Background: an optimization exercise with open tools, aiming at small area. Do not read the settings as production practice. In this exercise RTL edits were held to simulation tests only and were not proved equivalent to the original. Some runs may be left out. An edit can pass the tests and still lose a function that they never use. Power is estimated from default activity; no workload was simulated.

**flow/design.v**
```verilog
module gen_baudrate (
    input  wire        clk_i,            
    input  wire        rst_n_i,          
    input  wire        gen_en_i,         
    input  wire [11:0] cfg_div_i,        
    output wire        bit_done_o,       
    output wire        bit_half_done_o   
);
    reg [11:0] baud_counter;
    assign bit_done_o      = baud_counter == cfg_div_i;
    assign bit_half_done_o = baud_counter == cfg_div_i[11:1];
    always @(posedge clk_i or negedge rst_n_i) begin
        if (!rst_n_i) begin
            baud_counter <= 12'h0;
        end else begin
            if (!gen_en_i || bit_done_o) begin
                baud_counter <= 12'h0;
            end else begin
                baud_counter <= baud_counter + 1;
            end
        end
    end
endmodule
module uart_tx (
    input  wire        clk_i,
    input  wire        rst_n_i,
    input  wire        cfg_en_i,          
    input  wire [11:0] cfg_div_i,         
    input  wire [ 1:0] cfg_bits_i,        
    input  wire        cfg_parity_en_i,   
    input  wire        cfg_stop_bits_i,   
    output reg         tx_o,
    output reg         tx_busy_o,
    input  wire [ 7:0] tx_data_i,
    input  wire        tx_vld_i,
    output reg         tx_rdy_o
);
    localparam [2:0] IDLE = 3'd0, START = 3'd1, DATA = 3'd2, PARITY = 3'd3, STOP = 3'd4;
    reg  [2:0] state;
    reg  [2:0] state_next;
    reg  [2:0] tx_data_cnt;
    reg  [7:0] tx_data;
    reg        parity;
    reg  [1:0] stop;
    wire [3:0] tx_data_cnt_next;
    wire [3:0] tx_data_bits;
    wire       tx_data_done;
    wire       bit_done;
    wire       stop_done;
    wire       state_next_is_IDLE;
    assign state_next_is_IDLE = state_next == IDLE;
    assign tx_data_cnt_next = tx_data_cnt + 1;
    assign tx_data_bits = cfg_bits_i + 4'd5;
    assign tx_data_done = (tx_data_cnt_next == tx_data_bits) && bit_done;
    assign stop_done = (!cfg_stop_bits_i || (cfg_stop_bits_i && stop[1])) && stop[0];
    gen_baudrate gen_baud (
        .clk_i(clk_i),
        .rst_n_i(rst_n_i),
        .gen_en_i(tx_busy_o),
        .cfg_div_i(cfg_div_i),
        .bit_done_o(bit_done),
        .bit_half_done_o()
    );
    always @(posedge clk_i or negedge rst_n_i) begin
        if (!rst_n_i) begin
            state <= IDLE;
        end else begin
            if (cfg_en_i) begin
                state <= state_next;
            end else begin
                state <= IDLE;
            end
        end
    end
    always @(*) begin
        case (state)
            IDLE: begin
                if (tx_vld_i) begin
                    state_next = START;
                end else begin
                    state_next = state;
                end
            end
            START: begin
                if (bit_done) begin
                    state_next = DATA;
                end else begin
                    state_next = state;
                end
            end
            DATA: begin
                if (tx_data_done) begin
                    if (cfg_parity_en_i) begin
                        state_next = PARITY;
                    end else begin
                        state_next = STOP;
                    end
                end else begin
                    state_next = state;
                end
            end
            PARITY: begin
                if (bit_done) begin
                    state_next = STOP;
                end else begin
                    state_next = state;
                end
            end
            STOP: begin
                if (stop_done) begin
                    state_next = IDLE;
                end else begin
                    state_next = state;
                end
            end
            default: begin
                state_next = IDLE;
            end
        endcase
    end
    always @(posedge clk_i or negedge rst_n_i) begin
        if (!rst_n_i) begin
            tx_o <= 1'b0;
        end else begin
            case (state)
                IDLE: begin
                    tx_o <= 1'b1;
                end
                START: begin
                    tx_o <= 1'b0;
                end
                DATA: begin
                    tx_o <= tx_data[0];
                end
                PARITY: begin
                    tx_o <= parity;
                end
                STOP: begin
                    tx_o <= 1'b1;
                end
                default: begin
                    tx_o <= 1'b1;
                end
            endcase
        end
    end
    always @(posedge clk_i or negedge rst_n_i) begin
        if (!rst_n_i) begin
            parity <= 1'b0;
            tx_data_cnt <= 3'd0;
        end else begin
            if (state == DATA) begin
                if (bit_done) begin
                    parity <= parity ^ tx_data[0];
                    tx_data_cnt <= tx_data_cnt_next;
                end
            end else if (state == START) begin
                parity <= 1'b0;
                tx_data_cnt <= 3'd0;
            end
        end
    end
    always @(posedge clk_i or negedge rst_n_i) begin
        if (!rst_n_i) begin
            tx_busy_o <= 1'b0;
        end else begin
            tx_busy_o <= !state_next_is_IDLE;
        end
    end
    always @(posedge clk_i or negedge rst_n_i) begin
        if (!rst_n_i) begin
            tx_rdy_o <= 1'b0;
        end else begin
            tx_rdy_o <= state == START && bit_done;
        end
    end
    always @(posedge clk_i or negedge rst_n_i) begin
        if (!rst_n_i) begin
            tx_data <= 8'h0;
        end else begin
            if (bit_done) begin
                if (state == START) begin
                    tx_data <= tx_data_i;
                end else begin
                    tx_data <= {1'b0, tx_data[7:1]};
                end
            end
        end
    end
    always @(posedge clk_i or negedge rst_n_i) begin
        if (!rst_n_i) begin
            stop <= 2'b0;
        end else begin
            if (bit_done) begin
                stop[0] <= state == STOP;
                stop[1] <= stop[0];
            end
        end
    end
endmodule
module uart_rx (
    input  wire        clk_i,
    input  wire        rst_n_i,
    input  wire        cfg_en_i,          
    input  wire [11:0] cfg_div_i,         
    input  wire        cfg_parity_en_i,   
    input  wire [ 1:0] cfg_bits_i,        
    input  wire        rx_i,
    input  wire        rx_rdy_i,
    output reg         rx_vld_o,
    output reg  [ 7:0] rx_data_o
);
    localparam [2:0] IDLE = 3'd0, START = 3'd1, DATA = 3'd2, PARITY = 3'd3, STOP = 3'd4;
    reg  [2:0] state;
    reg  [2:0] state_next;
    reg  [2:0] rx_data_cnt;
    reg        parity;
    reg        rx_busy;
    wire       bit_half_done;
    wire       cfg_bit_5;
    wire       cfg_bit_6;
    wire       cfg_bit_7;
    wire       cfg_bit_8;
    wire [3:0] rx_data_cnt_next;
    wire [3:0] rx_data_bits;
    wire [3:0] rx_data_bit_next_7_4;
    wire       state_is_START;
    wire       state_is_DATA;
    assign state_is_START = state == START;
    assign rx_data_bits = cfg_bits_i + 4'd5;
    assign rx_data_cnt_next = rx_data_cnt + 4'd1;
    assign rx_data_done = (rx_data_cnt_next == rx_data_bits) && bit_half_done;
    assign cfg_bit_5 = cfg_bits_i == 0;
    assign cfg_bit_6 = cfg_bits_i == 1;
    assign cfg_bit_7 = cfg_bits_i == 2;
    assign cfg_bit_8 = cfg_bits_i == 3;
    assign rx_data_bit_next_7_4 = {
        cfg_bit_8 ? rx_i : 1'b0,
        cfg_bit_7 ? rx_i : rx_data_o[7],
        cfg_bit_6 ? rx_i : rx_data_o[6],
        cfg_bit_5 ? rx_i : rx_data_o[5]
    };
    gen_baudrate gen_baud (
        .clk_i(clk_i),
        .rst_n_i(rst_n_i),
        .gen_en_i(rx_busy),
        .cfg_div_i(cfg_div_i),
        .bit_done_o(),
        .bit_half_done_o(bit_half_done)
    );
    always @(posedge clk_i or negedge rst_n_i) begin
        if (!rst_n_i) begin
            state <= IDLE;
        end else begin
            if (cfg_en_i) begin
                state <= state_next;
            end else begin
                state <= IDLE;
            end
        end
    end
    always @(*) begin
        case (state)
            IDLE: begin
                if (!rx_i) begin
                    state_next = START;
                end else begin
                    state_next = state;
                end
            end
            START: begin
                if (bit_half_done) begin
                    if (rx_i) begin
                        state_next = IDLE;
                    end else begin
                        state_next = DATA;
                    end
                end else begin
                    state_next = state;
                end
            end
            DATA: begin
                if (rx_data_done) begin
                    if (cfg_parity_en_i) begin
                        state_next = PARITY;
                    end else begin
                        state_next = STOP;
                    end
                end else begin
                    state_next = state;
                end
            end
            PARITY: begin
                if (bit_half_done) begin
                    state_next = STOP;
                end else begin
                    state_next = state;
                end
            end
            STOP: begin
                if (bit_half_done) begin
                    state_next = IDLE;
                end else begin
                    state_next = state;
                end
            end
            default: begin
                state_next = IDLE;
            end
        endcase
    end
    always @(posedge clk_i or negedge rst_n_i) begin
        if (!rst_n_i) begin
            rx_data_cnt <= 3'd0;
            rx_data_o   <= 8'h0;
        end else begin
            if (state == DATA) begin
                if (bit_half_done) begin
                    rx_data_o   <= {rx_data_bit_next_7_4, rx_data_o[4:1]};
                    rx_data_cnt <= rx_data_cnt_next;
                end
            end else if (state_is_START) begin
                rx_data_o   <= 8'h0;
                rx_data_cnt <= 8'h0;
            end
        end
    end
    always @(posedge clk_i or negedge rst_n_i) begin
        if (!rst_n_i) begin
            rx_vld_o <= 1'b0;
        end else begin
            if (state == STOP && bit_half_done) begin
                rx_vld_o <= cfg_parity_en_i ? (!parity) : 1'b1;
            end else if (rx_rdy_i || state_is_START) begin
                rx_vld_o <= 1'b0;
            end
        end
    end
    always @(posedge clk_i or negedge rst_n_i) begin
        if (!rst_n_i) begin
            parity <= 8'h0;
        end else begin
            if (state == IDLE) begin
                parity <= 8'h0;
            end else if (bit_half_done) begin
                if (state == DATA || state == PARITY) begin
                    parity <= parity ^ rx_i;
                end
            end
        end
    end
    always @(posedge clk_i or negedge rst_n_i) begin
        if (!rst_n_i) begin
            rx_busy <= 1'b0;
        end else begin
            rx_busy <= (state_next != IDLE);
        end
    end
endmodule
module uart (
    input  wire        clk_i,
    input  wire        rst_n_i,
    input  wire        cfg_en_i,          
    input  wire [11:0] cfg_div_i,         
    input  wire        cfg_parity_en_i,   
    input  wire [ 1:0] cfg_bits_i,        
    input  wire        cfg_stop_bits_i,   
    input  wire        rx_i,
    output wire        tx_o,
    output wire        tx_busy_o,
    input  wire [ 7:0] tx_data_i,
    input  wire        tx_vld_i,
    output wire        tx_rdy_o,
    output wire [ 7:0] rx_data_o,
    output wire        rx_vld_o,
    input  wire        rx_rdy_i
);
    uart_tx tx_u0 (
        .clk_i          (clk_i),
        .rst_n_i        (rst_n_i),
        .cfg_en_i       (cfg_en_i),
        .cfg_div_i      (cfg_div_i),
        .cfg_bits_i     (cfg_bits_i),
        .cfg_parity_en_i(cfg_parity_en_i),
        .cfg_stop_bits_i(cfg_stop_bits_i),
        .tx_o           (tx_o),
        .tx_busy_o      (tx_busy_o),
        .tx_data_i      (tx_data_i),
        .tx_vld_i       (tx_vld_i),
        .tx_rdy_o       (tx_rdy_o)
    );
    uart_rx rx_u1 (
        .clk_i          (clk_i),
        .rst_n_i        (rst_n_i),
        .cfg_en_i       (cfg_en_i),
        .cfg_div_i      (cfg_div_i),
        .cfg_bits_i     (cfg_bits_i),
        .cfg_parity_en_i(cfg_parity_en_i),
        .rx_i           (rx_i),
        .rx_data_o      (rx_data_o),
        .rx_vld_o       (rx_vld_o),
        .rx_rdy_i       (rx_rdy_i)
    );
endmodule
module sync_fifo #(
    parameter DATA_WIDTH = 32,
    parameter DATA_DEPTH = 8,
    parameter CNT_WIDTH  = $clog2(DATA_DEPTH)
) (
    input  wire                  clk_i,
    input  wire                  rstn_i,
    output wire                  wr_rdy_o,
    input  wire                  wr_vld_i,
    input  wire [DATA_WIDTH-1:0] wr_data_i,
    input  wire                  rd_rdy_i,
    output reg                   rd_vld_o,
    output reg  [DATA_WIDTH-1:0] rd_data_o,
    output wire                  full_o,
    output wire                  empty_o,
    output wire [   CNT_WIDTH:0] elem_cnt_o
);
    reg  [ CNT_WIDTH-1:0] wr_ptr;
    reg  [ CNT_WIDTH-1:0] rd_ptr;
    reg  [   CNT_WIDTH:0] elem_cnt;
    reg  [DATA_WIDTH-1:0] ram        [0:DATA_DEPTH-1];
    wire                  wr_valid;
    wire                  rd_valid;
    wire                  rd_preread;
    wire                  empty;
    wire                  full;
    assign elem_cnt_o = elem_cnt;
    assign full       = elem_cnt == DATA_DEPTH;
    assign empty      = elem_cnt == 0;
    assign full_o     = full;
    assign empty_o    = !rd_vld_o && empty;
    assign wr_rdy_o   = !full;
    assign wr_valid   = wr_vld_i && wr_rdy_o;
    assign rd_preread = !rd_vld_o || rd_rdy_i;
    assign rd_valid   = rd_preread && (!empty);
    always @(posedge clk_i or negedge rstn_i) begin
        if (!rstn_i) begin
            elem_cnt <= 'b0;
        end else begin
            if (rd_valid && wr_valid) begin
                elem_cnt <= elem_cnt;
            end else if (rd_valid) begin
                elem_cnt <= elem_cnt - 1;
            end else if (wr_valid) begin
                elem_cnt <= elem_cnt + 1;
            end else begin
                elem_cnt <= elem_cnt;
            end
        end
    end
    always @(posedge clk_i or negedge rstn_i) begin
        if (!rstn_i) begin
            rd_vld_o <= 1'b0;
        end else begin
            if (rd_preread) begin
                rd_vld_o <= !empty;
            end
        end
    end
    always @(posedge clk_i or negedge rstn_i) begin
        if (!rstn_i) begin
            rd_data_o <= 'b0;
        end else begin
            if (rd_preread) begin
                rd_data_o <= ram[rd_ptr];
            end
        end
    end
    always @(posedge clk_i or negedge rstn_i) begin
        if (!rstn_i) begin
            rd_ptr <= 'd0;
        end else begin
            if (rd_valid) begin
                rd_ptr <= rd_ptr + 1;
            end else begin
                rd_ptr <= rd_ptr;
            end
        end
    end
    integer i;
    always @(posedge clk_i or negedge rstn_i) begin
        if (!rstn_i) begin
            for (i = 0; i < DATA_DEPTH; i = i + 1) begin
                ram[i] <= 'd0;
            end
        end else begin
            if (wr_valid) begin
                ram[wr_ptr] <= wr_data_i;
            end
        end
    end
    always @(posedge clk_i or negedge rstn_i) begin
        if (!rstn_i) begin
            wr_ptr <= 'd0;
        end else begin
            if (wr_valid) begin
                wr_ptr <= wr_ptr + 1;
            end else begin
                wr_ptr <= wr_ptr;
            end
        end
    end
endmodule
module uart_fifo (
    input  wire        clk_i,
    input  wire        rst_n_i,
    input  wire        cfg_en_i,
    input  wire [11:0] cfg_div_i,
    input  wire        cfg_parity_en_i,
    input  wire [ 1:0] cfg_bits_i,
    input  wire        cfg_stop_bits_i,
    input  wire        rx_i,
    output wire        tx_o,
    output wire        tx_busy_o,
    input  wire        wr_vld_i,
    input  wire [ 7:0] wr_data_i,
    output wire        wr_rdy_o,
    output wire [ 3:0] tx_cnt_o,
    output wire        rd_vld_o,
    output wire [ 7:0] rd_data_o,
    input  wire        rd_rdy_i,
    output wire [ 3:0] rx_cnt_o
);
    wire       tx_rdy;
    wire       tx_vld;
    wire [7:0] tx_data;
    wire       rx_rdy;
    wire       rx_vld;
    wire [7:0] rx_data;
    sync_fifo #(
        .DATA_WIDTH(8),
        .DATA_DEPTH(8)
    ) fifo_tx (
        .clk_i     (clk_i),
        .rstn_i    (rst_n_i),
        .wr_rdy_o  (wr_rdy_o),
        .wr_vld_i  (wr_vld_i),
        .wr_data_i (wr_data_i),
        .rd_rdy_i  (tx_rdy),
        .rd_vld_o  (tx_vld),
        .rd_data_o (tx_data),
        .full_o    (),
        .empty_o   (),
        .elem_cnt_o(tx_cnt_o)
    );
    uart uart_u (
        .clk_i          (clk_i),
        .rst_n_i        (rst_n_i),
        .cfg_en_i       (cfg_en_i),
        .cfg_div_i      (cfg_div_i),
        .cfg_parity_en_i(cfg_parity_en_i),
        .cfg_bits_i     (cfg_bits_i),
        .cfg_stop_bits_i(cfg_stop_bits_i),
        .rx_i           (rx_i),
        .tx_o           (tx_o),
        .tx_busy_o      (tx_busy_o),
        .tx_data_i      (tx_data),
        .tx_vld_i       (tx_vld),
        .tx_rdy_o       (tx_rdy),
        .rx_data_o      (rx_data),
        .rx_vld_o       (rx_vld),
        .rx_rdy_i       (rx_rdy)
    );
    sync_fifo #(
        .DATA_WIDTH(8),
        .DATA_DEPTH(8)
    ) fifo_rx (
        .clk_i     (clk_i),
        .rstn_i    (rst_n_i),
        .wr_rdy_o  (rx_rdy),
        .wr_vld_i  (rx_vld),
        .wr_data_i (rx_data),
        .rd_rdy_i  (rd_rdy_i),
        .rd_vld_o  (rd_vld_o),
        .rd_data_o (rd_data_o),
        .full_o    (),
        .empty_o   (),
        .elem_cnt_o(rx_cnt_o)
    );
endmodule
```
**flow/run.sh**
```bash
#!/bin/bash
# synth_recipe.tcl (not shown) runs the flow's synth.tcl, then flattens the netlist and writes it again
# the make line also repeats each setting of config.mk as NAME=value (left out here)
make -C /OpenROAD-flow-scripts/flow DESIGN_CONFIG=/design/flow/config.mk WORK_HOME=/design/flow/orfs CLKGATE_MAP_FILE= SYNTH_SCRIPT=/design/flow/synth_recipe.tcl finish
```
**flow/config.mk**
```make
export PLATFORM = sky130hd
export DESIGN_NAME = uart_fifo
export DESIGN_NICKNAME = uart_fifo
export VERILOG_FILES = /design/flow/design.v
export SDC_FILE = /design/flow/constraint.sdc
export NUM_CORES = 4
export LEC_CHECK = 0
export CAP_MARGIN = 20
export CORE_MARGIN = 2
export CORE_UTILIZATION = 40
export SLEW_MARGIN = 20
```
**flow/constraint.sdc**
```tcl
create_clock -name core_clock -period 5.0 [get_ports {clk_i}]
set_input_delay 1.0000 -clock core_clock [delete_from_list [all_inputs] [get_ports {clk_i}]]
set_output_delay 1.0000 -clock core_clock [all_outputs]
set_load 0.01 [all_outputs]
```
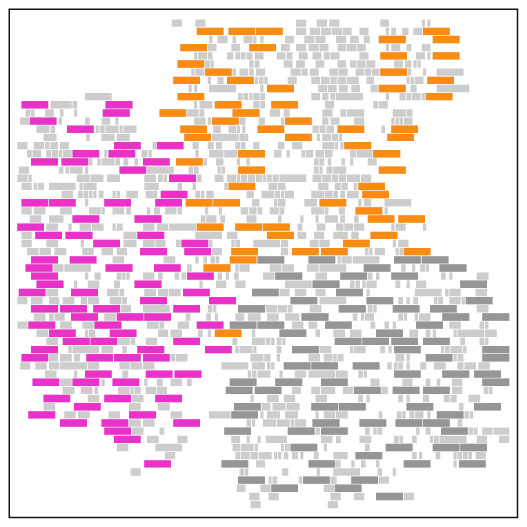
**Above:** run 1 (flops by top-level scope).
(3 px per µm) Other sequential cells in the stronger gray, the rest of the logic in the fainter gray.
[orange] uart_u | placed flops: 61
[magenta] fifo_tx | placed flops: 83
fin cells: 1380
post-layout util: 0.468
die area: 0.0285 mm²

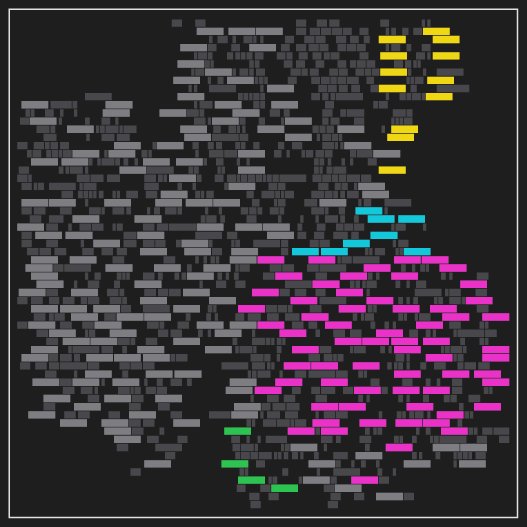
**Above:** run 1 (sequential cells colored by netlist name).
(3 px per µm) Other sequential cells in the stronger gray, the rest of the logic in the fainter gray.
[cyan] uart_u.rx_u1.rx_data_o | placed flops: 8 | where: right middle
[magenta] fifo_rx.ram | placed flops: 64
[yellow] uart_u.rx_u1.gen_baud.baud_counter | placed flops: 12 | where: top right
[green] fifo_rx.elem_cnt | placed flops: 4 | where: bottom middle
register area: 0.00568 mm²
sequential power: 2.56 mW

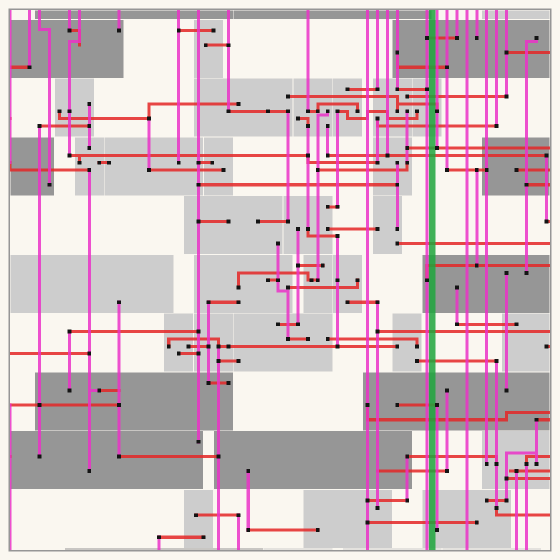
**Above:** run 1 (zoomed window).
Window x 72 to 97, y 38 to 63 µm. Cells in gray, sequential cells in the stronger gray; small squares are vias.
[red] metal 1
[green] metal 4
[magenta] metal 2
most frequent: dfrtp_1 (7), nand2_1 (6), ha_1 (5)
sequential cells in the window: 7
netlist names of flops here include: fifo_rx.ram (4), fifo_rx.wr_ptr (2)
cells with their middle in the window: 34

==> summary.md, run 1 <==
| Metric | Value |
|---|---|
| Startpoint type of the worst setup path | primary input |
| Top cells by area, synth | dfrtp_1, mux2_2, ha_1 |
| First-pass DRT Iterations | 8 |
| Worst Setup SP | rd_rdy_i |
| Max Freq | 0.333 GHz |
| Critical path cell sequence | clkdlybuf4s50_1 -> nand2b_1 -> inv_1 -> or2_2 -> clkinv_1 -> ha_1 -> a21o_1 -> a21oi_1 -> nor2_1 -> a22oi_1 -> xnor2_1 |
| Layout Nets | about 1100 |
| Outcome | timing/DRC/antenna clean |
| First-pass GRT wire length | approximately 40000 µm |
| EDFF count, synth | 0 |
| First-iteration detailed-routing DRC count | ~420 |
| Rel. slew slack | 0.353 |
| Worst hold stages | 2 |
| Die extent in y | roughly 170 µm |
| IO buf count | 49 |
| RR Startpoint | fifo_tx.rd_ptr[2]$_DFFE_PN0P_ |
| IO Pins | 50 |
| Hold Crit Start | fifo_rx.ram[0][3]$_DFFE_PN0P_ |
| VDD IR max | 0.000279 V |
| Worst R2R Setup Slack | around 2.3 ns |
| N_diodes | 0 |
| Bufs w/o clock | 54 |
| WL met3 | roughly 700 µm |
| Clk sink count | roughly 230 |
| Synth Flop Type | dfrtp_1 |
| Syn avg cell area | between 10 and 15 µm² |
| Post-synthesis compound-gate area fraction | 0.0983 |
| Setup violators final | 0 |
| Actual slew at the worst max-slew pin | approximately 0.97 ns |
| Multi-input gates | around 680 |
| Slowest CP cell | nand2b_1 |
| Top Layer Used | met4 |
| #FFs+latches synth | between 200 and 250 |
-- run 1: report_power, final --
group	internal [mW]	switching, mW
clock	1.14	0.757
combinational	0.761	0.755
sequential	2.25	0.315
-- run 1: stage by stage --
step                      std cells  setup WS [ns]  area [µm²]  power (mW)  hold WS [ns]
final                          1380           1.99       12500        5.98         0.476
after global routing           1380           1.73       12500        6.34         0.503
after CTS                      1380           1.99       12500        6.06         0.480
after detailed placement       1333           1.45       11700        4.13         0.466
after global placement         1333           1.47       11700        4.09         0.458
after floorplan                 985           2.12       10900        3.57         0.444
-- run 1: logic make-up after synthesis --
kind of cell | after synthesis
xor gates and xnor gates | 70
buffers and inverters | 83
AOI/OAI and AO/OA | 169
and+or+nand+nor | 270
muxes | 128
adders and majority gates | 38
DFF | 227
-- run 1: synthesized netlist by cell type (3+ instances only) --
library cell,n
dfrtp_1,227
and3_1,7
inv_1,33
xor2_1,22
mux2i_1,14
nand3_1,26
clkbuf_1,33
o2bb2ai_1,3
buf_1,9
nor3_1,7
ha_1,36
a221oi_1,8
mux2_2,113
nor2b_1,3
clkinv_1,3
buf_2,3
xnor2_1,48
a21oi_1,39
a22oi_1,4
nand2b_1,9
or3_1,4
nand3b_1,4
nor3b_1,3
a31oi_1,5
o21ai_0,66
nand2_1,95
nand4_1,18
nor2_1,71
a22o_1,3
and2_1,7
a21o_1,6
nor4_1,5
or2_2,3
a222oi_1,20
-- run 1: layer usage --
metal	up-vias	GRT usage
li1	3552	-
met1	3626	0.232
met2	107	0.275
met3	35	0.0213
met4	0	0.0484
met5	-	0
-- run 1: cells in the final DEF (no fill, tap or decap), types with 6 or more instances in the layout --
cell type	instances
inv_1	33
xor2_1	22
clkdlybuf4s50_1	48
dfrtp_1	227
nand2_1	95
nor3_1	6
a21oi_1	39
o21ai_0	66
xnor2_1	48
mux2_2	113
nand3_1	26
and2_1	7
nor2_1	71
a21o_1	6
ha_1	36
clkbuf_8	7
a222oi_1	20
a221oi_1	8
nand4_1	18
mux2i_1	14
clkbuf_16	27
and3_1	7
nand2b_1	9
-- run 1: worst reg2reg max path: stages, from the launching register on --
cell      delay, ns
dfrtp_1        0.74
clkinv_1       0.43
ha_1           0.44
nor2_1         0.13
nand2_1        0.33
o21ai_0        0.40
a21oi_1        0.11
**Run 1: I/O nets highlighted**

(3 px per µm)
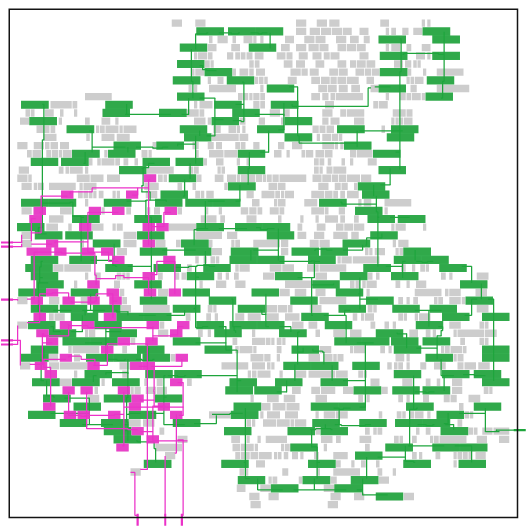

==> run 2: a larger rewrite; changed files in full <==
==> flow/design.v <==
module uart_tx (
    input  wire        clk_i,
    input  wire        rst_n_i,
    input  wire        cfg_en_i,
    input  wire [11:0] cfg_div_i,
    input  wire [ 1:0] cfg_bits_i,
    input  wire        cfg_parity_en_i,
    input  wire        cfg_stop_bits_i,
    output reg         tx_o,
    output reg         tx_busy_o,
    input  wire [ 7:0] tx_data_i,
    input  wire        tx_vld_i,
    output reg         tx_rdy_o
);
    localparam [2:0] IDLE = 3'd0, START = 3'd1, DATA = 3'd2, PARITY = 3'd3, STOP = 3'd4;
    reg  [ 2:0] state;
    reg  [ 2:0] state_next;
    reg  [ 2:0] cnt;
    reg  [ 7:0] data;
    reg         parity;
    reg  [ 1:0] stop;
    reg  [11:0] baud;
    wire        bit_done  = baud == cfg_div_i;
    wire        data_done = ({1'b0, cnt} + 4'd1 == {2'b0, cfg_bits_i} + 4'd5) && bit_done;
    wire        stop_done = (!cfg_stop_bits_i || stop[1]) && stop[0];
    always @(posedge clk_i) begin
        if (!tx_busy_o || bit_done) baud <= 12'h0;
        else baud <= baud + 12'd1;
    end
    always @(*) begin
        case (state)
            IDLE:    state_next = tx_vld_i ? START : IDLE;
            START:   state_next = bit_done ? DATA : START;
            DATA:    state_next = data_done ? (cfg_parity_en_i ? PARITY : STOP) : DATA;
            PARITY:  state_next = bit_done ? STOP : PARITY;
            STOP:    state_next = stop_done ? IDLE : STOP;
            default: state_next = IDLE;
        endcase
    end
    always @(posedge clk_i or negedge rst_n_i) begin
        if (!rst_n_i) begin
            state     <= IDLE;
            tx_o      <= 1'b0;
            tx_busy_o <= 1'b0;
        end else begin
            state     <= cfg_en_i ? state_next : IDLE;
            tx_busy_o <= state_next != IDLE;
            case (state)
                START:   tx_o <= 1'b0;
                DATA:    tx_o <= data[0];
                PARITY:  tx_o <= parity;
                default: tx_o <= 1'b1;
            endcase
        end
    end
    always @(posedge clk_i) begin
        tx_rdy_o <= state == START && bit_done;
        if (state == DATA) begin
            if (bit_done) begin
                parity <= parity ^ data[0];
                cnt    <= cnt + 3'd1;
            end
        end else if (state == START) begin
            parity <= 1'b0;
            cnt    <= 3'd0;
        end
        if (bit_done) begin
            data    <= (state == START) ? tx_data_i : {1'b0, data[7:1]};
            stop[0] <= state == STOP;
            stop[1] <= stop[0];
        end
    end
endmodule
module uart_rx (
    input  wire        clk_i,
    input  wire        rst_n_i,
    input  wire        cfg_en_i,
    input  wire [11:0] cfg_div_i,
    input  wire        cfg_parity_en_i,
    input  wire [ 1:0] cfg_bits_i,
    input  wire        rx_i,
    input  wire        rx_rdy_i,
    output reg         rx_vld_o,
    output reg  [ 7:0] rx_data_o
);
    localparam [2:0] IDLE = 3'd0, START = 3'd1, DATA = 3'd2, PARITY = 3'd3, STOP = 3'd4;
    reg  [ 2:0] state;
    reg  [ 2:0] state_next;
    reg  [ 2:0] cnt;
    reg         parity;
    reg         busy;
    reg  [11:0] baud;
    wire        bit_done  = baud == cfg_div_i;
    wire        half_done = baud == {1'b0, cfg_div_i[11:1]};
    wire        data_done = ({1'b0, cnt} + 4'd1 == {2'b0, cfg_bits_i} + 4'd5) && half_done;
    wire [ 3:0] next_7_4  = {
        cfg_bits_i == 2'd3 ? rx_i : 1'b0,
        cfg_bits_i == 2'd2 ? rx_i : rx_data_o[7],
        cfg_bits_i == 2'd1 ? rx_i : rx_data_o[6],
        cfg_bits_i == 2'd0 ? rx_i : rx_data_o[5]
    };
    always @(posedge clk_i) begin
        if (!busy || bit_done) baud <= 12'h0;
        else baud <= baud + 12'd1;
    end
    always @(*) begin
        case (state)
            IDLE:    state_next = !rx_i ? START : IDLE;
            START:   state_next = half_done ? (rx_i ? IDLE : DATA) : START;
            DATA:    state_next = data_done ? (cfg_parity_en_i ? PARITY : STOP) : DATA;
            PARITY:  state_next = half_done ? STOP : PARITY;
            STOP:    state_next = half_done ? IDLE : STOP;
            default: state_next = IDLE;
        endcase
    end
    always @(posedge clk_i or negedge rst_n_i) begin
        if (!rst_n_i) begin
            state    <= IDLE;
            busy     <= 1'b0;
            rx_vld_o <= 1'b0;
        end else begin
            state <= cfg_en_i ? state_next : IDLE;
            busy  <= state_next != IDLE;
            if (state == STOP && half_done) rx_vld_o <= cfg_parity_en_i ? !parity : 1'b1;
            else if (rx_rdy_i || state == START) rx_vld_o <= 1'b0;
        end
    end
    always @(posedge clk_i) begin
        if (state == DATA) begin
            if (half_done) begin
                rx_data_o <= {next_7_4, rx_data_o[4:1]};
                cnt       <= cnt + 3'd1;
            end
        end else if (state == START) begin
            rx_data_o <= 8'h0;
            cnt       <= 3'd0;
        end
        if (state == IDLE) parity <= 1'b0;
        else if (half_done && (state == DATA || state == PARITY)) parity <= parity ^ rx_i;
    end
endmodule
module sync_fifo #(
    parameter RST_DATA = 1
) (
    input  wire       clk_i,
    input  wire       rstn_i,
    output wire       wr_rdy_o,
    input  wire       wr_vld_i,
    input  wire [7:0] wr_data_i,
    input  wire       rd_rdy_i,
    output reg        rd_vld_o,
    output reg  [7:0] rd_data_o,
    output wire [3:0] elem_cnt_o
);
    reg  [3:0] cnt;
    reg  [7:0] line [0:7];
    wire       full  = cnt[3];
    wire       empty = ~|cnt;
    wire       wr    = wr_vld_i & ~full;
    wire       pre   = ~rd_vld_o | rd_rdy_i;
    wire       rd    = pre & ~empty;
    assign wr_rdy_o   = ~full;
    assign elem_cnt_o = cnt;
    always @(posedge clk_i or negedge rstn_i) begin
        if (!rstn_i) begin
            cnt      <= 4'd0;
            rd_vld_o <= 1'b0;
        end else begin
            if (wr & ~rd) cnt <= cnt + 4'd1;
            else if (rd & ~wr) cnt <= cnt - 4'd1;
            if (pre) rd_vld_o <= ~empty;
        end
    end
    always @(posedge clk_i) begin
        if (pre) rd_data_o <= line[cnt[2:0]];
    end
    integer i;
    generate
        if (RST_DATA) begin : g_rst
            always @(posedge clk_i or negedge rstn_i) begin
                if (!rstn_i) begin
                    for (i = 0; i < 8; i = i + 1) line[i] <= 8'd0;
                end else if (wr) begin
                    line[1] <= wr_data_i;
                    for (i = 2; i < 8; i = i + 1) line[i] <= line[i-1];
                    line[0] <= line[7];
                end
            end
        end else begin : g_norst
            always @(posedge clk_i) begin
                if (wr) begin
                    line[1] <= wr_data_i;
                    for (i = 2; i < 8; i = i + 1) line[i] <= line[i-1];
                    line[0] <= line[7];
                end
            end
        end
    endgenerate
endmodule
module uart_fifo (
    input  wire        clk_i,
    input  wire        rst_n_i,
    input  wire        cfg_en_i,
    input  wire [11:0] cfg_div_i,
    input  wire        cfg_parity_en_i,
    input  wire [ 1:0] cfg_bits_i,
    input  wire        cfg_stop_bits_i,
    input  wire        rx_i,
    output wire        tx_o,
    output wire        tx_busy_o,
    input  wire        wr_vld_i,
    input  wire [ 7:0] wr_data_i,
    output wire        wr_rdy_o,
    output wire [ 3:0] tx_cnt_o,
    output wire        rd_vld_o,
    output wire [ 7:0] rd_data_o,
    input  wire        rd_rdy_i,
    output wire [ 3:0] rx_cnt_o
);
    wire       tx_rdy;
    wire       tx_vld;
    wire [7:0] tx_data;
    wire       rx_rdy;
    wire       rx_vld;
    wire [7:0] rx_data;
    sync_fifo #(
        .RST_DATA(1)
    ) fifo_tx (
        .clk_i     (clk_i),
        .rstn_i    (rst_n_i),
        .wr_rdy_o  (wr_rdy_o),
        .wr_vld_i  (wr_vld_i),
        .wr_data_i (wr_data_i),
        .rd_rdy_i  (tx_rdy),
        .rd_vld_o  (tx_vld),
        .rd_data_o (tx_data),
        .elem_cnt_o(tx_cnt_o)
    );
    uart_tx tx_u (
        .clk_i          (clk_i),
        .rst_n_i        (rst_n_i),
        .cfg_en_i       (cfg_en_i),
        .cfg_div_i      (cfg_div_i),
        .cfg_bits_i     (cfg_bits_i),
        .cfg_parity_en_i(cfg_parity_en_i),
        .cfg_stop_bits_i(cfg_stop_bits_i),
        .tx_o           (tx_o),
        .tx_busy_o      (tx_busy_o),
        .tx_data_i      (tx_data),
        .tx_vld_i       (tx_vld),
        .tx_rdy_o       (tx_rdy)
    );
    uart_rx rx_u (
        .clk_i          (clk_i),
        .rst_n_i        (rst_n_i),
        .cfg_en_i       (cfg_en_i),
        .cfg_div_i      (cfg_div_i),
        .cfg_parity_en_i(cfg_parity_en_i),
        .cfg_bits_i     (cfg_bits_i),
        .rx_i           (rx_i),
        .rx_rdy_i       (rx_rdy),
        .rx_vld_o       (rx_vld),
        .rx_data_o      (rx_data)
    );
    sync_fifo #(
        .RST_DATA(0)
    ) fifo_rx (
        .clk_i     (clk_i),
        .rstn_i    (rst_n_i),
        .wr_rdy_o  (rx_rdy),
        .wr_vld_i  (rx_vld),
        .wr_data_i (rx_data),
        .rd_rdy_i  (rd_rdy_i),
        .rd_vld_o  (rd_vld_o),
        .rd_data_o (rd_data_o),
        .elem_cnt_o(rx_cnt_o)
    );
endmodule
==> flow/config.mk <==
export PLATFORM = sky130hd
export DESIGN_NAME = uart_fifo
export DESIGN_NICKNAME = uart_fifo
export VERILOG_FILES = /design/flow/design.v
export SDC_FILE = /design/flow/constraint.sdc
export NUM_CORES = 4
export LEC_CHECK = 0
export ABC_AREA = 1
export CAP_MARGIN = 20
export CORE_MARGIN = 2
export CORE_UTILIZATION = 40
export SLEW_MARGIN = 20
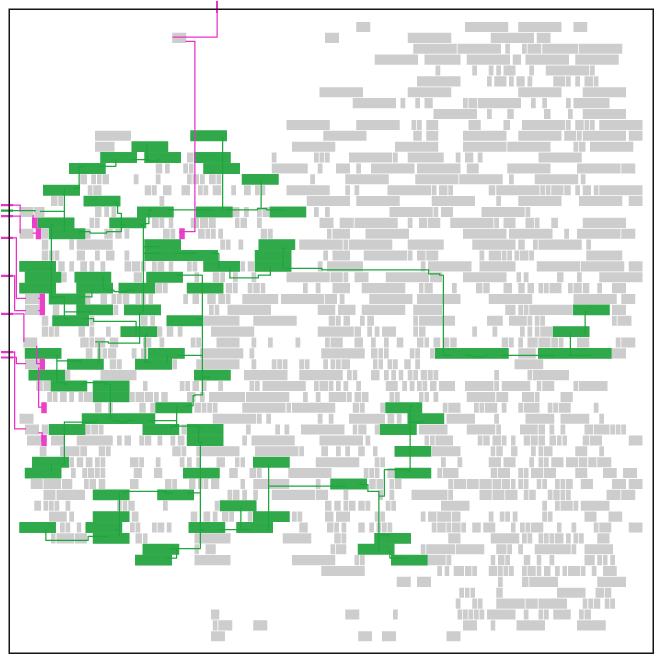
**Above:** run 2 (I/O nets highlighted).
(4 px per µm)
[magenta] wr_data_i | bits: 8 | direction: input | end cells: 8 | wire: 173 µm
[green] rst_n_i | bits: 1 | direction: input | end cells: 84 | wire: 739 µm
IO Pins: 50
IO buf count: 49

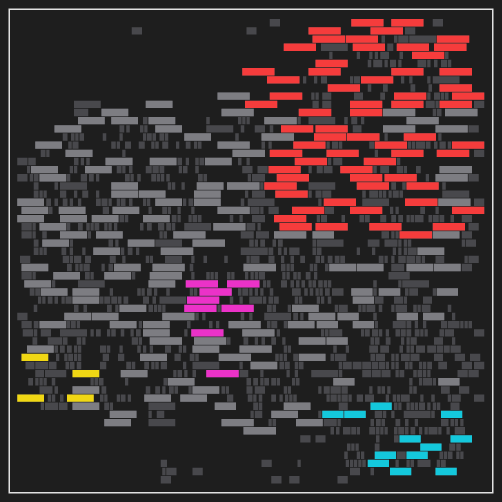
**Above:** run 2 (sequential cells colored by netlist name).
(3 px per µm) Other sequential cells in the stronger gray, the rest of the logic in the fainter gray.
[yellow] fifo_tx.cnt | placed flops: 4 | where: bottom left
[magenta] tx_u.data | placed flops: 8 | where: middle
[red] fifo_rx.line | placed flops: 64
[cyan] tx_u.baud | placed flops: 12 | where: bottom right
not colored: 127
sequential cell area share: 0.509
register area: 0.00578 mm²
sequential power: 2.50 mW

==> summary.md, run 2 <==
| Metric | Value |
|---|---|
| Startpoint type of the worst setup path | primary input |
| First-iteration detailed-routing DRC count | 338 (-20%) |
| Top cells by area, synth | edfxtp_1, dfrtp_1, nand2_1 |
| CP Capture Type | flip-flop |
| P_leak | approximately 4.8 nW |
| CTS buffer count | 24 |
| Slowest CP cell | clkdlybuf4s50_1 |
| Final hold slack | 0.419 ns (-0.0565 ns) |
| Synth Flop Type | edfxtp_1 |
| RR Startpoint | fifo_rx.cnt[0]$_DFFE_PN0P_ |
| EDFF count, synth | 105 (+105) |
| Syn avg cell area | 9.44 µm² (-15%) |
| Setup violators final | 0 (unchanged) |
| DP HPWL | roughly 13000 µm |
| WL met3 | 680 µm (-2.6%) |
| Clk sink count | 215 (-5.3%) |
| Area Overhead vs Synth | 15.6% |
| Synth cell types | 43 |
| Skew-Pair Late Insertion Delay | between 0.5 and 0.6 ns |
| First-pass GRT wire length | 32600 µm (-17%) |
| Final worst slack | 1.98 ns (-0.0158 ns) |
| Top-count cell post-synth | nand2_1 |
| Top Layer Used | met4 |
| First-pass DRT Iterations | 4 (-4) |
| Critical path class | primary input to flip-flop |
| Placed Cells | 1391 (+4.4%) |
| Worst Setup SP | rd_rdy_i |
| DIE WIDTH | around 160 µm |
| Commonest non-fill, non-tap cell in the layout | nand2_1 |
| Max Freq | 0.331 GHz (-0.52%) |
| M1 WL | about 9300 µm |
| Most frequent cells in the layout | nand2_1, inv_1, edfxtp_1 |
| Placement Setup Slack | 1.44 ns (-0.00467 ns) |
| VDD IR max | 0.000317 V (+14%) |
| Die extent in y | 161 µm (-4.9%) |
| N_diodes | 0 (unchanged) |
| Synth top cells by count | nand2_1, inv_1, edfxtp_1, nor2_1, dfrtp_1 |
| Synth Instances | between 1000 and 1500 |
| #FFs+latches synth | 215 (-5.3%) |
| Critical path cell sequence | clkdlybuf4s50_1 -> inv_1 -> nand2_1 -> o21ai_0 -> ha_1 -> inv_1 -> ha_1 -> nand2_1 -> nor2_1 -> a211oi_1 -> nor2_1 -> nor2_1 -> nand2_1 -> xnor2_1 |
| CTS tree | yes |
| Actual slew at the worst max-slew pin | 0.889 ns (-0.0765 ns) |
| Fin cells | 1434 (+3.9%) |
| Hold Fails Final Rpt | 0 |
| Outcome | timing/DRC/antenna clean |
| Rel. slew slack | 0.407 (+0.0538) |
| Share of cells above drive strength 1 | 0.0604 |
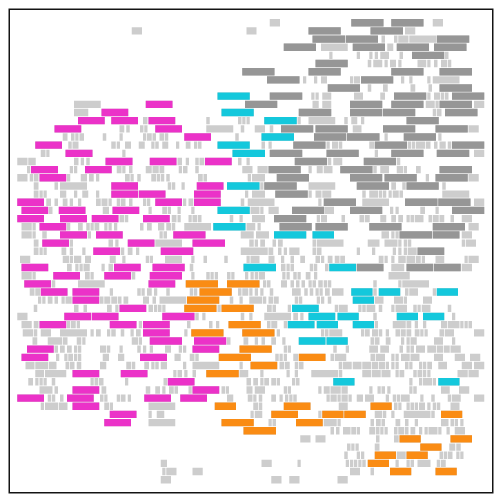
**Above:** run 2 (flops by top-level scope).
(3 px per µm) Other sequential cells in the stronger gray, the rest of the logic in the fainter gray.
[cyan] rx_u | placed flops: 29
[orange] tx_u | placed flops: 32
[magenta] fifo_tx | placed flops: 77
die area: 0.0258 mm²
post-layout util: 0.469

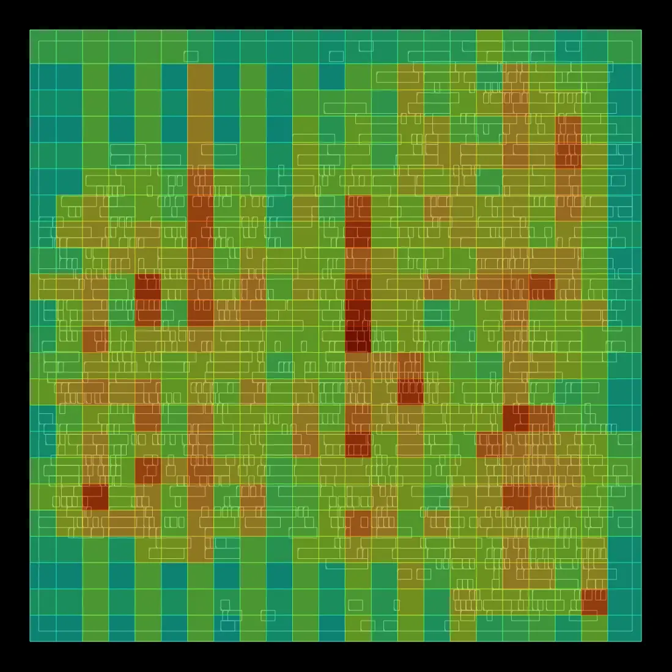
**Above:** run 2 (routing congestion map).
met2 Resource Use GR: 0.252
Total GRT Usage: 0.153

## run 2: layout make-up
cell class / count / area, µm² / share of cell area
Inverter: 183 / 688 / 0.0607
Timing Repair Buffer: 52 / 510 / 0.0450
Tap cell: 324 / 405 / 0.0357
Clock inverter: 2 / 20.0 / 0.00176
Sequential cell: 215 / 5780 / 0.509
Multi-Input combinational cell: 617 / 3240 / 0.285
Clock buffer: 41 / 706 / 0.0622
## run 2: worst paths after layout
kind,cells after the start,endpoint,slack (ns)
max,14,fifo_rx.cnt[3]$_DFFE_PN0P_,1.98
min,1,fifo_tx.line[7][2]$_DFFE_PN0P_,0.42
max reg2reg,13,fifo_rx.cnt[3]$_DFFE_PN0P_,2.06
min reg2reg,0,fifo_rx.line[1][0]$_DFFE_PP_,0.42
max in group asynchronous,2,fifo_tx.line[1][6]$_DFFE_PN0P_,3.52
min in group core_clock,0,fifo_rx.line[1][0]$_DFFE_PP_,0.42
## run 2: routing by layer
layer / track usage / vias to the layer above
met4: 0.0393 / 0
met5: 0 / -
li1: - / 3512
met1: 0.213 / 3144
met3: 0.0230 / 29
met2: 0.252 / 99
## run 2: per-stage QoR
stage / util / power (mW) / instance area [µm²]
after detailed placement: 0.439 / 3.94 / 10600
after global placement: 0.439 / 3.91 / 10600
after floorplan: - / 3.43 / 9820
final: 0.469 / 5.52 / 11300
after CTS: 0.469 / 5.59 / 11300
after global routing: 0.469 / 5.89 / 11300
## run 2: kinds of logic (layout without fill, tap and decap cells)
kind of cell | Yosys count | after routing | share of synthesized area
simple gates | 405 | 405 | 0.176
flops | 215 | 215 | 0.588
buf+inv | 208 | 278 | 0.0827
compound gates | 151 | 151 | 0.0900
xor+xnor | 42 | 42 | 0.0375
fa+ha+maj | 16 | 16 | 0.0219
mux | 3 | 3 | 0.00306
## run 2: power breakdown
part | switching [mW] | total [mW] | leakage, nW | internal, mW
Clock | 0.663 | 1.62 | 0.347 | 0.955
Combinational | 0.847 | 1.40 | 2.17 | 0.558
Sequential | 0.266 | 2.50 | 2.25 | 2.23
**Run 2: zoomed window**

Window x 68 to 93, y 36 to 61 µm. Cells in gray, sequential cells in the stronger gray; small squares are vias.
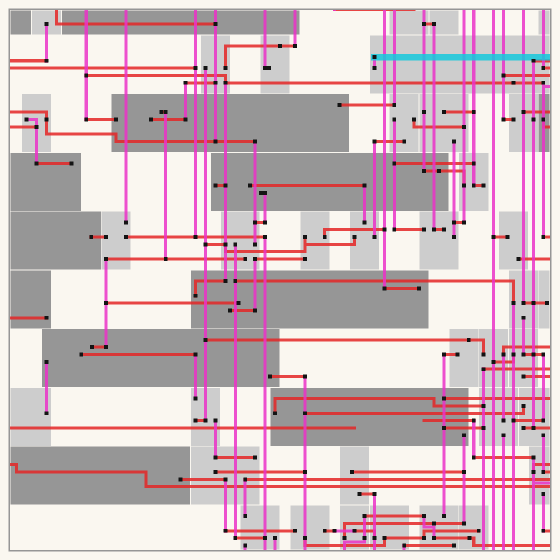

==> run 2 -> run 3 <==
--- a/flow/design.v
+++ b/flow/design.v
@@ -21,7 +21,7 @@
     reg  [ 1:0] stop;
     reg  [11:0] baud;
     wire        bit_done  = baud == cfg_div_i;
-    wire        data_done = ({1'b0, cnt} + 4'd1 == {2'b0, cfg_bits_i} + 4'd5) && bit_done;
+    wire        data_done = cnt[2] && (cnt[1:0] == cfg_bits_i) && bit_done;
     wire        stop_done = (!cfg_stop_bits_i || stop[1]) && stop[0];
     always @(posedge clk_i) begin
         if (!tx_busy_o || bit_done) baud <= 12'h0;
@@ -92,7 +92,7 @@
     reg  [11:0] baud;
     wire        bit_done  = baud == cfg_div_i;
     wire        half_done = baud == {1'b0, cfg_div_i[11:1]};
-    wire        data_done = ({1'b0, cnt} + 4'd1 == {2'b0, cfg_bits_i} + 4'd5) && half_done;
+    wire        data_done = cnt[2] && (cnt[1:0] == cfg_bits_i) && half_done;
     wire [ 3:0] next_7_4  = {
         cfg_bits_i == 2'd3 ? rx_i : 1'b0,
         cfg_bits_i == 2'd2 ? rx_i : rx_data_o[7],
@@ -172,30 +172,35 @@
         end
     end
     always @(posedge clk_i) begin
-        if (pre) rd_data_o <= line[cnt[2:0]];
-    end
-    integer i;
+        if (pre) rd_data_o <= (cnt[2:0] == 3'd0) ? line0 : line[cnt[2:0]];
+    end
+    wire [7:0] line0;
     generate
-        if (RST_DATA) begin : g_rst
+        if (RST_DATA) begin : g_seen
+            reg [2:0] wcnt;
+            reg       seen;
             always @(posedge clk_i or negedge rstn_i) begin
                 if (!rstn_i) begin
-                    for (i = 0; i < 8; i = i + 1) line[i] <= 8'd0;
+                    wcnt <= 3'd0;
+                    seen <= 1'b0;
                 end else if (wr) begin
-                    line[1] <= wr_data_i;
-                    for (i = 2; i < 8; i = i + 1) line[i] <= line[i-1];
-                    line[0] <= line[7];
+                    wcnt <= wcnt + 3'd1;
+                    if (&wcnt) seen <= 1'b1;
                 end
             end
-        end else begin : g_norst
-            always @(posedge clk_i) begin
-                if (wr) begin
-                    line[1] <= wr_data_i;
-                    for (i = 2; i < 8; i = i + 1) line[i] <= line[i-1];
-                    line[0] <= line[7];
-                end
-            end
+            assign line0 = line[0] & {8{seen}};
+        end else begin : g_noseen
+            assign line0 = line[0];
         end
     endgenerate
+    integer i;
+    always @(posedge clk_i) begin
+        if (wr) begin
+            line[1] <= wr_data_i;
+            for (i = 2; i < 8; i = i + 1) line[i] <= line[i-1];
+            line[0] <= line[7];
+        end
+    end
 endmodule
 module uart_fifo (
     input  wire        clk_i,
==> flow/flow/run.sh (new file) <==
#!/bin/bash
# Own layout flow: the standard flow (standard.sh, with the standard
# synthesis unchanged), except that
#  - the port buffers are sky130_fd_sc_hd__buf_1 (every port still gets one),
#  - the clock tree is built from clkbuf_4 with larger sink clusters and
#    without the dummy loads CTS adds for balancing.
# make's full output goes to flow_make.log; ORFS's per-step logs stay in orfs/logs.
set -euo pipefail
cd "$(dirname "${BASH_SOURCE[0]}")/.."
bash standard.sh \
  "BUFFER_PORTS_ARGS=-buffer_cell sky130_fd_sc_hd__buf_1" \
  "CTS_ARGS=-sink_clustering_enable -repair_clock_nets -dont_use_dummy_load -buf_list sky130_fd_sc_hd__clkbuf_16 -sink_clustering_size 30 -sink_clustering_max_diameter 100" \
  finish > flow_make.log 2>&1
==> flow/standard.sh (new file) <==
#!/bin/bash
# synth_recipe.tcl (not shown) runs the flow's synth.tcl, then flattens the netlist and writes it again
# the make line also repeats each setting of config.mk as NAME=value (left out here)
make -C /OpenROAD-flow-scripts/flow DESIGN_CONFIG=/design/flow/config.mk WORK_HOME=/design/flow/orfs CLKGATE_MAP_FILE= SYNTH_SCRIPT=/design/flow/synth_recipe.tcl "${@:-finish}"
--- a/flow/config.mk
+++ b/flow/config.mk
@@ -5,7 +5,6 @@
 export SDC_FILE = /design/flow/constraint.sdc
 export NUM_CORES = 4
 export LEC_CHECK = 0
-export ABC_AREA = 1
 export CAP_MARGIN = 20
 export CORE_MARGIN = 2
 export CORE_UTILIZATION = 40
removed: flow/run.sh
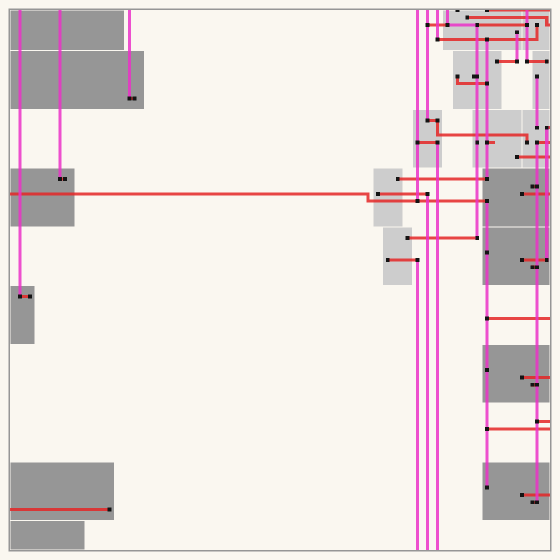
**Above:** run 3 (zoomed window).
Window x 66 to 91, y 34 to 59 µm. Cells in gray, sequential cells in the stronger gray; small squares are vias.
[magenta] metal 2
[red] metal 1
cells with their middle in the window: 10
most frequent: buf_1 (3), nand2b_1 (2)
netlist names of flops here include: fifo_tx.g_seen.wcnt (1), tx_u.data (1)
sequential cells in the window: 2

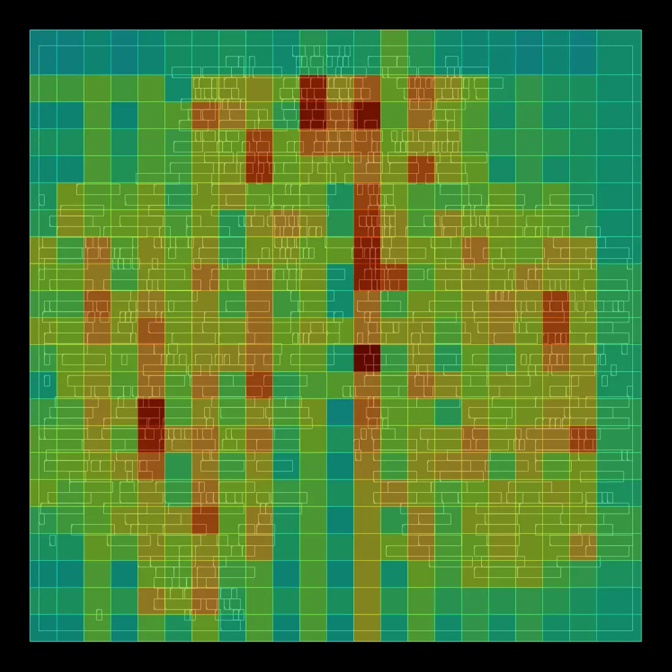
**Above:** run 3 (routing congestion map).
met1 usage: 0.183
post-layout util: 0.441
Top Usage Layer GRT: met2

==> summary.md, run 3 <==
| Metric | Value |
|---|---|
| Total GRT Usage | 0.138 (-0.0155) |
| Most frequent cells in the layout | edfxtp_1, nor2_1, buf_1 |
| First-iteration detailed-routing DRC count | 359 (+6.2%) |
| Clk sink count | 219 (+1.9%) |
| Share of cells above drive strength 1 | 0.0757 (+0.0154) |
| Commonest non-fill, non-tap cell in the layout | edfxtp_1 |
| Worst Setup SP | cfg_div_i[1] |
| First-pass GRT wire length | 27400 µm (-16%) |
| Synth Instances | 678 (-35%) |
| Critical path class | primary input to flip-flop |
| CP Capture Type | flip-flop |
| Outcome | timing/DRC/antenna clean |
| DP HPWL | 11100 µm (-16%) |
| Reg2reg path depth | 5 (-8) |
| CTS buffer count | 11 (-54%) |
| Placed Area | 0.00974 mm² (-8.3%) |
| Gate power share | 0.271 (+0.016) |
| EDFF count, synth | 169 (+61%) |
| Final hold slack | 0.446 ns (+0.0268 ns) |
| Crit Reg-Reg Endpoint | rx_u.cnt[0]$_SDFFCE_PN0P_ |
| Max Freq | 0.316 GHz (-4.4%) |
| N_diodes | 0 (unchanged) |
| Synth cell types | 54 (+26%) |
| P_leak | 3.47 nW (-27%) |
| VDD IR max | 0.000206 V (-35%) |
| #FFs+latches synth | 219 (+1.9%) |
| Hold Fails Final Rpt | 0 (unchanged) |
| Slowest CP cell | a21oi_1 |
| Critical path cell sequence | buf_1 -> xor2_1 -> nor4_1 -> nand3_1 -> or3b_1 -> a21oi_1 |
| Top cell type's share of synthesized area | 0.547 |
| IO Pins | 50 (unchanged) |
| Fin cells | 998 (-30%) |
| Switching pwr | 1.45 mW (-18%) |
| First-pass DRT Iterations | 5 (+1) |
| Clock power frac | 0.196 (-0.097) |
| Die extent in y | 156 µm (-2.7%) |
| CTS tree | yes |
| Deepest clock path buffer count | 3 |
| Final Instance Area | 0.0100 mm² (-12%) |
| Delay-heaviest family, CP | simple AND/OR/NAND/NOR gates |
| Pint | 3.22 mW (-14%) |
| Synth top cells by count | edfxtp_1, nor2_1, nand2_1, xor2_1, xnor2_1 |
| Final worst slack | 1.84 ns (-0.138 ns) |
| RR Startpoint | rx_u.baud[2]$_SDFF_PP0_ |
| Startpoint type of the worst setup path | primary input |
| Seq pwr share | 0.533 (+0.081) |
| Switching share of power | 0.310 (-0.0117) |
| Rel. slew slack | 0.328 (-0.0797) |
| Placed Cells | 987 (-29%) |
| Top-count cell post-synth | edfxtp_1 |
| Initial antenna violation count | 0 |
| Syn avg cell area | 13.7 µm² (+45%) |
| Area Overhead vs Synth | 7.82% |
| IO buf count | 49 (unchanged) |
| Skew-Pair Late Insertion Delay | 0.46 ns (-0.06 ns) |
| Placement Setup Slack | 1.37 ns (-0.0696 ns) |
| Setup violators final | 0 (unchanged) |
| DIE WIDTH | 156 µm (-2.7%) |
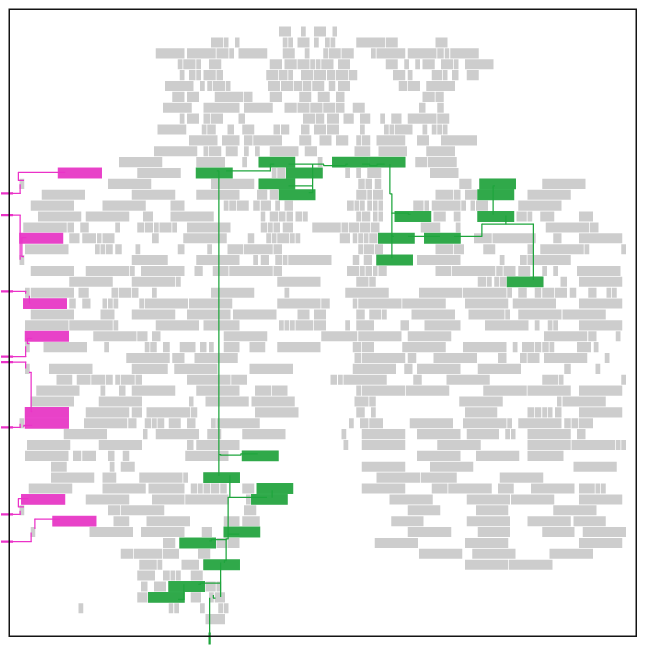
**Above:** run 3 (I/O nets highlighted).
(4 px per µm)
[green] rst_n_i | bits: 1 | direction: input | end cells: 24 | wire: 291 µm
[magenta] wr_data_i | bits: 8 | direction: input | end cells: 8 | wire: 98.8 µm

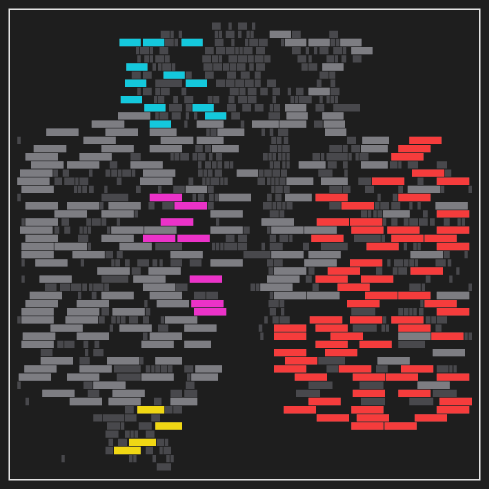
**Above:** run 3 (sequential cells colored by netlist name).
(3 px per µm) Other sequential cells in the stronger gray, the rest of the logic in the fainter gray.
[yellow] fifo_tx.cnt | placed flops: 4
[red] fifo_rx.line | placed flops: 64
[magenta] tx_u.data | placed flops: 8 | where: middle
[cyan] tx_u.baud | placed flops: 12
register area: 0.00620 mm²
sequential power: 2.49 mW
sequential cell area share: 0.619

run 3: changes by cell type after synthesis, moves of 32 or more:
cell	delta
nor2_1	-40
inv_1	-155
o22ai_1	-32
dfrtp_1	-60
o21ai_0	-57
edfxtp_1	+64
nand2_1	-164
run 3: worst min-delay path by stage:
stage / from / end / slack, ns / cells past startpoint
floorplan: rx_u.rx_data_o[0]$_SDFFCE_PN0P_ / fifo_rx.line[1][0]$_DFFE_PP_ / 0.40 / 0
detailed placement: fifo_tx.line[3][3]$_DFFE_PP_ / fifo_tx.line[4][3]$_DFFE_PP_ / 0.43 / 0
global route: fifo_tx.line[3][3]$_DFFE_PP_ / fifo_tx.line[4][3]$_DFFE_PP_ / 0.46 / 0
CTS: fifo_rx.line[4][3]$_DFFE_PP_ / fifo_rx.line[5][3]$_DFFE_PP_ / 0.45 / 0
finish: rx_u.rx_data_o[0]$_SDFFCE_PN0P_ / fifo_rx.line[1][0]$_DFFE_PP_ / 0.45 / 0
global placement: rx_u.rx_data_o[0]$_SDFFCE_PN0P_ / fifo_rx.line[1][0]$_DFFE_PP_ / 0.41 / 0
run 3: per-layer routing:
metal | GRT usage | wire length (µm) | up-vias
met4 | 0.0354 | 297 | 0
li1 | - | - | 2546
met5 | 0 | 0 | -
met2 | 0.239 | 8030 | 86
met1 | 0.183 | 7630 | 2608
met3 | 0.0188 | 438 | 17
run 3: final cells by class:
type / instances / area [µm²]
clock buffer: 11 / 275
fill: 2056 / 12700
inverter: 17 / 63.8
multi-input combinational: 409 / 2880
sequential: 219 / 6200
tap: 285 / 357
timing repair buffer: 57 / 244
run 3: cells by family after synthesis:
family,after synthesis,share of synthesized area
and+or+nand+nor,195,0.101
AOI/OAI and AO/OA,89,0.0619
DFF,219,0.667
adders and majority gates,13,0.0191
buffers and inverters,50,0.0247
muxes,40,0.0577
xor gates and xnor gates,72,0.0679
run 3: worst reg2reg max path, delay by kind of cell (launching register included):
| kind | cells | cell delay [ns] |
|---|---|---|
| compound gates | 1 | 0.80 |
| xor+xnor | 1 | 0.12 |
| flops | 1 | 0.51 |
| simple gates | 3 | 1.11 |
run 3: power by group through the flow:
stage          Sequential [mW]  Combinational [mW]  Clock (mW)
5_1_grt                   2.53                1.44        1.01
4_1_cts                   2.49                1.29       0.957
2_1_floorplan             2.48               0.991           0
3_5_place_dp              2.53                1.28           0
6_report                  2.49                1.27       0.917
3_3_place_gp              2.52                1.25           0
**Run 3: flops by top-level scope**

(3 px per µm) Other cells in gray.
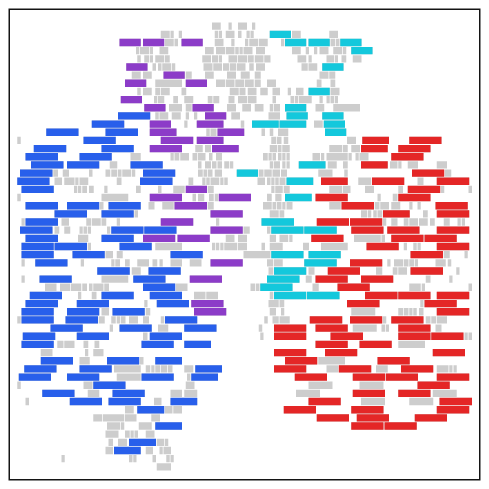

==> run 3 -> run 4 <==
--- a/flow/flow/run.sh
+++ b/flow/flow/run.sh
@@ -9,5 +9,5 @@
 cd "$(dirname "${BASH_SOURCE[0]}")/.."
 bash standard.sh \
   "BUFFER_PORTS_ARGS=-buffer_cell sky130_fd_sc_hd__buf_1" \
-  "CTS_ARGS=-sink_clustering_enable -repair_clock_nets -dont_use_dummy_load -buf_list sky130_fd_sc_hd__clkbuf_16 -sink_clustering_size 30 -sink_clustering_max_diameter 100" \
+  "CTS_ARGS=-sink_clustering_enable -repair_clock_nets -dont_use_dummy_load -buf_list sky130_fd_sc_hd__clkbuf_8 -sink_clustering_size 16 -sink_clustering_max_diameter 60" \
   finish > flow_make.log 2>&1
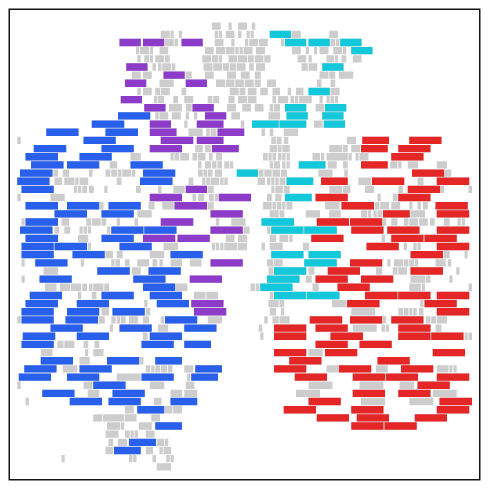
**Above:** run 4 (flops by top-level scope).
(3 px per µm) Other cells in gray.
[cyan] rx_u | placed flops: 29
[blue] fifo_tx | placed flops: 81
[purple] tx_u | placed flops: 32
[red] fifo_rx | placed flops: 77
die area: 0.0244 mm²
fin cells: 1007

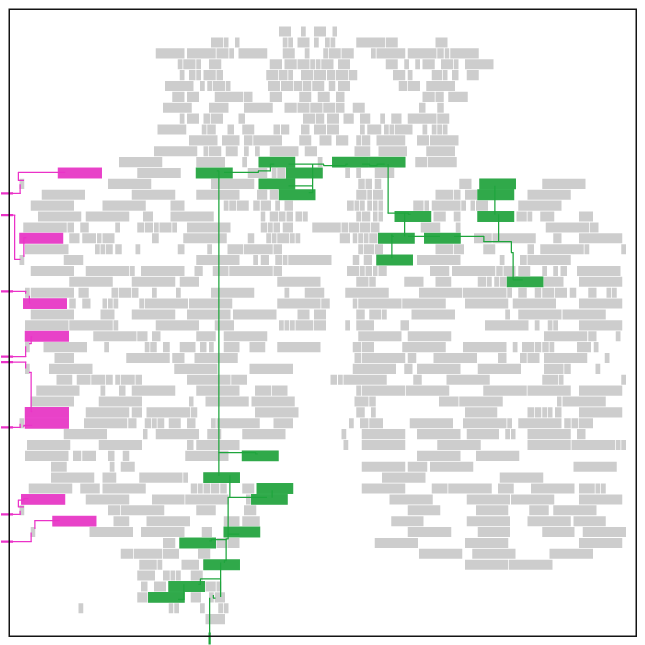
**Above:** run 4 (I/O nets highlighted).
(4 px per µm)
[green] rst_n_i | bits: 1 | direction: input | end cells: 24 | wire: 289 µm
[magenta] wr_data_i | bits: 8 | direction: input | end cells: 8 | wire: 96.9 µm

==> summary.md, run 4 <==
| Metric | Value |
|---|---|
| Top cell type's share of synthesized area | 0.547 (unchanged) |
| Cell taking the most area after synthesis | edfxtp_1 |
| Critical path class | primary input to flip-flop |
| Top-count cell post-synth | edfxtp_1 |
| CTS tree | yes |
| Placed Area | 0.00974 mm² (unchanged) |
| IO buf count | 49 (unchanged) |
| CP Capture Type | flip-flop |
| Synth Instances | 678 (unchanged) |
| #FFs+latches synth | 219 (unchanged) |
| Max Freq | 0.318 GHz (+0.34%) |
| GR Overflow Total | 0 |
| Pwr dens | roughly 460 mW/mm² |
| FILL cells | 2070 (+0.68%) |
| Post-layout util | 0.441 (unchanged) |
| First-pass GRT wire length | 28000 µm (+1.9%) |
| Worst hold stages | 0 (unchanged) |
| Commonest non-fill, non-tap cell in the layout | edfxtp_1 |
| Reg2reg path depth | 5 (unchanged) |
| Rel. slew slack | 0.334 (+0.00596) |
| P_leak | 3.48 nW (+0.24%) |
| CTS buffer count | 20 (+9) |
| Deepest clock path buffer count | 3 (unchanged) |
| Clk sink count | 219 (unchanged) |
| Total GRT Usage | 0.140 (+0.00234) |
| Most frequent cells in the layout | edfxtp_1, nor2_1, buf_1 |
| Die extent in y | 156 µm (unchanged) |
| First-pass DRT Iterations | 5 (unchanged) |
| DIE WIDTH | 156 µm (unchanged) |
| IO Pins | 50 (unchanged) |
| Share of cells above drive strength 1 | 0.0873 (+0.0115) |
| Initial antenna violation count | 0 (unchanged) |
| CTS Hold Bufs | 0 |
| DP HPWL | 11100 µm (unchanged) |
| Slew Viols, Final | 0 |
| Outcome | timing/DRC/antenna clean |
| Skew-Pair Late Insertion Delay | 0.50 ns (+0.04 ns) |
| EDFF count, synth | 169 (unchanged) |
| VDD IR max | 0.000241 V (+17%) |
| Vias/cell | ~5.3 |
| Synth cell types | 54 (unchanged) |
| Period minus WS final | between 3 and 4 ns |
| Syn avg cell area | 13.7 µm² (unchanged) |
| Synth top cells by count | edfxtp_1, nor2_1, nand2_1, xor2_1, xnor2_1 |
| N_diodes | 0 (unchanged) |
| WL/cell | 16.6 µm |
| Crit Path Max Fanout | 12 |
| H-tree depth | 1 |
| Final Instance Area | 0.0100 mm² (unchanged) |
| Area Overhead vs Synth | 7.82% (unchanged) |
| Hold Fails Final Rpt | 0 (unchanged) |
| First-iteration detailed-routing DRC count | 353 (-1.7%) |
| Startpoint type of the worst setup path | primary input |
| Setup violators final | 0 (unchanged) |
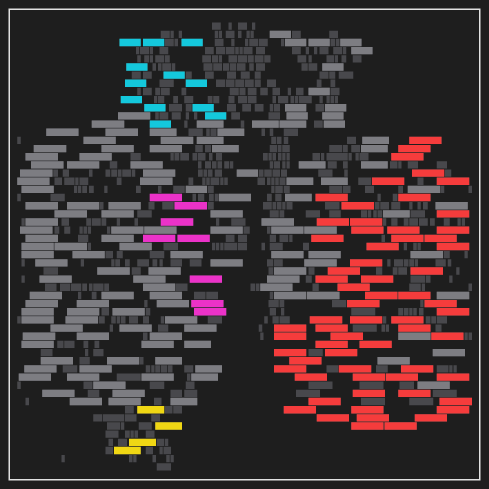
**Above:** run 4 (sequential cells colored by netlist name).
(3 px per µm) Other sequential cells in the stronger gray, the rest of the logic in the fainter gray.
[cyan] tx_u.baud | placed flops: 12
[yellow] fifo_tx.cnt | placed flops: 4
[magenta] tx_u.data | placed flops: 8 | where: middle
[red] fifo_rx.line | placed flops: 64
not colored: 131

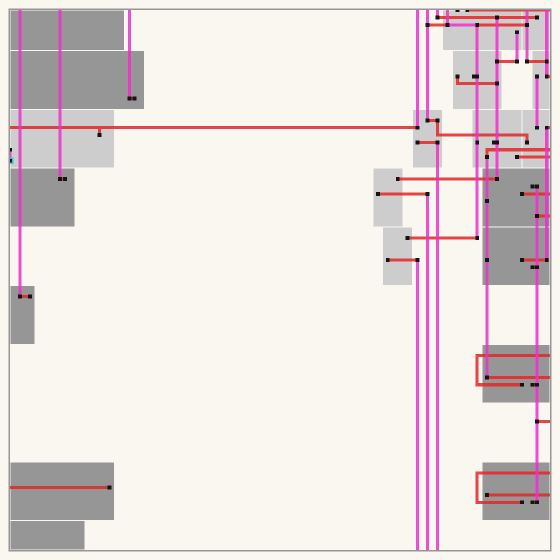
**Above:** run 4 (zoomed window).
Window x 66 to 91, y 34 to 59 µm. Cells in gray, sequential cells in the stronger gray; small squares are vias.
[red] metal 1
[cyan] metal 3
[magenta] metal 2
netlist names of flops here include: fifo_tx.g_seen.wcnt (1), tx_u.data (1)
most frequent: buf_1 (3), nand2b_1 (2)
sequential cells in the window: 2
cells with their middle in the window: 11

[run 4: cell counts after synthesis]
Identical to the previous run, type by type.
[run 4: final cells by class]
type,instances,area [µm²],share of cell area
inverters,17,63.8,0.00637
clock buffers,20,275,0.0275
multi-input cells,409,2880,0.287
well taps,285,357,0.0356
repair buffers,57,244,0.0244
flip-flops and latches,219,6200,0.619
[run 4: power breakdown]
part | leakage [nW] | internal, mW | total, mW | switching, mW
logic | 1.27 | 0.550 | 1.27 | 0.719
clock network | 0.144 | 0.359 | 0.895 | 0.537
registers | 2.06 | 2.28 | 2.49 | 0.214
total | 3.48 | 3.18 | 4.65 | 1.47
[run 4: cell families (layout without fill, tap and decap cells)]
group	Yosys count	after routing	synth area share
AO/OA/AOI/OAI	89	89	0.0619
XOR/XNOR	72	72	0.0679
adder cells (fa/ha/maj)	13	13	0.0191
buffers and inverters	50	94	0.0247
flip-flops	219	219	0.667
multiplexers	40	40	0.0577
AND/OR/NAND/NOR	195	195	0.101
[run 4: final timing paths]
check | slack, ns | startpoint | end
worst max-delay path | 1.85 | cfg_div_i[1] | rx_u.cnt[0]$_SDFFCE_PN0P_
worst min-delay path | 0.43 | fifo_tx.line[3][2]$_DFFE_PP_ | fifo_tx.line[4][2]$_DFFE_PP_
worst max register to register | 2.08 | rx_u.baud[2]$_SDFF_PP0_ | rx_u.cnt[0]$_SDFFCE_PN0P_
worst min register to register | 0.43 | fifo_tx.line[3][2]$_DFFE_PP_ | fifo_tx.line[4][2]$_DFFE_PP_
max in group asynchronous | 4.23 | rst_n_i | rx_u.rx_vld_o$_DFFE_PN0P_
min in group asynchronous | 0.46 | rst_n_i | fifo_tx.cnt[2]$_DFFE_PN0P_
[run 4: worst max-delay path, stage by stage]
cell and delay (ns):
buf_1 0.19, xor2_1 0.12, nor4_1 0.31, nand3_1 0.36, or3b_1 0.46, a21oi_1 0.80
[run 4: layer usage]
metal	up-vias	GRT usage	routed length (µm)
li1	2559	-	-
met2	108	0.238	8030
met5	-	0	0
met3	32	0.0208	550
met4	0	0.0433	417
met1	2598	0.185	7700
[run 4: per-stage QoR]
step | setup slack, ns | cells | hold WS, ns
2_1_floorplan | 0.0211 | 678 | 0.400
3_5_place_dp | 1.37 | 987 | 0.429
5_1_grt | 1.60 | 1007 | 0.436
4_1_cts | 1.88 | 1007 | 0.432
6_report | 1.85 | 1007 | 0.435
3_3_place_gp | 1.46 | 987 | 0.405
**Run 4: routing congestion map**

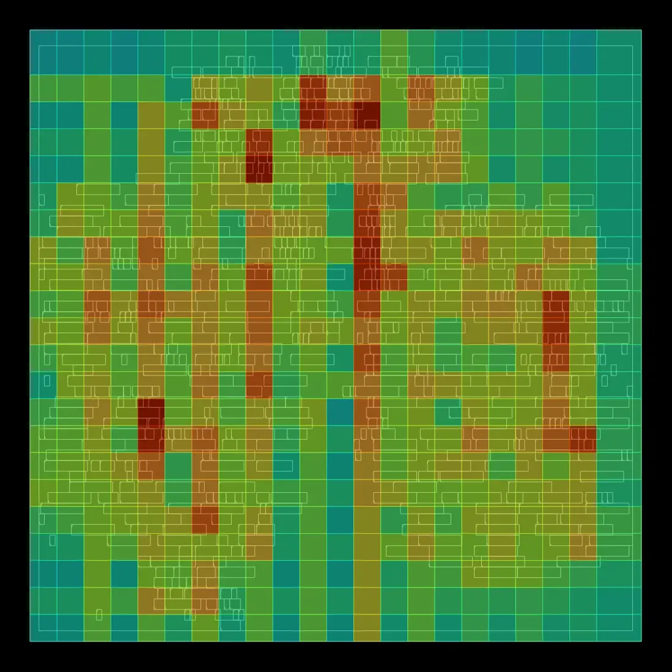

==> run 4 -> run 5 <==
==> flow/flow/run.sh (replaced) <==
#!/bin/bash
# Own layout flow, built on the standard flow (standard.sh):
#  1. Synthesis is the standard synthesis script (synth_recipe.tcl, via
#     standard.sh) with one change: ABC maps the combinational logic with an
#     area-oriented script (flow/abc_area_map.script: repeated dch + map -a)
#     instead of ORFS's abc_speed.script. Flip-flops are mapped by dfflibmap
#     before ABC runs, so the registers, their names and cells are the
#     standard synthesis's. ORFS's scripts are copied into this work folder
#     and only abc_speed.script is replaced in the copy.
#  2. Floorplan to finish is standard.sh with ORFS's own scripts, except that
#     the port buffers are sky130_fd_sc_hd__buf_1 (every port still gets one)
#     and the clock tree uses clkbuf_8 with larger sink clusters and no dummy
#     loads.
# Each make call's full output goes to its own log in this folder; ORFS's
# per-step logs are in orfs/logs.
set -euo pipefail
cd "$(dirname "${BASH_SOURCE[0]}")/.."
rm -rf synth_scripts
cp -r "$FLOW_HOME/scripts" synth_scripts
cp flow/abc_area_map.script synth_scripts/abc_speed.script
bash standard.sh "SCRIPTS_DIR=$PWD/synth_scripts" ABC_AREA=0 synth > flow_synth.log 2>&1
bash standard.sh \
  "BUFFER_PORTS_ARGS=-buffer_cell sky130_fd_sc_hd__buf_1" \
  "CTS_ARGS=-sink_clustering_enable -repair_clock_nets -dont_use_dummy_load -buf_list sky130_fd_sc_hd__clkbuf_8 -sink_clustering_size 16 -sink_clustering_max_diameter 60" \
  finish > flow_layout.log 2>&1
==> flow/flow/abc_area_map.script (new file) <==
strash
dch
map -a
strash
dch -f
map -a
strash
dch -f
map -a
strash
dch -f
map -a
topo
stime -c
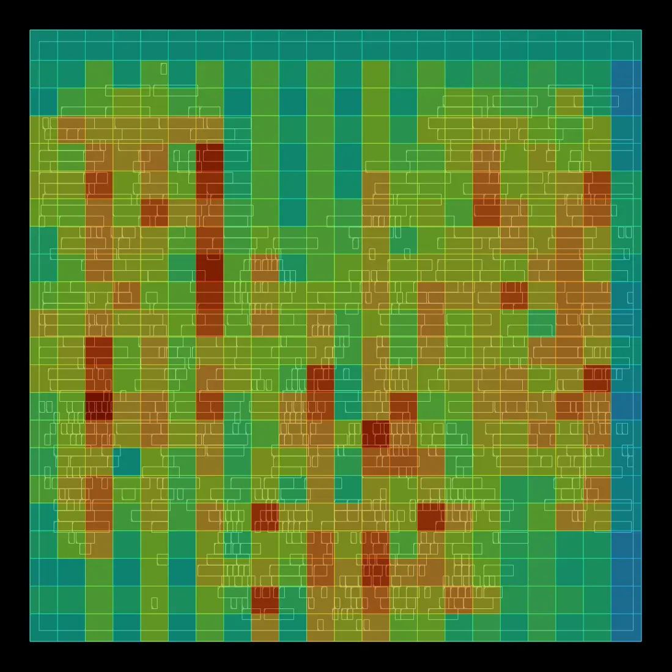
**Above:** run 5 (routing congestion map).
met1 usage: 0.200
met2 Resource Use GR: 0.261
WL/cell: 17.0 µm
M3 GR Usage: 0.0253
post-layout util: 0.447

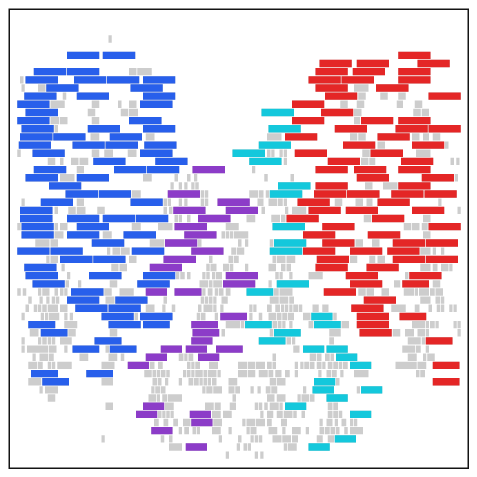
**Above:** run 5 (flops by top-level scope).
(3 px per µm) Other cells in gray.
[blue] fifo_tx | placed flops: 81
[red] fifo_rx | placed flops: 77
[purple] tx_u | placed flops: 32
[cyan] rx_u | placed flops: 29
fin cells: 1032
die area: 0.0232 mm²

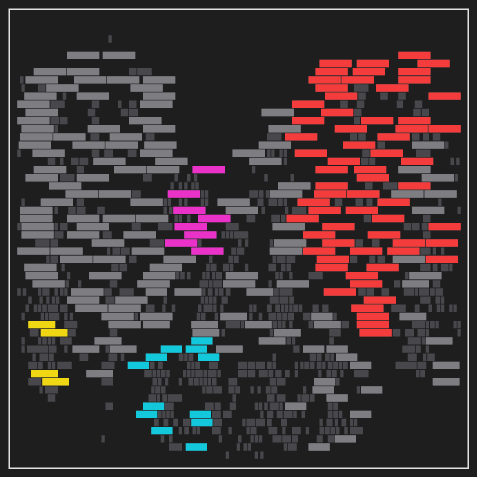
**Above:** run 5 (sequential cells colored by netlist name).
(3 px per µm) Other sequential cells in the stronger gray, the rest of the logic in the fainter gray.
[yellow] fifo_tx.cnt | placed flops: 4 | where: bottom left
[red] fifo_rx.line | placed flops: 64
[cyan] tx_u.baud | placed flops: 12
[magenta] tx_u.data | placed flops: 8 | where: middle
not colored: 131
sequential power: 2.47 mW
sequential cell area share: 0.638

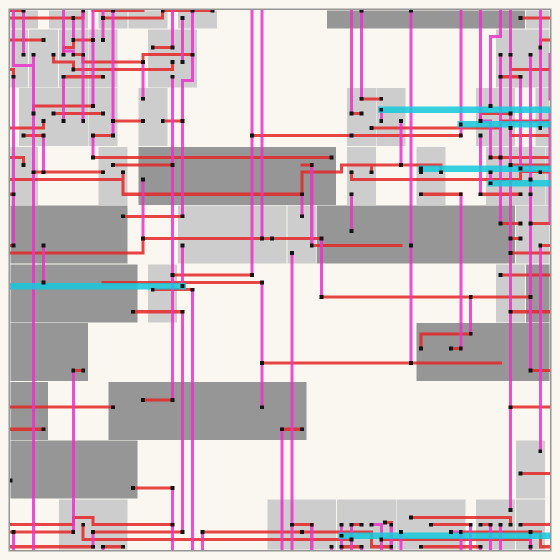
**Above:** run 5 (zoomed window).
Window x 64 to 89, y 33 to 58 µm. Cells in gray, sequential cells in the stronger gray; small squares are vias.
[red] metal 1
[magenta] metal 2
[cyan] metal 3
netlist names of flops here include: rx_u.state (2), tx_u.state (2)
cells with their middle in the window: 36
most frequent: nor2_1 (7), clkinv_1 (6), dfrtp_1 (6)
sequential cells in the window: 7

==> summary.md, run 5 <==
| Metric | Value |
|---|---|
| Final hold slack | 0.394 ns (-0.0406 ns) |
| Critical path class | flip-flop to flip-flop |
| Most frequent cells in the layout | edfxtp_1, clkinv_1, nand2_1 |
| CTS Hold Bufs | 0 (unchanged) |
| Largest stage delay on the critical path | 0.62 ns (-0.18 ns) |
| Cell taking the most area after synthesis | edfxtp_1 |
| Vias/cell | 5.46 (+3.8%) |
| IO Pins | 50 (unchanged) |
| Worst R2R Setup Slack | 2.12 ns (+0.04 ns) |
| Top-count cell post-synth | edfxtp_1 |
| First-pass DRT Iterations | 5 (unchanged) |
| Gate power share | 0.242 (-0.031) |
| Startpoint type of the worst setup path | flip-flop |
| Total GRT Usage | 0.150 (+0.0104) |
| Top Layer Used | met4 |
| DP HPWL | 12000 µm (+8.9%) |
| Setup violators final | 0 (unchanged) |
| Initial antenna violation count | 0 (unchanged) |
| Hold Fails Final Rpt | 0 (unchanged) |
| P_leak | 3.18 nW (-8.6%) |
| Critical path cell sequence | nor2_4 -> buf_4 -> ha_1 -> clkinv_1 -> ha_1 -> clkinv_1 -> o21bai_1 -> nor2_1 -> nor3b_1 -> xor2_1 |
| Switching pwr | 1.38 mW (-6.1%) |
| Outcome | timing/DRC/antenna clean |
| Period minus WS final | 2.88 ns (-0.270 ns) |
| EDFF count, synth | 169 (unchanged) |
| Syn avg cell area | 13.0 µm² (-4.9%) |
| Clk sink count | 219 (unchanged) |
| CP Capture Type | flip-flop |
| GR Overflow Total | 0 (unchanged) |
| DIE WIDTH | 152 µm (-2.5%) |
| Share of cells above drive strength 1 | 0.0652 (-0.0221) |
| Placed Area | 0.00945 mm² (-2.9%) |
| Top cell type's share of synthesized area | 0.576 (+0.0290) |
| Rel. slew slack | 0.456 (+0.122) |
| Slowest CP cell | buf_4 |
| M1 WL | 7610 µm (-1.1%) |
| Die extent in y | 152 µm (-2.5%) |
| Slew Viols, Final | 0 (unchanged) |
| Final Instance Area | 0.00972 mm² (-3.0%) |
| First-iteration detailed-routing DRC count | 305 (-14%) |
| Pwr dens | 454 mW/mm² (-2.3%) |
| Crit Path Max Fanout | 65 (+53) |
| Synth top cells by count | edfxtp_1, clkinv_1, nand2_1, a22oi_1, nor2_1 |
## run 5: per-stage QoR
| stage | setup slack (ns) | total power, mW |
|---|---|---|
| finish | 2.12 | 4.41 |
| global route | 1.90 | 4.69 |
| CTS | 2.11 | 4.48 |
| detailed placement | 1.84 | 3.59 |
| global placement | 2.09 | 3.52 |
| floorplan | 0.202 | 3.18 |
## run 5: kinds of logic after synthesis
kind of cell,Yosys count,share of synthesized area
DFF,219,0.703
and+or+nand+nor,200,0.102
buffers and inverters,77,0.0336
muxes,1,0.00128
adders and majority gates,13,0.0202
AOI/OAI and AO/OA,136,0.109
xor gates and xnor gates,31,0.0308
## run 5: power by group through the flow
stage | clock network [mW] | logic (mW) | registers [mW]
2_1_floorplan | 0 | 0.708 | 2.48
3_3_place_gp | 0 | 1.04 | 2.49
3_5_place_dp | 0 | 1.08 | 2.51
4_1_cts | 0.921 | 1.09 | 2.47
5_1_grt | 0.979 | 1.21 | 2.50
6_report | 0.875 | 1.07 | 2.47
## run 5: per-layer routing
metal  vias to the layer above  GRT usage
li1                       2674          -
met1                      2769      0.200
met2                       166      0.261
met3                        26     0.0253
met4                         0     0.0340
met5                         -          0
## run 5: layout make-up
cell class / count / area [µm²]
Sequential cell: 219 / 6200
Fill cell: 1984 / 12000
Clock buffer: 19 / 262
Tap cell: 280 / 350
Multi-Input combinational cell: 381 / 2370
Timing Repair Buffer: 58 / 251
Inverter: 75 / 282
## run 5: worst paths after layout
| path | start | end | depth (start not counted) |
|---|---|---|---|
| setup / recovery | fifo_rx.cnt[3]$_DFFE_PN0P_ | fifo_rx.cnt[3]$_DFFE_PN0P_ | 10 |
| hold reg to reg | fifo_tx.line[4][3]$_DFFE_PP_ | fifo_tx.line[5][3]$_DFFE_PP_ | 0 |
| setup reg to reg | fifo_rx.cnt[3]$_DFFE_PN0P_ | fifo_rx.cnt[3]$_DFFE_PN0P_ | 10 |
| hold / removal | fifo_tx.line[4][3]$_DFFE_PP_ | fifo_tx.line[5][3]$_DFFE_PP_ | 0 |
| max in group asynchronous | rst_n_i | fifo_rx.cnt[1]$_DFFE_PN0P_ | 2 |
| min in group asynchronous | rst_n_i | fifo_tx.g_seen.wcnt[2]$_DFFE_PN0P_ | 2 |
**Run 5: I/O nets highlighted**

(4 px per µm)
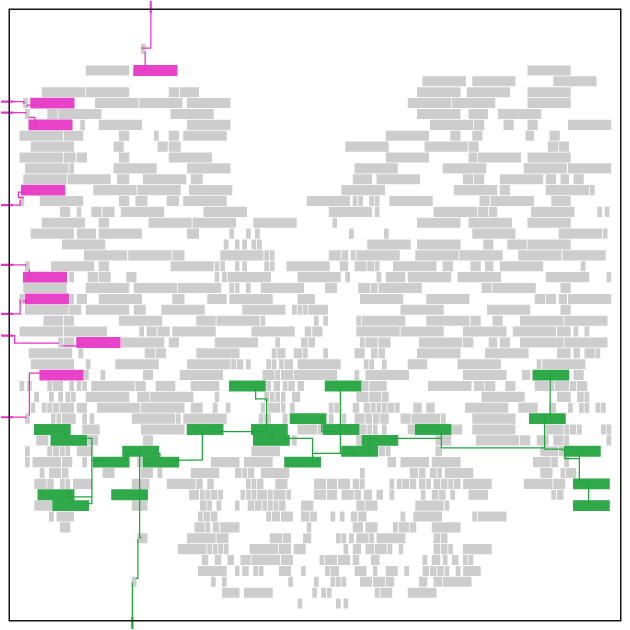

==> run 5 -> run 6 <==
==> flow/config.mk (replaced) <==
export PLATFORM = sky130hd
export DESIGN_NAME = uart_fifo
export DESIGN_NICKNAME = uart_fifo
export VERILOG_FILES = /design/flow/design.v
export SDC_FILE = /design/flow/constraint.sdc
export NUM_CORES = 4
export LEC_CHECK = 0
export CAP_MARGIN = 0
export CORE_MARGIN = 2
export CORE_UTILIZATION = 65
export SLEW_MARGIN = 0
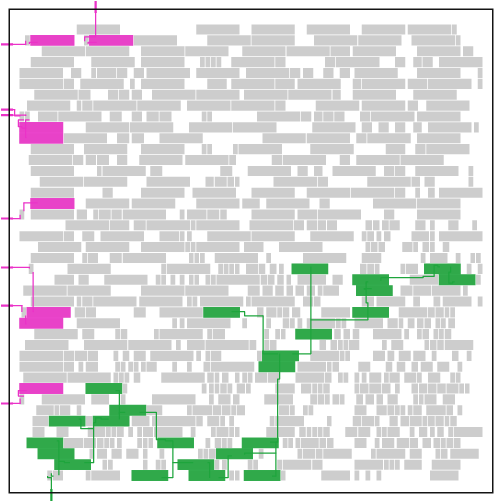
**Above:** run 6 (I/O nets highlighted).
(4 px per µm)
[green] rst_n_i | bits: 1 | direction: input | end cells: 24 | wire: 239 µm
[magenta] wr_data_i | bits: 8 | direction: input | end cells: 8 | wire: 74.6 µm

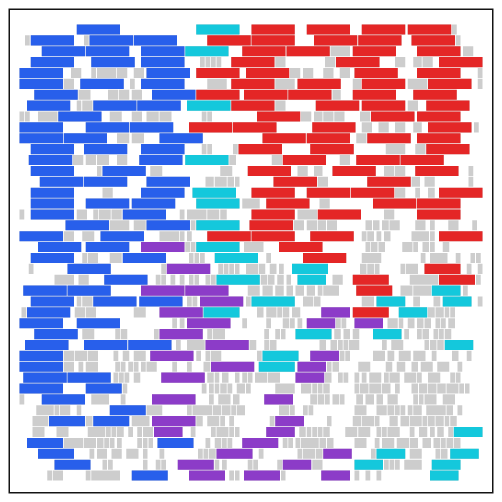
**Above:** run 6 (flops by top-level scope).
(4 px per µm) Other cells in gray.
[purple] tx_u | placed flops: 32
[cyan] rx_u | placed flops: 29
[red] fifo_rx | placed flops: 77
[blue] fifo_tx | placed flops: 81
die area: 0.0145 mm²
post-layout util: 0.720
fin cells: 926

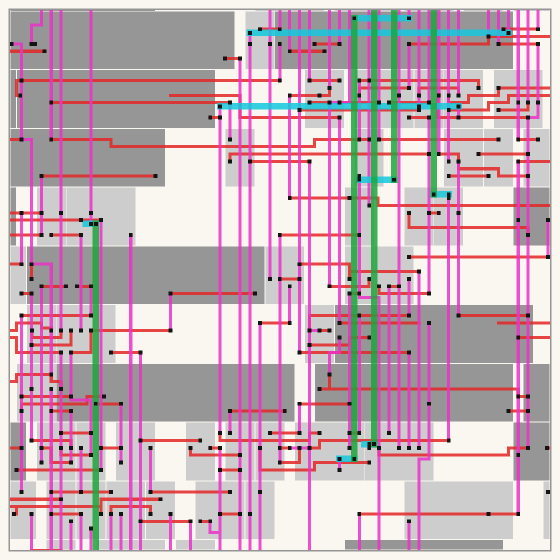
**Above:** run 6 (zoomed window).
Window x 48 to 73, y 24 to 49 µm. Cells in gray, sequential cells in the stronger gray; small squares are vias.
[green] metal 4
[magenta] metal 2
[cyan] metal 3
[red] metal 1
netlist names of flops here include: rx_u.state (3), tx_u.data (2)
sequential cells in the window: 8
most frequent: clkinv_1 (9), nor2_1 (8)
cells with their middle in the window: 47

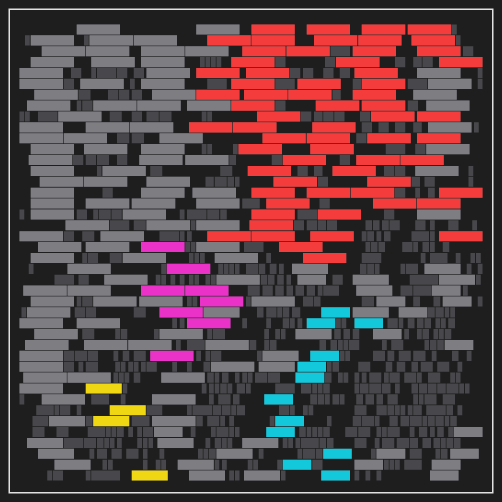
**Above:** run 6 (sequential cells colored by netlist name).
(4 px per µm) Other sequential cells in the stronger gray, the rest of the logic in the fainter gray.
[magenta] tx_u.data | placed flops: 8
[red] fifo_rx.line | placed flops: 64
[cyan] tx_u.baud | placed flops: 12
[yellow] fifo_tx.cnt | placed flops: 4 | where: bottom left
not colored: 131
sequential power: 2.46 mW
sequential cell area share: 0.650

==> summary.md, run 6 <==
| Metric | Value |
|---|---|
| Setup crit end | fifo_rx.cnt[3]$_DFFE_PN0P_ |
| Top cell type's share of synthesized area | 0.576 (unchanged) |
| Share of cells above drive strength 1 | 0.0533 (-0.0118) |
| CTS Hold Bufs | 0 (unchanged) |
| Top Layer Used | met4 |
| IO Pins | 50 (unchanged) |
| Slew Viols, Final | 0 (unchanged) |
| Worst R2R Setup Slack | 2.10 ns (-0.02 ns) |
| DP HPWL | 11400 µm (-5.7%) |
| FILL cells | 926 (-53%) |
| Vias/cell | 6.06 (+11%) |
| RR Startpoint | fifo_rx.cnt[3]$_DFFE_PN0P_ |
| Final worst slack | 2.10 ns (-0.0160 ns) |
| P_leak | 3.16 nW (-0.63%) |
| Critical path class | flip-flop to flip-flop |
| Rel. slew slack | 0.172 (-0.284) |
| EDFF count, synth | 169 (unchanged) |
| Most frequent cells in the layout | edfxtp_1, clkinv_1, nand2_1 |
| Reg2reg path depth | 10 (unchanged) |
| Worst Setup SP | fifo_rx.cnt[3]$_DFFE_PN0P_ |
| Crit Reg-Reg Endpoint | fifo_rx.cnt[3]$_DFFE_PN0P_ |
| Syn avg cell area | 13.0 µm² (unchanged) |
| First-iteration detailed-routing DRC count | 397 (+30%) |
| Pwr dens | 455 mW/mm² (+0.22%) |
| CP Capture Type | flip-flop |
| Top-count cell post-synth | edfxtp_1 |
| Setup violators final | 0 (unchanged) |
| Die extent in y | 120 µm (-21%) |
| Total GRT Usage | 0.231 (+0.0807) |
| Outcome | timing/DRC/antenna clean |
| First-pass DRT Iterations | 6 (+1) |
| Period minus WS final | 2.90 ns (+0.0160 ns) |
-- run 6: worst max-delay path, stage by stage, from the launching register on --
cell and delay (ns):
dfrtp_1 0.49, nor2_4 0.13, buf_4 0.62, ha_1 0.27, clkinv_1 0.17, ha_1 0.37
clkinv_1 0.07, o21bai_1 0.19, nor2_1 0.06, nor3b_1 0.24, xor2_1 0.19
-- run 6: cells by family (layout without fill, tap and decap cells) --
group           count (synthesis)  count (layout)  synth area share
flops                         219             219             0.703
buf+inv                        77             150            0.0336
fa+ha+maj                      13              13            0.0202
xor+xnor                       31              31            0.0308
mux                             1               1           0.00128
compound gates                136             136             0.109
simple gates                  200             200             0.102
-- run 6: where the power goes --
part	switching [mW]	internal (mW)
Sequential	0.190	2.27
Clock	0.516	0.324
Combinational	0.627	0.413
Total	1.33	3.01
-- run 6: final cells by class --
type,count,area [µm²],area share
clock buffer,18,248,0.0260
inverter,75,282,0.0295
multi-input combinational,381,2340,0.246
sequential,219,6200,0.650
tap,176,220,0.0231
timing repair buffer,57,244,0.0256
-- run 6: worst min path at each step --
stage | end | startpoint | depth (start not counted) | slack, ns
final | fifo_tx.line[2][2]$_DFFE_PP_ | fifo_tx.line[1][2]$_DFFE_PP_ | 0 | 0.43
after CTS | fifo_tx.line[2][2]$_DFFE_PP_ | fifo_tx.line[1][2]$_DFFE_PP_ | 0 | 0.44
after detailed placement | fifo_rx.line[1][0]$_DFFE_PP_ | rx_u.rx_data_o[0]$_SDFFCE_PN0P_ | 0 | 0.41
after global routing | fifo_tx.line[2][2]$_DFFE_PP_ | fifo_tx.line[1][2]$_DFFE_PP_ | 0 | 0.45
after global placement | fifo_rx.line[1][0]$_DFFE_PP_ | rx_u.rx_data_o[0]$_SDFFCE_PN0P_ | 0 | 0.40
after floorplan | fifo_rx.line[1][0]$_DFFE_PP_ | rx_u.rx_data_o[0]$_SDFFCE_PN0P_ | 0 | 0.40
-- run 6: stage by stage --
stage	total power, mW	instance area [µm²]	instances
CTS	4.37	9530	926
global placement	3.49	9280	908
finish	4.34	9530	926
global route	4.59	9530	926
detailed placement	3.54	9280	908
floorplan	3.18	8820	677
-- run 6: layer usage --
metal,up-vias,track usage
li1,2677,-
met1,2723,0.304
met2,176,0.394
met3,40,0.0373
met4,0,0.0814
met5,-,0
**Run 6: routing congestion map**

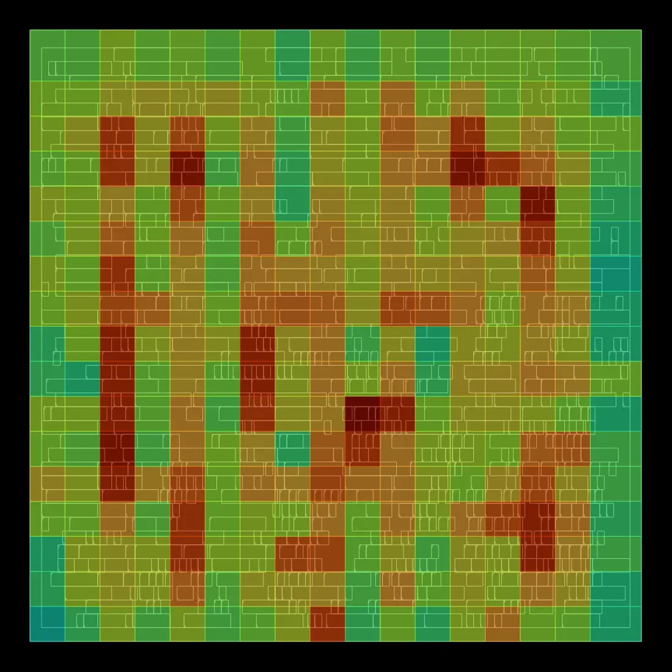

==> run 6 -> run 7 <==
--- a/flow/flow/run.sh
+++ b/flow/flow/run.sh
@@ -2,7 +2,7 @@
 # Own layout flow, built on the standard flow (standard.sh):
 #  1. Synthesis is the standard synthesis script (synth_recipe.tcl, via
 #     standard.sh) with one change: ABC maps the combinational logic with an
-#     area-oriented script (flow/abc_area_map.script: repeated dch + map -a)
+#     area-oriented script (flow/abc_area_map.script: repeated dch + amap)
 #     instead of ORFS's abc_speed.script. Flip-flops are mapped by dfflibmap
 #     before ABC runs, so the registers, their names and cells are the
 #     standard synthesis's. ORFS's scripts are copied into this work folder
==> flow/flow/abc_area_map.script (replaced) <==
strash
dch
amap
strash
dch -f
amap
strash
dch -f
amap
strash
dch -f
amap
topo
stime -c
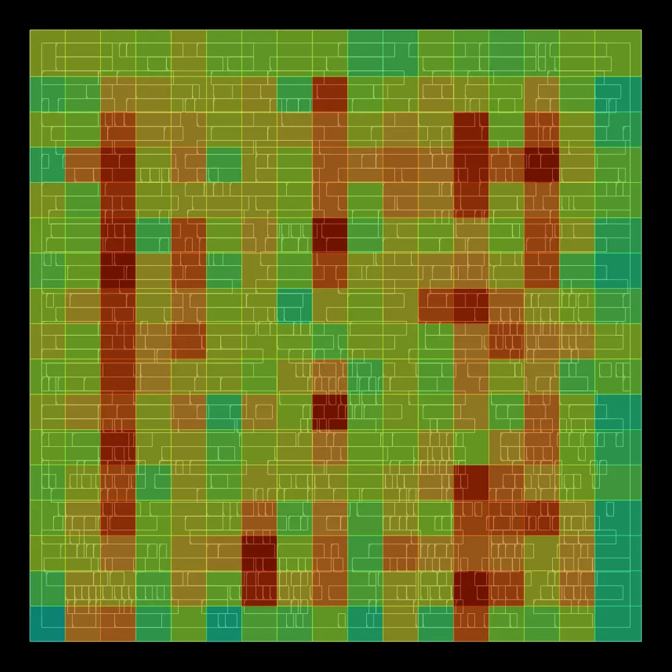
**Above:** run 7 (routing congestion map).
met1 usage: 0.322
WL/cell: 18.5 µm
Total GRT Usage: 0.236
met2 Resource Use GR: 0.392

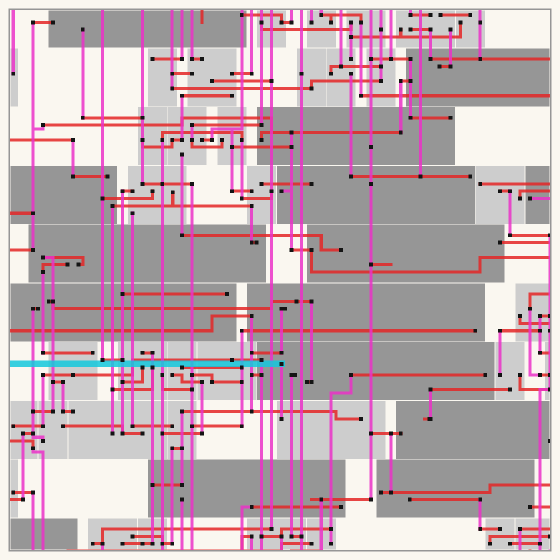
**Above:** run 7 (zoomed window).
Window x 47 to 72, y 23 to 48 µm. Cells in gray, sequential cells in the stronger gray; small squares are vias.
[cyan] metal 3
[magenta] metal 2
[red] metal 1
cells with their middle in the window: 45
netlist names of flops here include: rx_u.state (3), tx_u.cnt (3), tx_u.baud (2)
sequential cells in the window: 12
most frequent: nor2_1 (12), dfrtp_1 (5), edfxtp_1 (4)

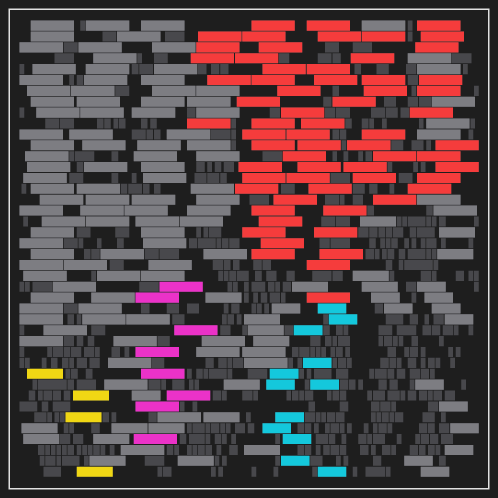
**Above:** run 7 (sequential cells colored by netlist name).
(4 px per µm) Other sequential cells in the stronger gray, the rest of the logic in the fainter gray.
[magenta] tx_u.data | placed flops: 8
[yellow] fifo_tx.cnt | placed flops: 4 | where: bottom left
[red] fifo_rx.line | placed flops: 64
[cyan] tx_u.baud | placed flops: 12 | where: bottom middle
not colored: 131
sequential cell area share: 0.658
post-layout util: 0.717

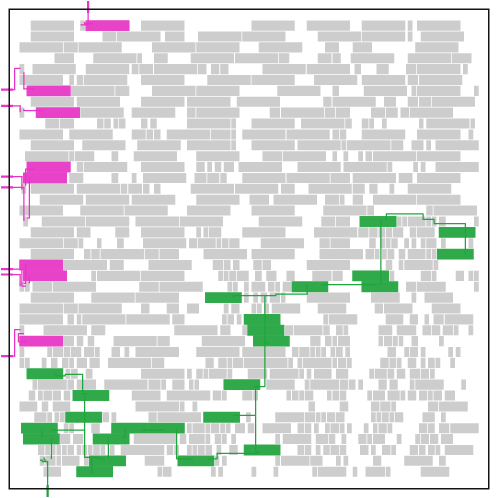
**Above:** run 7 (I/O nets highlighted).
(4 px per µm)
[green] rst_n_i | bits: 1 | direction: input | end cells: 24 | wire: 236 µm
[magenta] wr_data_i | bits: 8 | direction: input | end cells: 8 | wire: 98.6 µm

==> summary.md, run 7 <==
| Metric | Value |
|---|---|
| Outcome | timing/DRC/antenna clean |
| DRC | 0 |
| First-iteration detailed-routing DRC count | 581 (+46%) |
| Overall Power | 4.38 mW (+0.94%) |
| Synth Flop Type | edfxtp_1 |
| Period minus WS final | 4.05 ns (+1.15 ns) |
| Final Instance Area | 0.00941 mm² (-1.2%) |
| EDFF count, synth | 169 (unchanged) |
| Rel. slew slack | 0.0916 (-0.0804) |
| P_leak | 3.08 nW (-2.3%) |
| Area occupied by multi-input gates | 0.00225 mm² (-4.0%) |
| CTS Hold Bufs | 0 (unchanged) |
| Synth cell types | 40 |
| Placed Area | 0.00917 mm² (-1.2%) |
| N_diodes | 0 |
| Vias/cell | 6.30 (+3.9%) |
| Top Usage Layer GRT | met2 |
| DP HPWL | 11600 µm (+1.9%) |
| Register area | 0.00620 mm² (unchanged) |
| Skew-Pair Late Insertion Delay | 0.53 ns |
| Post-CTS Setup Inserts | 0 |
| Reg2reg path depth | 15 (+5) |
| Unrepaired setup endpoints after global routing | false |
| Critical path class | flip-flop to flip-flop |
| #FFs+latches synth | between 200 and 250 |
| M3 GR Usage | 0.0418 (+0.00456) |
| Worst R2R Setup Slack | 0.95 ns (-1.15 ns) |
| FILL cells | 921 (-0.54%) |
| Top cell type's share of synthesized area | 0.585 (+0.00963) |
| Type of the worst min-delay path | primary input to async pin |
| Placer Congestion | about 0.89 |
| Setup violators final | 0 (unchanged) |
| First-pass DRT Iterations | 5 (-1) |
| CP Capture Type | flip-flop |
| Slew Viols, Final | 0 (unchanged) |
| Die area | 0.0143 mm² (-1.6%) |
| Synth top cells by count | edfxtp_1, nor2_1, clkinv_1, nand2_1, a21oi_1 |
| Most frequent cells in the layout | edfxtp_1, nor2_1, clkinv_1 |
| Setup TNS | 0 ns |
| Deepest clock path buffer count | 3 |
| Top-count cell post-synth | edfxtp_1 |
| Hold Fails Final Rpt | 0 |
| Crit Path Max Fanout | 8 |
| DIE WIDTH | 120 µm |
| WL met3 | between 1000 and 1500 µm |
| H-tree depth | 1 |
| IO Pins | 50 (unchanged) |
| Top Layer Used | met4 |
| Pwr dens | 465 mW/mm² (+2.2%) |
| Syn avg cell area | 13.4 µm² (+2.8%) |
| Share of cells above drive strength 1 | 0.0455 (-0.00788) |
| Synth Instances | between 600 and 700 |
| Commonest non-fill, non-tap cell in the layout | edfxtp_1 |
| Die extent in y | 120 µm (-0.80%) |
| Post-synth ARST share | 0.110 |
run 7: cell count changes in the layout (fill, tap and decap cells not counted), sizes merged, moves of 14 or more:
cell    before  now
a211oi       2   16
a222oi       0   26
a22oi       58    9
clkinv      75   58
nand2       62   36
nor3        41   24
o21ai        9   24
o22ai        7   26
xor2        26    0
run 7: worst max-delay path: stages, from the launching register on:
cell	delay (ns)
dfrtp_1	0.48
nor2_1	0.54
clkinv_1	0.30
nor2_1	0.43
clkinv_1	0.36
o21ai_0	0.31
ha_1	0.24
clkinv_1	0.14
ha_1	0.29
a21oi_1	0.16
nor2_1	0.06
nor2_1	0.13
nor2_1	0.06
a211oi_1	0.28
nor2_1	0.07
a21oi_1	0.12
run 7: cell type report:
type | count | area share
Clock buffer | 18 | 0.0263
Inverter | 59 | 0.0235
Multi-Input combinational cell | 368 | 0.239
Sequential cell | 219 | 0.658
Tap cell | 176 | 0.0234
Timing Repair Buffer | 62 | 0.0299
run 7: worst paths after layout:
check,from,end
setup / recovery,fifo_rx.cnt[1]$_DFFE_PN0P_,fifo_rx.cnt[3]$_DFFE_PN0P_
hold / removal,rst_n_i,fifo_tx.g_seen.wcnt[0]$_DFFE_PN0P_
setup reg to reg,fifo_rx.cnt[1]$_DFFE_PN0P_,fifo_rx.cnt[3]$_DFFE_PN0P_
hold reg to reg,fifo_rx.line[2][5]$_DFFE_PP_,fifo_rx.line[3][5]$_DFFE_PP_
max in group asynchronous,rst_n_i,fifo_rx.rd_vld_o$_DFFE_PN0P_
min in group core_clock,fifo_rx.line[2][5]$_DFFE_PP_,fifo_rx.line[3][5]$_DFFE_PP_
run 7: kinds of logic after synthesis:
family / after synthesis / share of synthesized area
adders and majority gates: 13 / 0.0205
AOI/OAI and AO/OA: 177 / 0.145
and+or+nand+nor: 178 / 0.0932
DFF: 219 / 0.714
buffers and inverters: 61 / 0.0273
run 7: through the flow:
| stage | worst slack [ns] | hold slack, ns | util | cells |
|---|---|---|---|---|
| floorplan | 0.769 | 0.400 | - | 648 |
| global placement | 1.32 | 0.419 | 0.698 | 884 |
| detailed placement | 1.03 | 0.421 | 0.698 | 884 |
| CTS | 0.988 | 0.421 | 0.717 | 902 |
| global route | 0.453 | 0.457 | 0.717 | 902 |
| finish | 0.954 | 0.435 | 0.717 | 902 |
run 7: power by group:
group          switching (mW)  internal [mW]
logic                   0.683          0.398
clock network           0.517          0.324
registers               0.182           2.28
**Run 7: flops by top-level scope**

(4 px per µm) Other cells in gray.
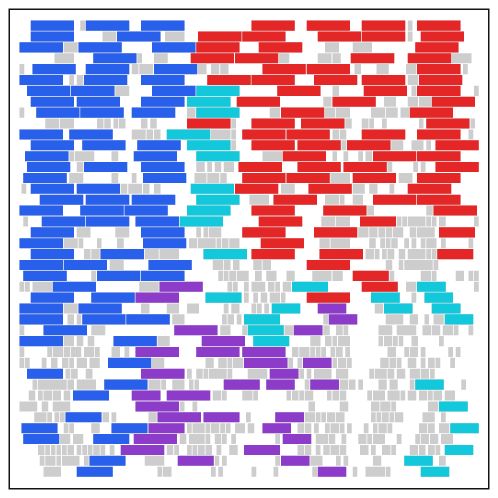

==> run 7 -> run 8 <==
--- a/flow/flow/run.sh
+++ b/flow/flow/run.sh
@@ -2,7 +2,7 @@
 # Own layout flow, built on the standard flow (standard.sh):
 #  1. Synthesis is the standard synthesis script (synth_recipe.tcl, via
 #     standard.sh) with one change: ABC maps the combinational logic with an
-#     area-oriented script (flow/abc_area_map.script: repeated dch + amap)
+#     area-oriented script (flow/abc_area_map.script: repeated dch + map -a)
 #     instead of ORFS's abc_speed.script. Flip-flops are mapped by dfflibmap
 #     before ABC runs, so the registers, their names and cells are the
 #     standard synthesis's. ORFS's scripts are copied into this work folder
@@ -21,5 +21,5 @@
 bash standard.sh "SCRIPTS_DIR=$PWD/synth_scripts" ABC_AREA=0 synth > flow_synth.log 2>&1
 bash standard.sh \
   "BUFFER_PORTS_ARGS=-buffer_cell sky130_fd_sc_hd__buf_1" \
-  "CTS_ARGS=-sink_clustering_enable -repair_clock_nets -dont_use_dummy_load -buf_list sky130_fd_sc_hd__clkbuf_8 -sink_clustering_size 16 -sink_clustering_max_diameter 60" \
+  "CTS_ARGS=-sink_clustering_enable -repair_clock_nets -dont_use_dummy_load -buf_list sky130_fd_sc_hd__clkbuf_8 -sink_clustering_size 20 -sink_clustering_max_diameter 50" \
   finish > flow_layout.log 2>&1
==> flow/flow/abc_area_map.script (replaced) <==
strash
dch
map -a
strash
dch -f
map -a
strash
dch -f
map -a
strash
dch -f
map -a
topo
stime -c
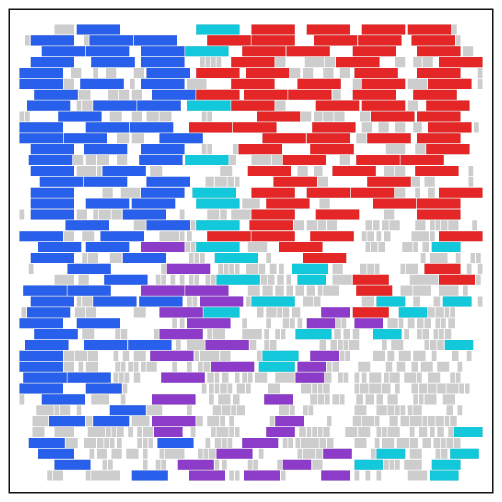
**Above:** run 8 (flops by top-level scope).
(4 px per µm) Other cells in gray.
[red] fifo_rx | placed flops: 77
[blue] fifo_tx | placed flops: 81
[cyan] rx_u | placed flops: 29
[purple] tx_u | placed flops: 32
fin cells: 928
post-layout util: 0.722

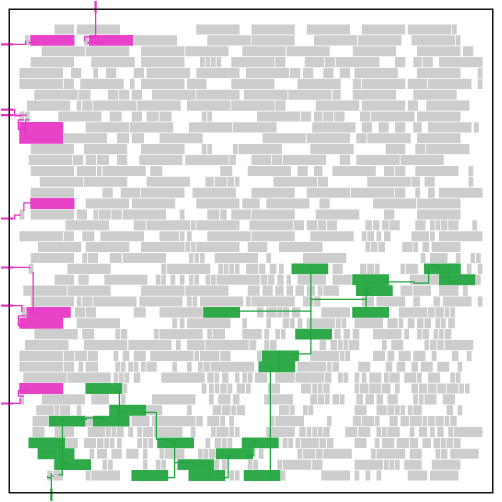
**Above:** run 8 (I/O nets highlighted).
(4 px per µm)
[green] rst_n_i | bits: 1 | direction: input | end cells: 24 | wire: 221 µm
[magenta] wr_data_i | bits: 8 | direction: input | end cells: 8 | wire: 79.0 µm

==> summary.md, run 8 <==
| Metric | Value |
|---|---|
| Reg2reg path depth | 10 (-5) |
| Switching share of power | 0.306 (-0.00997) |
| Worst Skew | between 0.04 and 0.05 ns |
| Die extent in y | 120 µm (+0.81%) |
| Type of the worst min-delay path | flip-flop to flip-flop |
| Final Instance Area | 0.00956 mm² (+1.5%) |
| Share of cells above drive strength 1 | 0.0559 (+0.0104) |
| Worst R2R Setup Slack | 2.10 ns (+1.14 ns) |
| CP Capture Type | flip-flop |
| Post-synth ARST share | 0.110 (unchanged) |
| #FFs+latches synth | 219 (unchanged) |
| Critical path class | flip-flop to flip-flop |
| Syn avg cell area | 13.0 µm² (-2.7%) |
| IO Pins | 50 (unchanged) |
| First-pass DRT Iterations | 5 (unchanged) |
| Unrepaired setup endpoints after global routing | false |
| Pwr dens | 458 mW/mm² (-1.5%) |
| Delay-heaviest family, CP | buffers and inverters |
| RR Startpoint | fifo_rx.cnt[3]$_DFFE_PN0P_ |
| Placer Congestion | 0.967 (+9.1%) |
| Setup TNS | 0 ns (unchanged) |
| DP HPWL | 11400 µm (-1.9%) |
| DIE WIDTH | 120 µm (+0.81%) |
| Crit Reg-Reg Endpoint | fifo_rx.cnt[3]$_DFFE_PN0P_ |
| Clock power frac | 0.201 (+0.009) |
| M3 GR Usage | 0.0368 (-0.00503) |
| Setup violators final | 0 (unchanged) |
| Synth Flop Type | edfxtp_1 |
| Pint | 3.04 mW (+1.5%) |
| Synth top cells by count | edfxtp_1, clkinv_1, nand2_1, a22oi_1, nor2_1 |
| Vias/cell | 6.04 (-4.2%) |
| Min-Delay Endpoint | fifo_tx.line[5][7]$_DFFE_PP_ |
| Synth cell types | 36 (-10%) |
| First-iteration detailed-routing DRC count | 350 (-40%) |
| Crit Path Max Fanout | 65 (+57) |
| Hold Crit Start | fifo_tx.line[4][7]$_DFFE_PP_ |
| Buffers & Inverters on Critical Path | 3 (unchanged) |
| P_leak | 3.17 nW (+2.9%) |
| Worst Setup SP | fifo_rx.cnt[3]$_DFFE_PN0P_ |
| Most frequent cells in the layout | edfxtp_1, clkinv_1, nand2_1 |
| Top Usage Layer GRT | met2 |
| EDFF count, synth | 169 (unchanged) |
| Seq pwr share | 0.562 (about the same) |
| Critical path cell sequence | nor2_4 -> buf_4 -> ha_1 -> clkinv_1 -> ha_1 -> clkinv_1 -> o21bai_1 -> nor2_1 -> nor3b_1 -> xor2_1 |
| Top-count cell post-synth | edfxtp_1 |
| N_diodes | 0 (unchanged) |
| Gate power share | 0.237 (-0.010) |
| Outcome | timing/DRC/antenna clean |
| Deepest clock path buffer count | 3 (unchanged) |
| Number of cells on the critical path | 10 (-5) |
| Period minus WS final | 2.90 ns (-1.14 ns) |
| Switching pwr | 1.34 mW (-3.2%) |
| Largest stage delay on the critical path | 0.62 ns (+0.08 ns) |
| Rel. slew slack | 0.166 (+0.0740) |
| Synth Instances | 677 (+4.5%) |
| DRC | 0 (unchanged) |
| H-tree depth | 1 (unchanged) |
| Hold Fails Final Rpt | 0 (unchanged) |
| Skew-Pair Late Insertion Delay | 0.52 ns (about the same) |
| Slowest CP cell | buf_4 |
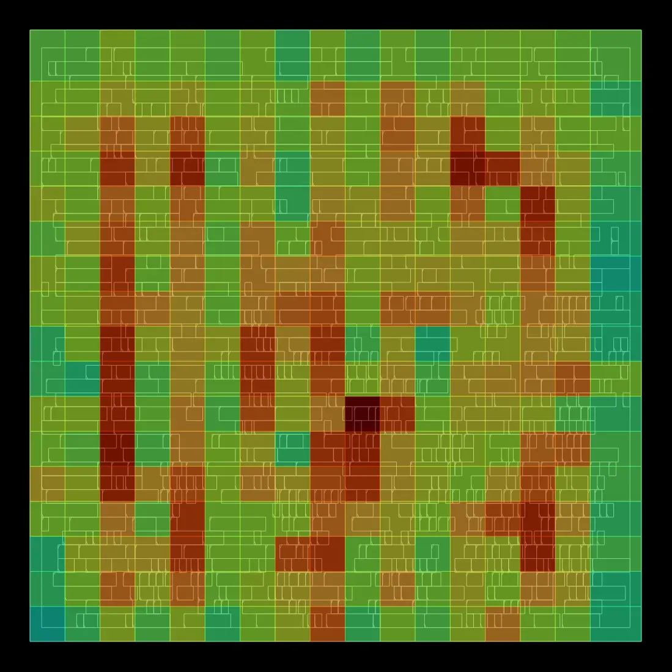
**Above:** run 8 (routing congestion map).
Total GRT Usage: 0.232
WL/cell: 17.6 µm
met2 Resource Use GR: 0.397
met1 usage: 0.300

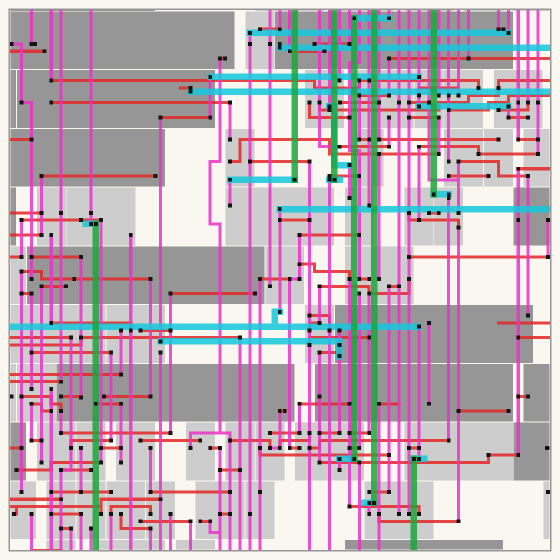
**Above:** run 8 (zoomed window).
Window x 48 to 73, y 24 to 49 µm. Cells in gray, sequential cells in the stronger gray; small squares are vias.
[red] metal 1
[magenta] metal 2
[cyan] metal 3
[green] metal 4
netlist names of flops here include: rx_u.state (3), tx_u.data (2)
most frequent: clkinv_1 (9), nor2_1 (7)
sequential cells in the window: 8
cells with their middle in the window: 48

==> run 8: cell types whose count changed after synthesis, sizes merged, moves of 13 or more <==
| cell | delta |
|---|---|
| a22oi | +49 |
| a222oi | -26 |
| nand2 | +26 |
| xor2 | +26 |
| o22ai | -19 |
| nor3 | +17 |
| clkinv | +16 |
| o21ai | -15 |
| a211oi | -14 |
| nor2 | -13 |
| nor2b | -13 |
==> run 8: routing by layer <==
layer	vias to the layer above	wire, µm	share of wire
li1	2682	-	-
met1	2703	6880	0.42
met2	173	8140	0.50
met3	47	846	0.052
met4	0	462	0.028
met5	-	0	0
==> run 8: area by class of cell <==
| type | count | area (µm²) |
|---|---|---|
| Sequential cell | 219 | 6200 |
| Fill cell | 930 | 3690 |
| Multi-Input combinational cell | 381 | 2340 |
| Inverter | 75 | 282 |
| Clock buffer | 20 | 275 |
| Timing Repair Buffer | 57 | 244 |
| Tap cell | 176 | 220 |
==> run 8: kinds of logic (layout without fill, tap and decap cells) <==
| group | Yosys count | after routing | synth area share |
|---|---|---|---|
| AO/OA/AOI/OAI | 136 | 136 | 0.109 |
| adder cells (fa/ha/maj) | 13 | 13 | 0.0202 |
| XOR/XNOR | 31 | 31 | 0.0308 |
| flip-flops | 219 | 219 | 0.703 |
| buffers and inverters | 77 | 152 | 0.0336 |
| multiplexers | 1 | 1 | 0.00128 |
| AND/OR/NAND/NOR | 200 | 200 | 0.102 |
==> run 8: per-stage QoR <==
stage,hold slack [ns],total power [mW],cells,util,worst slack (ns)
2_1_floorplan,0.400,3.18,677,-,0.202
4_1_cts,0.412,4.41,928,0.722,2.12
3_5_place_dp,0.410,3.54,908,0.701,1.86
5_1_grt,0.427,4.63,928,0.722,1.89
6_report,0.407,4.38,928,0.722,2.10
3_3_place_gp,0.404,3.49,908,0.701,2.10
==> run 8: power by group through the flow <==
| stage | clock, mW | sequential, mW | combinational [mW] |
|---|---|---|---|
| floorplan | 0 | 2.48 | 0.708 |
| global placement | 0 | 2.48 | 1.01 |
| detailed placement | 0 | 2.50 | 1.03 |
| CTS | 0.907 | 2.46 | 1.04 |
| global route | 0.963 | 2.49 | 1.17 |
| finish | 0.881 | 2.46 | 1.04 |
**Run 8: sequential cells colored by netlist name**

(4 px per µm) Other sequential cells in the stronger gray, the rest of the logic in the fainter gray.
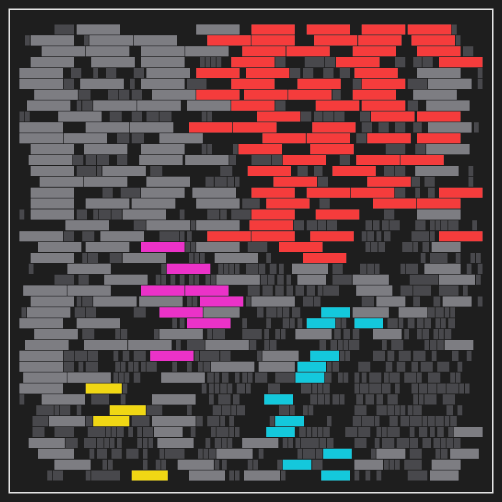

==> run 8 -> run 9 <==
--- a/flow/flow/run.sh
+++ b/flow/flow/run.sh
@@ -9,7 +9,7 @@
 #     and only abc_speed.script is replaced in the copy.
 #  2. Floorplan to finish is standard.sh with ORFS's own scripts, except that
 #     the port buffers are sky130_fd_sc_hd__buf_1 (every port still gets one)
-#     and the clock tree uses clkbuf_8 with larger sink clusters and no dummy
+#     and the clock tree uses clkbuf_16 with larger sink clusters and no dummy
 #     loads.
 # Each make call's full output goes to its own log in this folder; ORFS's
 # per-step logs are in orfs/logs.
@@ -21,5 +21,5 @@
 bash standard.sh "SCRIPTS_DIR=$PWD/synth_scripts" ABC_AREA=0 synth > flow_synth.log 2>&1
 bash standard.sh \
   "BUFFER_PORTS_ARGS=-buffer_cell sky130_fd_sc_hd__buf_1" \
-  "CTS_ARGS=-sink_clustering_enable -repair_clock_nets -dont_use_dummy_load -buf_list sky130_fd_sc_hd__clkbuf_8 -sink_clustering_size 20 -sink_clustering_max_diameter 50" \
+  "CTS_ARGS=-sink_clustering_enable -repair_clock_nets -dont_use_dummy_load -buf_list sky130_fd_sc_hd__clkbuf_16 -sink_clustering_size 24 -sink_clustering_max_diameter 70" \
   finish > flow_layout.log 2>&1
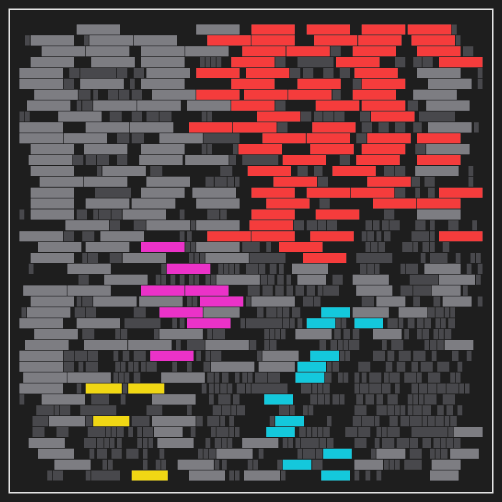
**Above:** run 9 (sequential cells colored by netlist name).
(4 px per µm) Other sequential cells in the stronger gray, the rest of the logic in the fainter gray.
[red] fifo_rx.line | placed flops: 64
[yellow] fifo_tx.cnt | placed flops: 4 | where: bottom left
[cyan] tx_u.baud | placed flops: 12
[magenta] tx_u.data | placed flops: 8
sequential cell area share: 0.645
post-layout util: 0.725

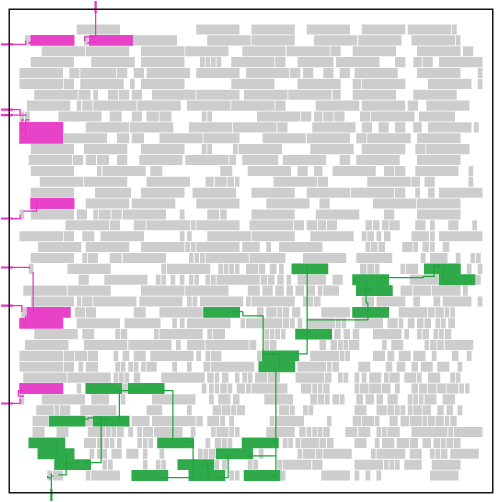
**Above:** run 9 (I/O nets highlighted).
(4 px per µm)
[green] rst_n_i | bits: 1 | direction: input | end cells: 24 | wire: 243 µm
[magenta] wr_data_i | bits: 8 | direction: input | end cells: 8 | wire: 73.1 µm

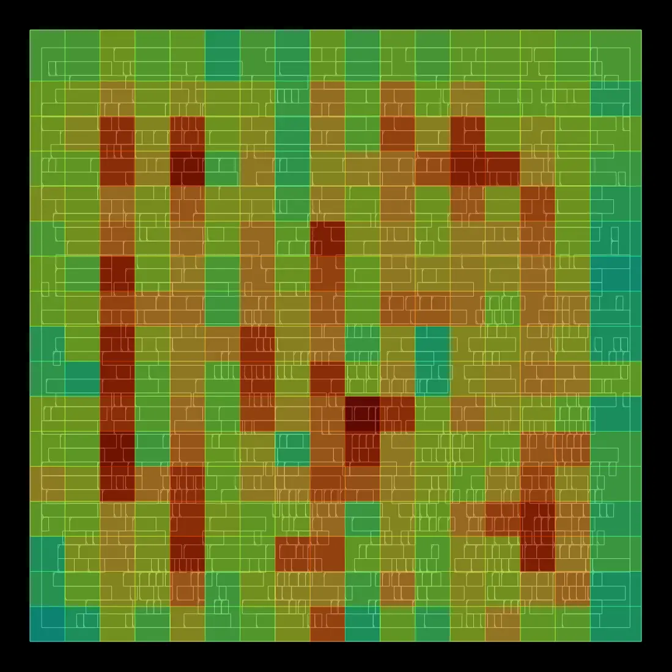
**Above:** run 9 (routing congestion map).
WL/cell: 17.6 µm
met2 Resource Use GR: 0.392
M3 GR Usage: 0.0358
Total GRT Usage: 0.230
met1 usage: 0.306

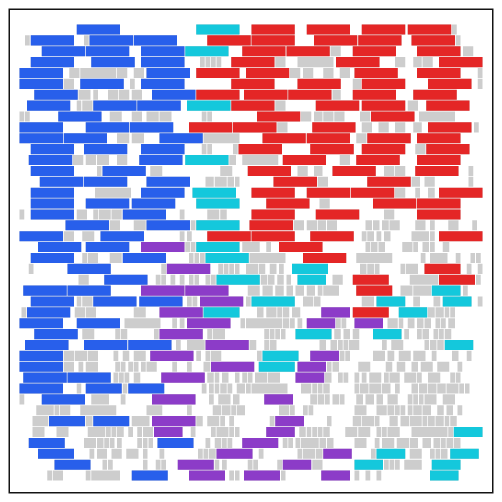
**Above:** run 9 (flops by top-level scope).
(4 px per µm) Other cells in gray.
[purple] tx_u | placed flops: 32
[red] fifo_rx | placed flops: 77
[blue] fifo_tx | placed flops: 81
[cyan] rx_u | placed flops: 29
fin cells: 921

==> summary.md, run 9 <==
| Metric | Value |
|---|---|
| Outcome | timing/DRC/antenna clean |
| DIE WIDTH | 120 µm (unchanged) |
| Synth top cells by count | edfxtp_1, clkinv_1, nand2_1, a22oi_1, nor2_1 |
| Hold Fails Final Rpt | 0 (unchanged) |
| Clkbuf count | 13 (-35%) |
| Crit Path Max Fanout | 65 (unchanged) |
| Multi-input gates | 381 (unchanged) |
| Period minus WS final | 2.90 ns (-0.00462 ns) |
| Most frequent cells in the layout | edfxtp_1, clkinv_1, nand2_1 |
| Invs w/o clock | 75 (unchanged) |
| N_diodes | 0 (unchanged) |
| Placed Cells | 908 (unchanged) |
| First-pass DRT Iterations | 5 (unchanged) |
| Syn avg cell area | 13.0 µm² (unchanged) |
| Synth cell types | 36 (unchanged) |
| WL met3 | 903 µm (+6.7%) |
| Setup violators final | 0 (unchanged) |
| Combinational power | 1.04 mW (about the same) |
| Bufs w/o clock | 57 (unchanged) |
| M1 WL | 6830 µm (-0.70%) |
| Setup TNS | 0 ns (unchanged) |
| Leading cell kind | registers |
| Final worst slack | 2.10 ns (+0.00462 ns) |
| WL met2 | 8090 µm (-0.68%) |
| Placer Congestion | 0.967 (unchanged) |
| Final Instance Area | 0.00961 mm² (+0.52%) |
| Pwr dens | 467 mW/mm² (+1.9%) |
| Synth Flop Type | edfxtp_1 |
| Switching share of power | 0.299 (-0.00711) |
-- run 9: final timing paths --
path,from,to,slack (ns)
min in group asynchronous,rst_n_i,fifo_tx.g_seen.wcnt[0]$_DFFE_PN0P_,0.51
hold reg to reg,rx_u.rx_data_o[0]$_SDFFCE_PN0P_,fifo_rx.line[1][0]$_DFFE_PP_,0.43
max in group asynchronous,rst_n_i,fifo_rx.cnt[3]$_DFFE_PN0P_,4.23
setup / recovery,fifo_rx.cnt[3]$_DFFE_PN0P_,fifo_rx.cnt[3]$_DFFE_PN0P_,2.10
setup reg to reg,fifo_rx.cnt[3]$_DFFE_PN0P_,fifo_rx.cnt[3]$_DFFE_PN0P_,2.10
hold / removal,rx_u.rx_data_o[0]$_SDFFCE_PN0P_,fifo_rx.line[1][0]$_DFFE_PP_,0.43
-- run 9: worst max-delay path: cells and delay by family (launching register included) --
kind	cells	cell delay (ns)
buffers and inverters	3	0.86
and+or+nand+nor	3	0.43
DFF	1	0.48
AOI/OAI and AO/OA	1	0.19
adders and majority gates	2	0.64
xor gates and xnor gates	1	0.19
-- run 9: cells by family after synthesis --
| group | synth area share |
|---|---|
| AOI/OAI and AO/OA | 0.109 |
| xor gates and xnor gates | 0.0308 |
| adders and majority gates | 0.0202 |
| buffers and inverters | 0.0336 |
| DFF | 0.703 |
| muxes | 0.00128 |
| and+or+nand+nor | 0.102 |

## re-timing with driven ports
How much do the figures lean on ideal ports? The routed layouts below were timed once more, with nothing changed but the port constraints.
Step 1, drivers: a clkbuf_16 drives clk_i and a buf_2 each remaining input, both assumed.
Step 2 moves the port delays by t, midway between the first and last clock arrival at a register: inputs arrive t later, outputs are due t later. That takes back most of the time a late clock gives input paths.
Slacks: ideal ports / drivers / drivers and shift; pairs: ideal ports / drivers.
| run | t (ns) | setup slack, ns | worst setup path after step 2 | clock arrival spread, ns | cell pins on the clock port's net |
|---|---|---|---|---|---|
| run 1 | 0.568 | 1.994 / 2.013 / 1.445 | input to register | 0.013 / 0.012 | 1 |
| run 2 | 0.557 | 1.978 / 1.997 / 1.440 | input to register | 0.022 / 0.022 | 1 |
| run 3 | 0.497 | 1.840 / 1.864 / 1.367 | input to register | 0.026 / 0.026 | 1 |
| run 4 | 0.533 | 1.851 / 1.868 / 1.335 | input to register | 0.050 / 0.050 | 1 |
| run 5 | 0.537 | 2.120 / 2.120 / 1.813 | input to register | 0.052 / 0.052 | 1 |
| run 6 | 0.522 | 2.105 / 2.105 / 1.868 | input to register | 0.045 / 0.044 | 1 |
| run 7 | 0.532 | 0.954 / 0.954 / 0.954 | register to register | 0.061 / 0.061 | 1 |
| run 8 | 0.530 | 2.098 / 2.098 / 1.859 | input to register | 0.047 / 0.046 | 1 |
| run 9 | 0.490 | 2.103 / 2.103 / 1.863 | input to register | 0.029 / 0.029 | 1 |
After both steps every run listed still meets setup and hold. For run 1, which loses most, drivers alone change the setup slack by +0.019 ns; drivers and shift together by -0.549 ns.
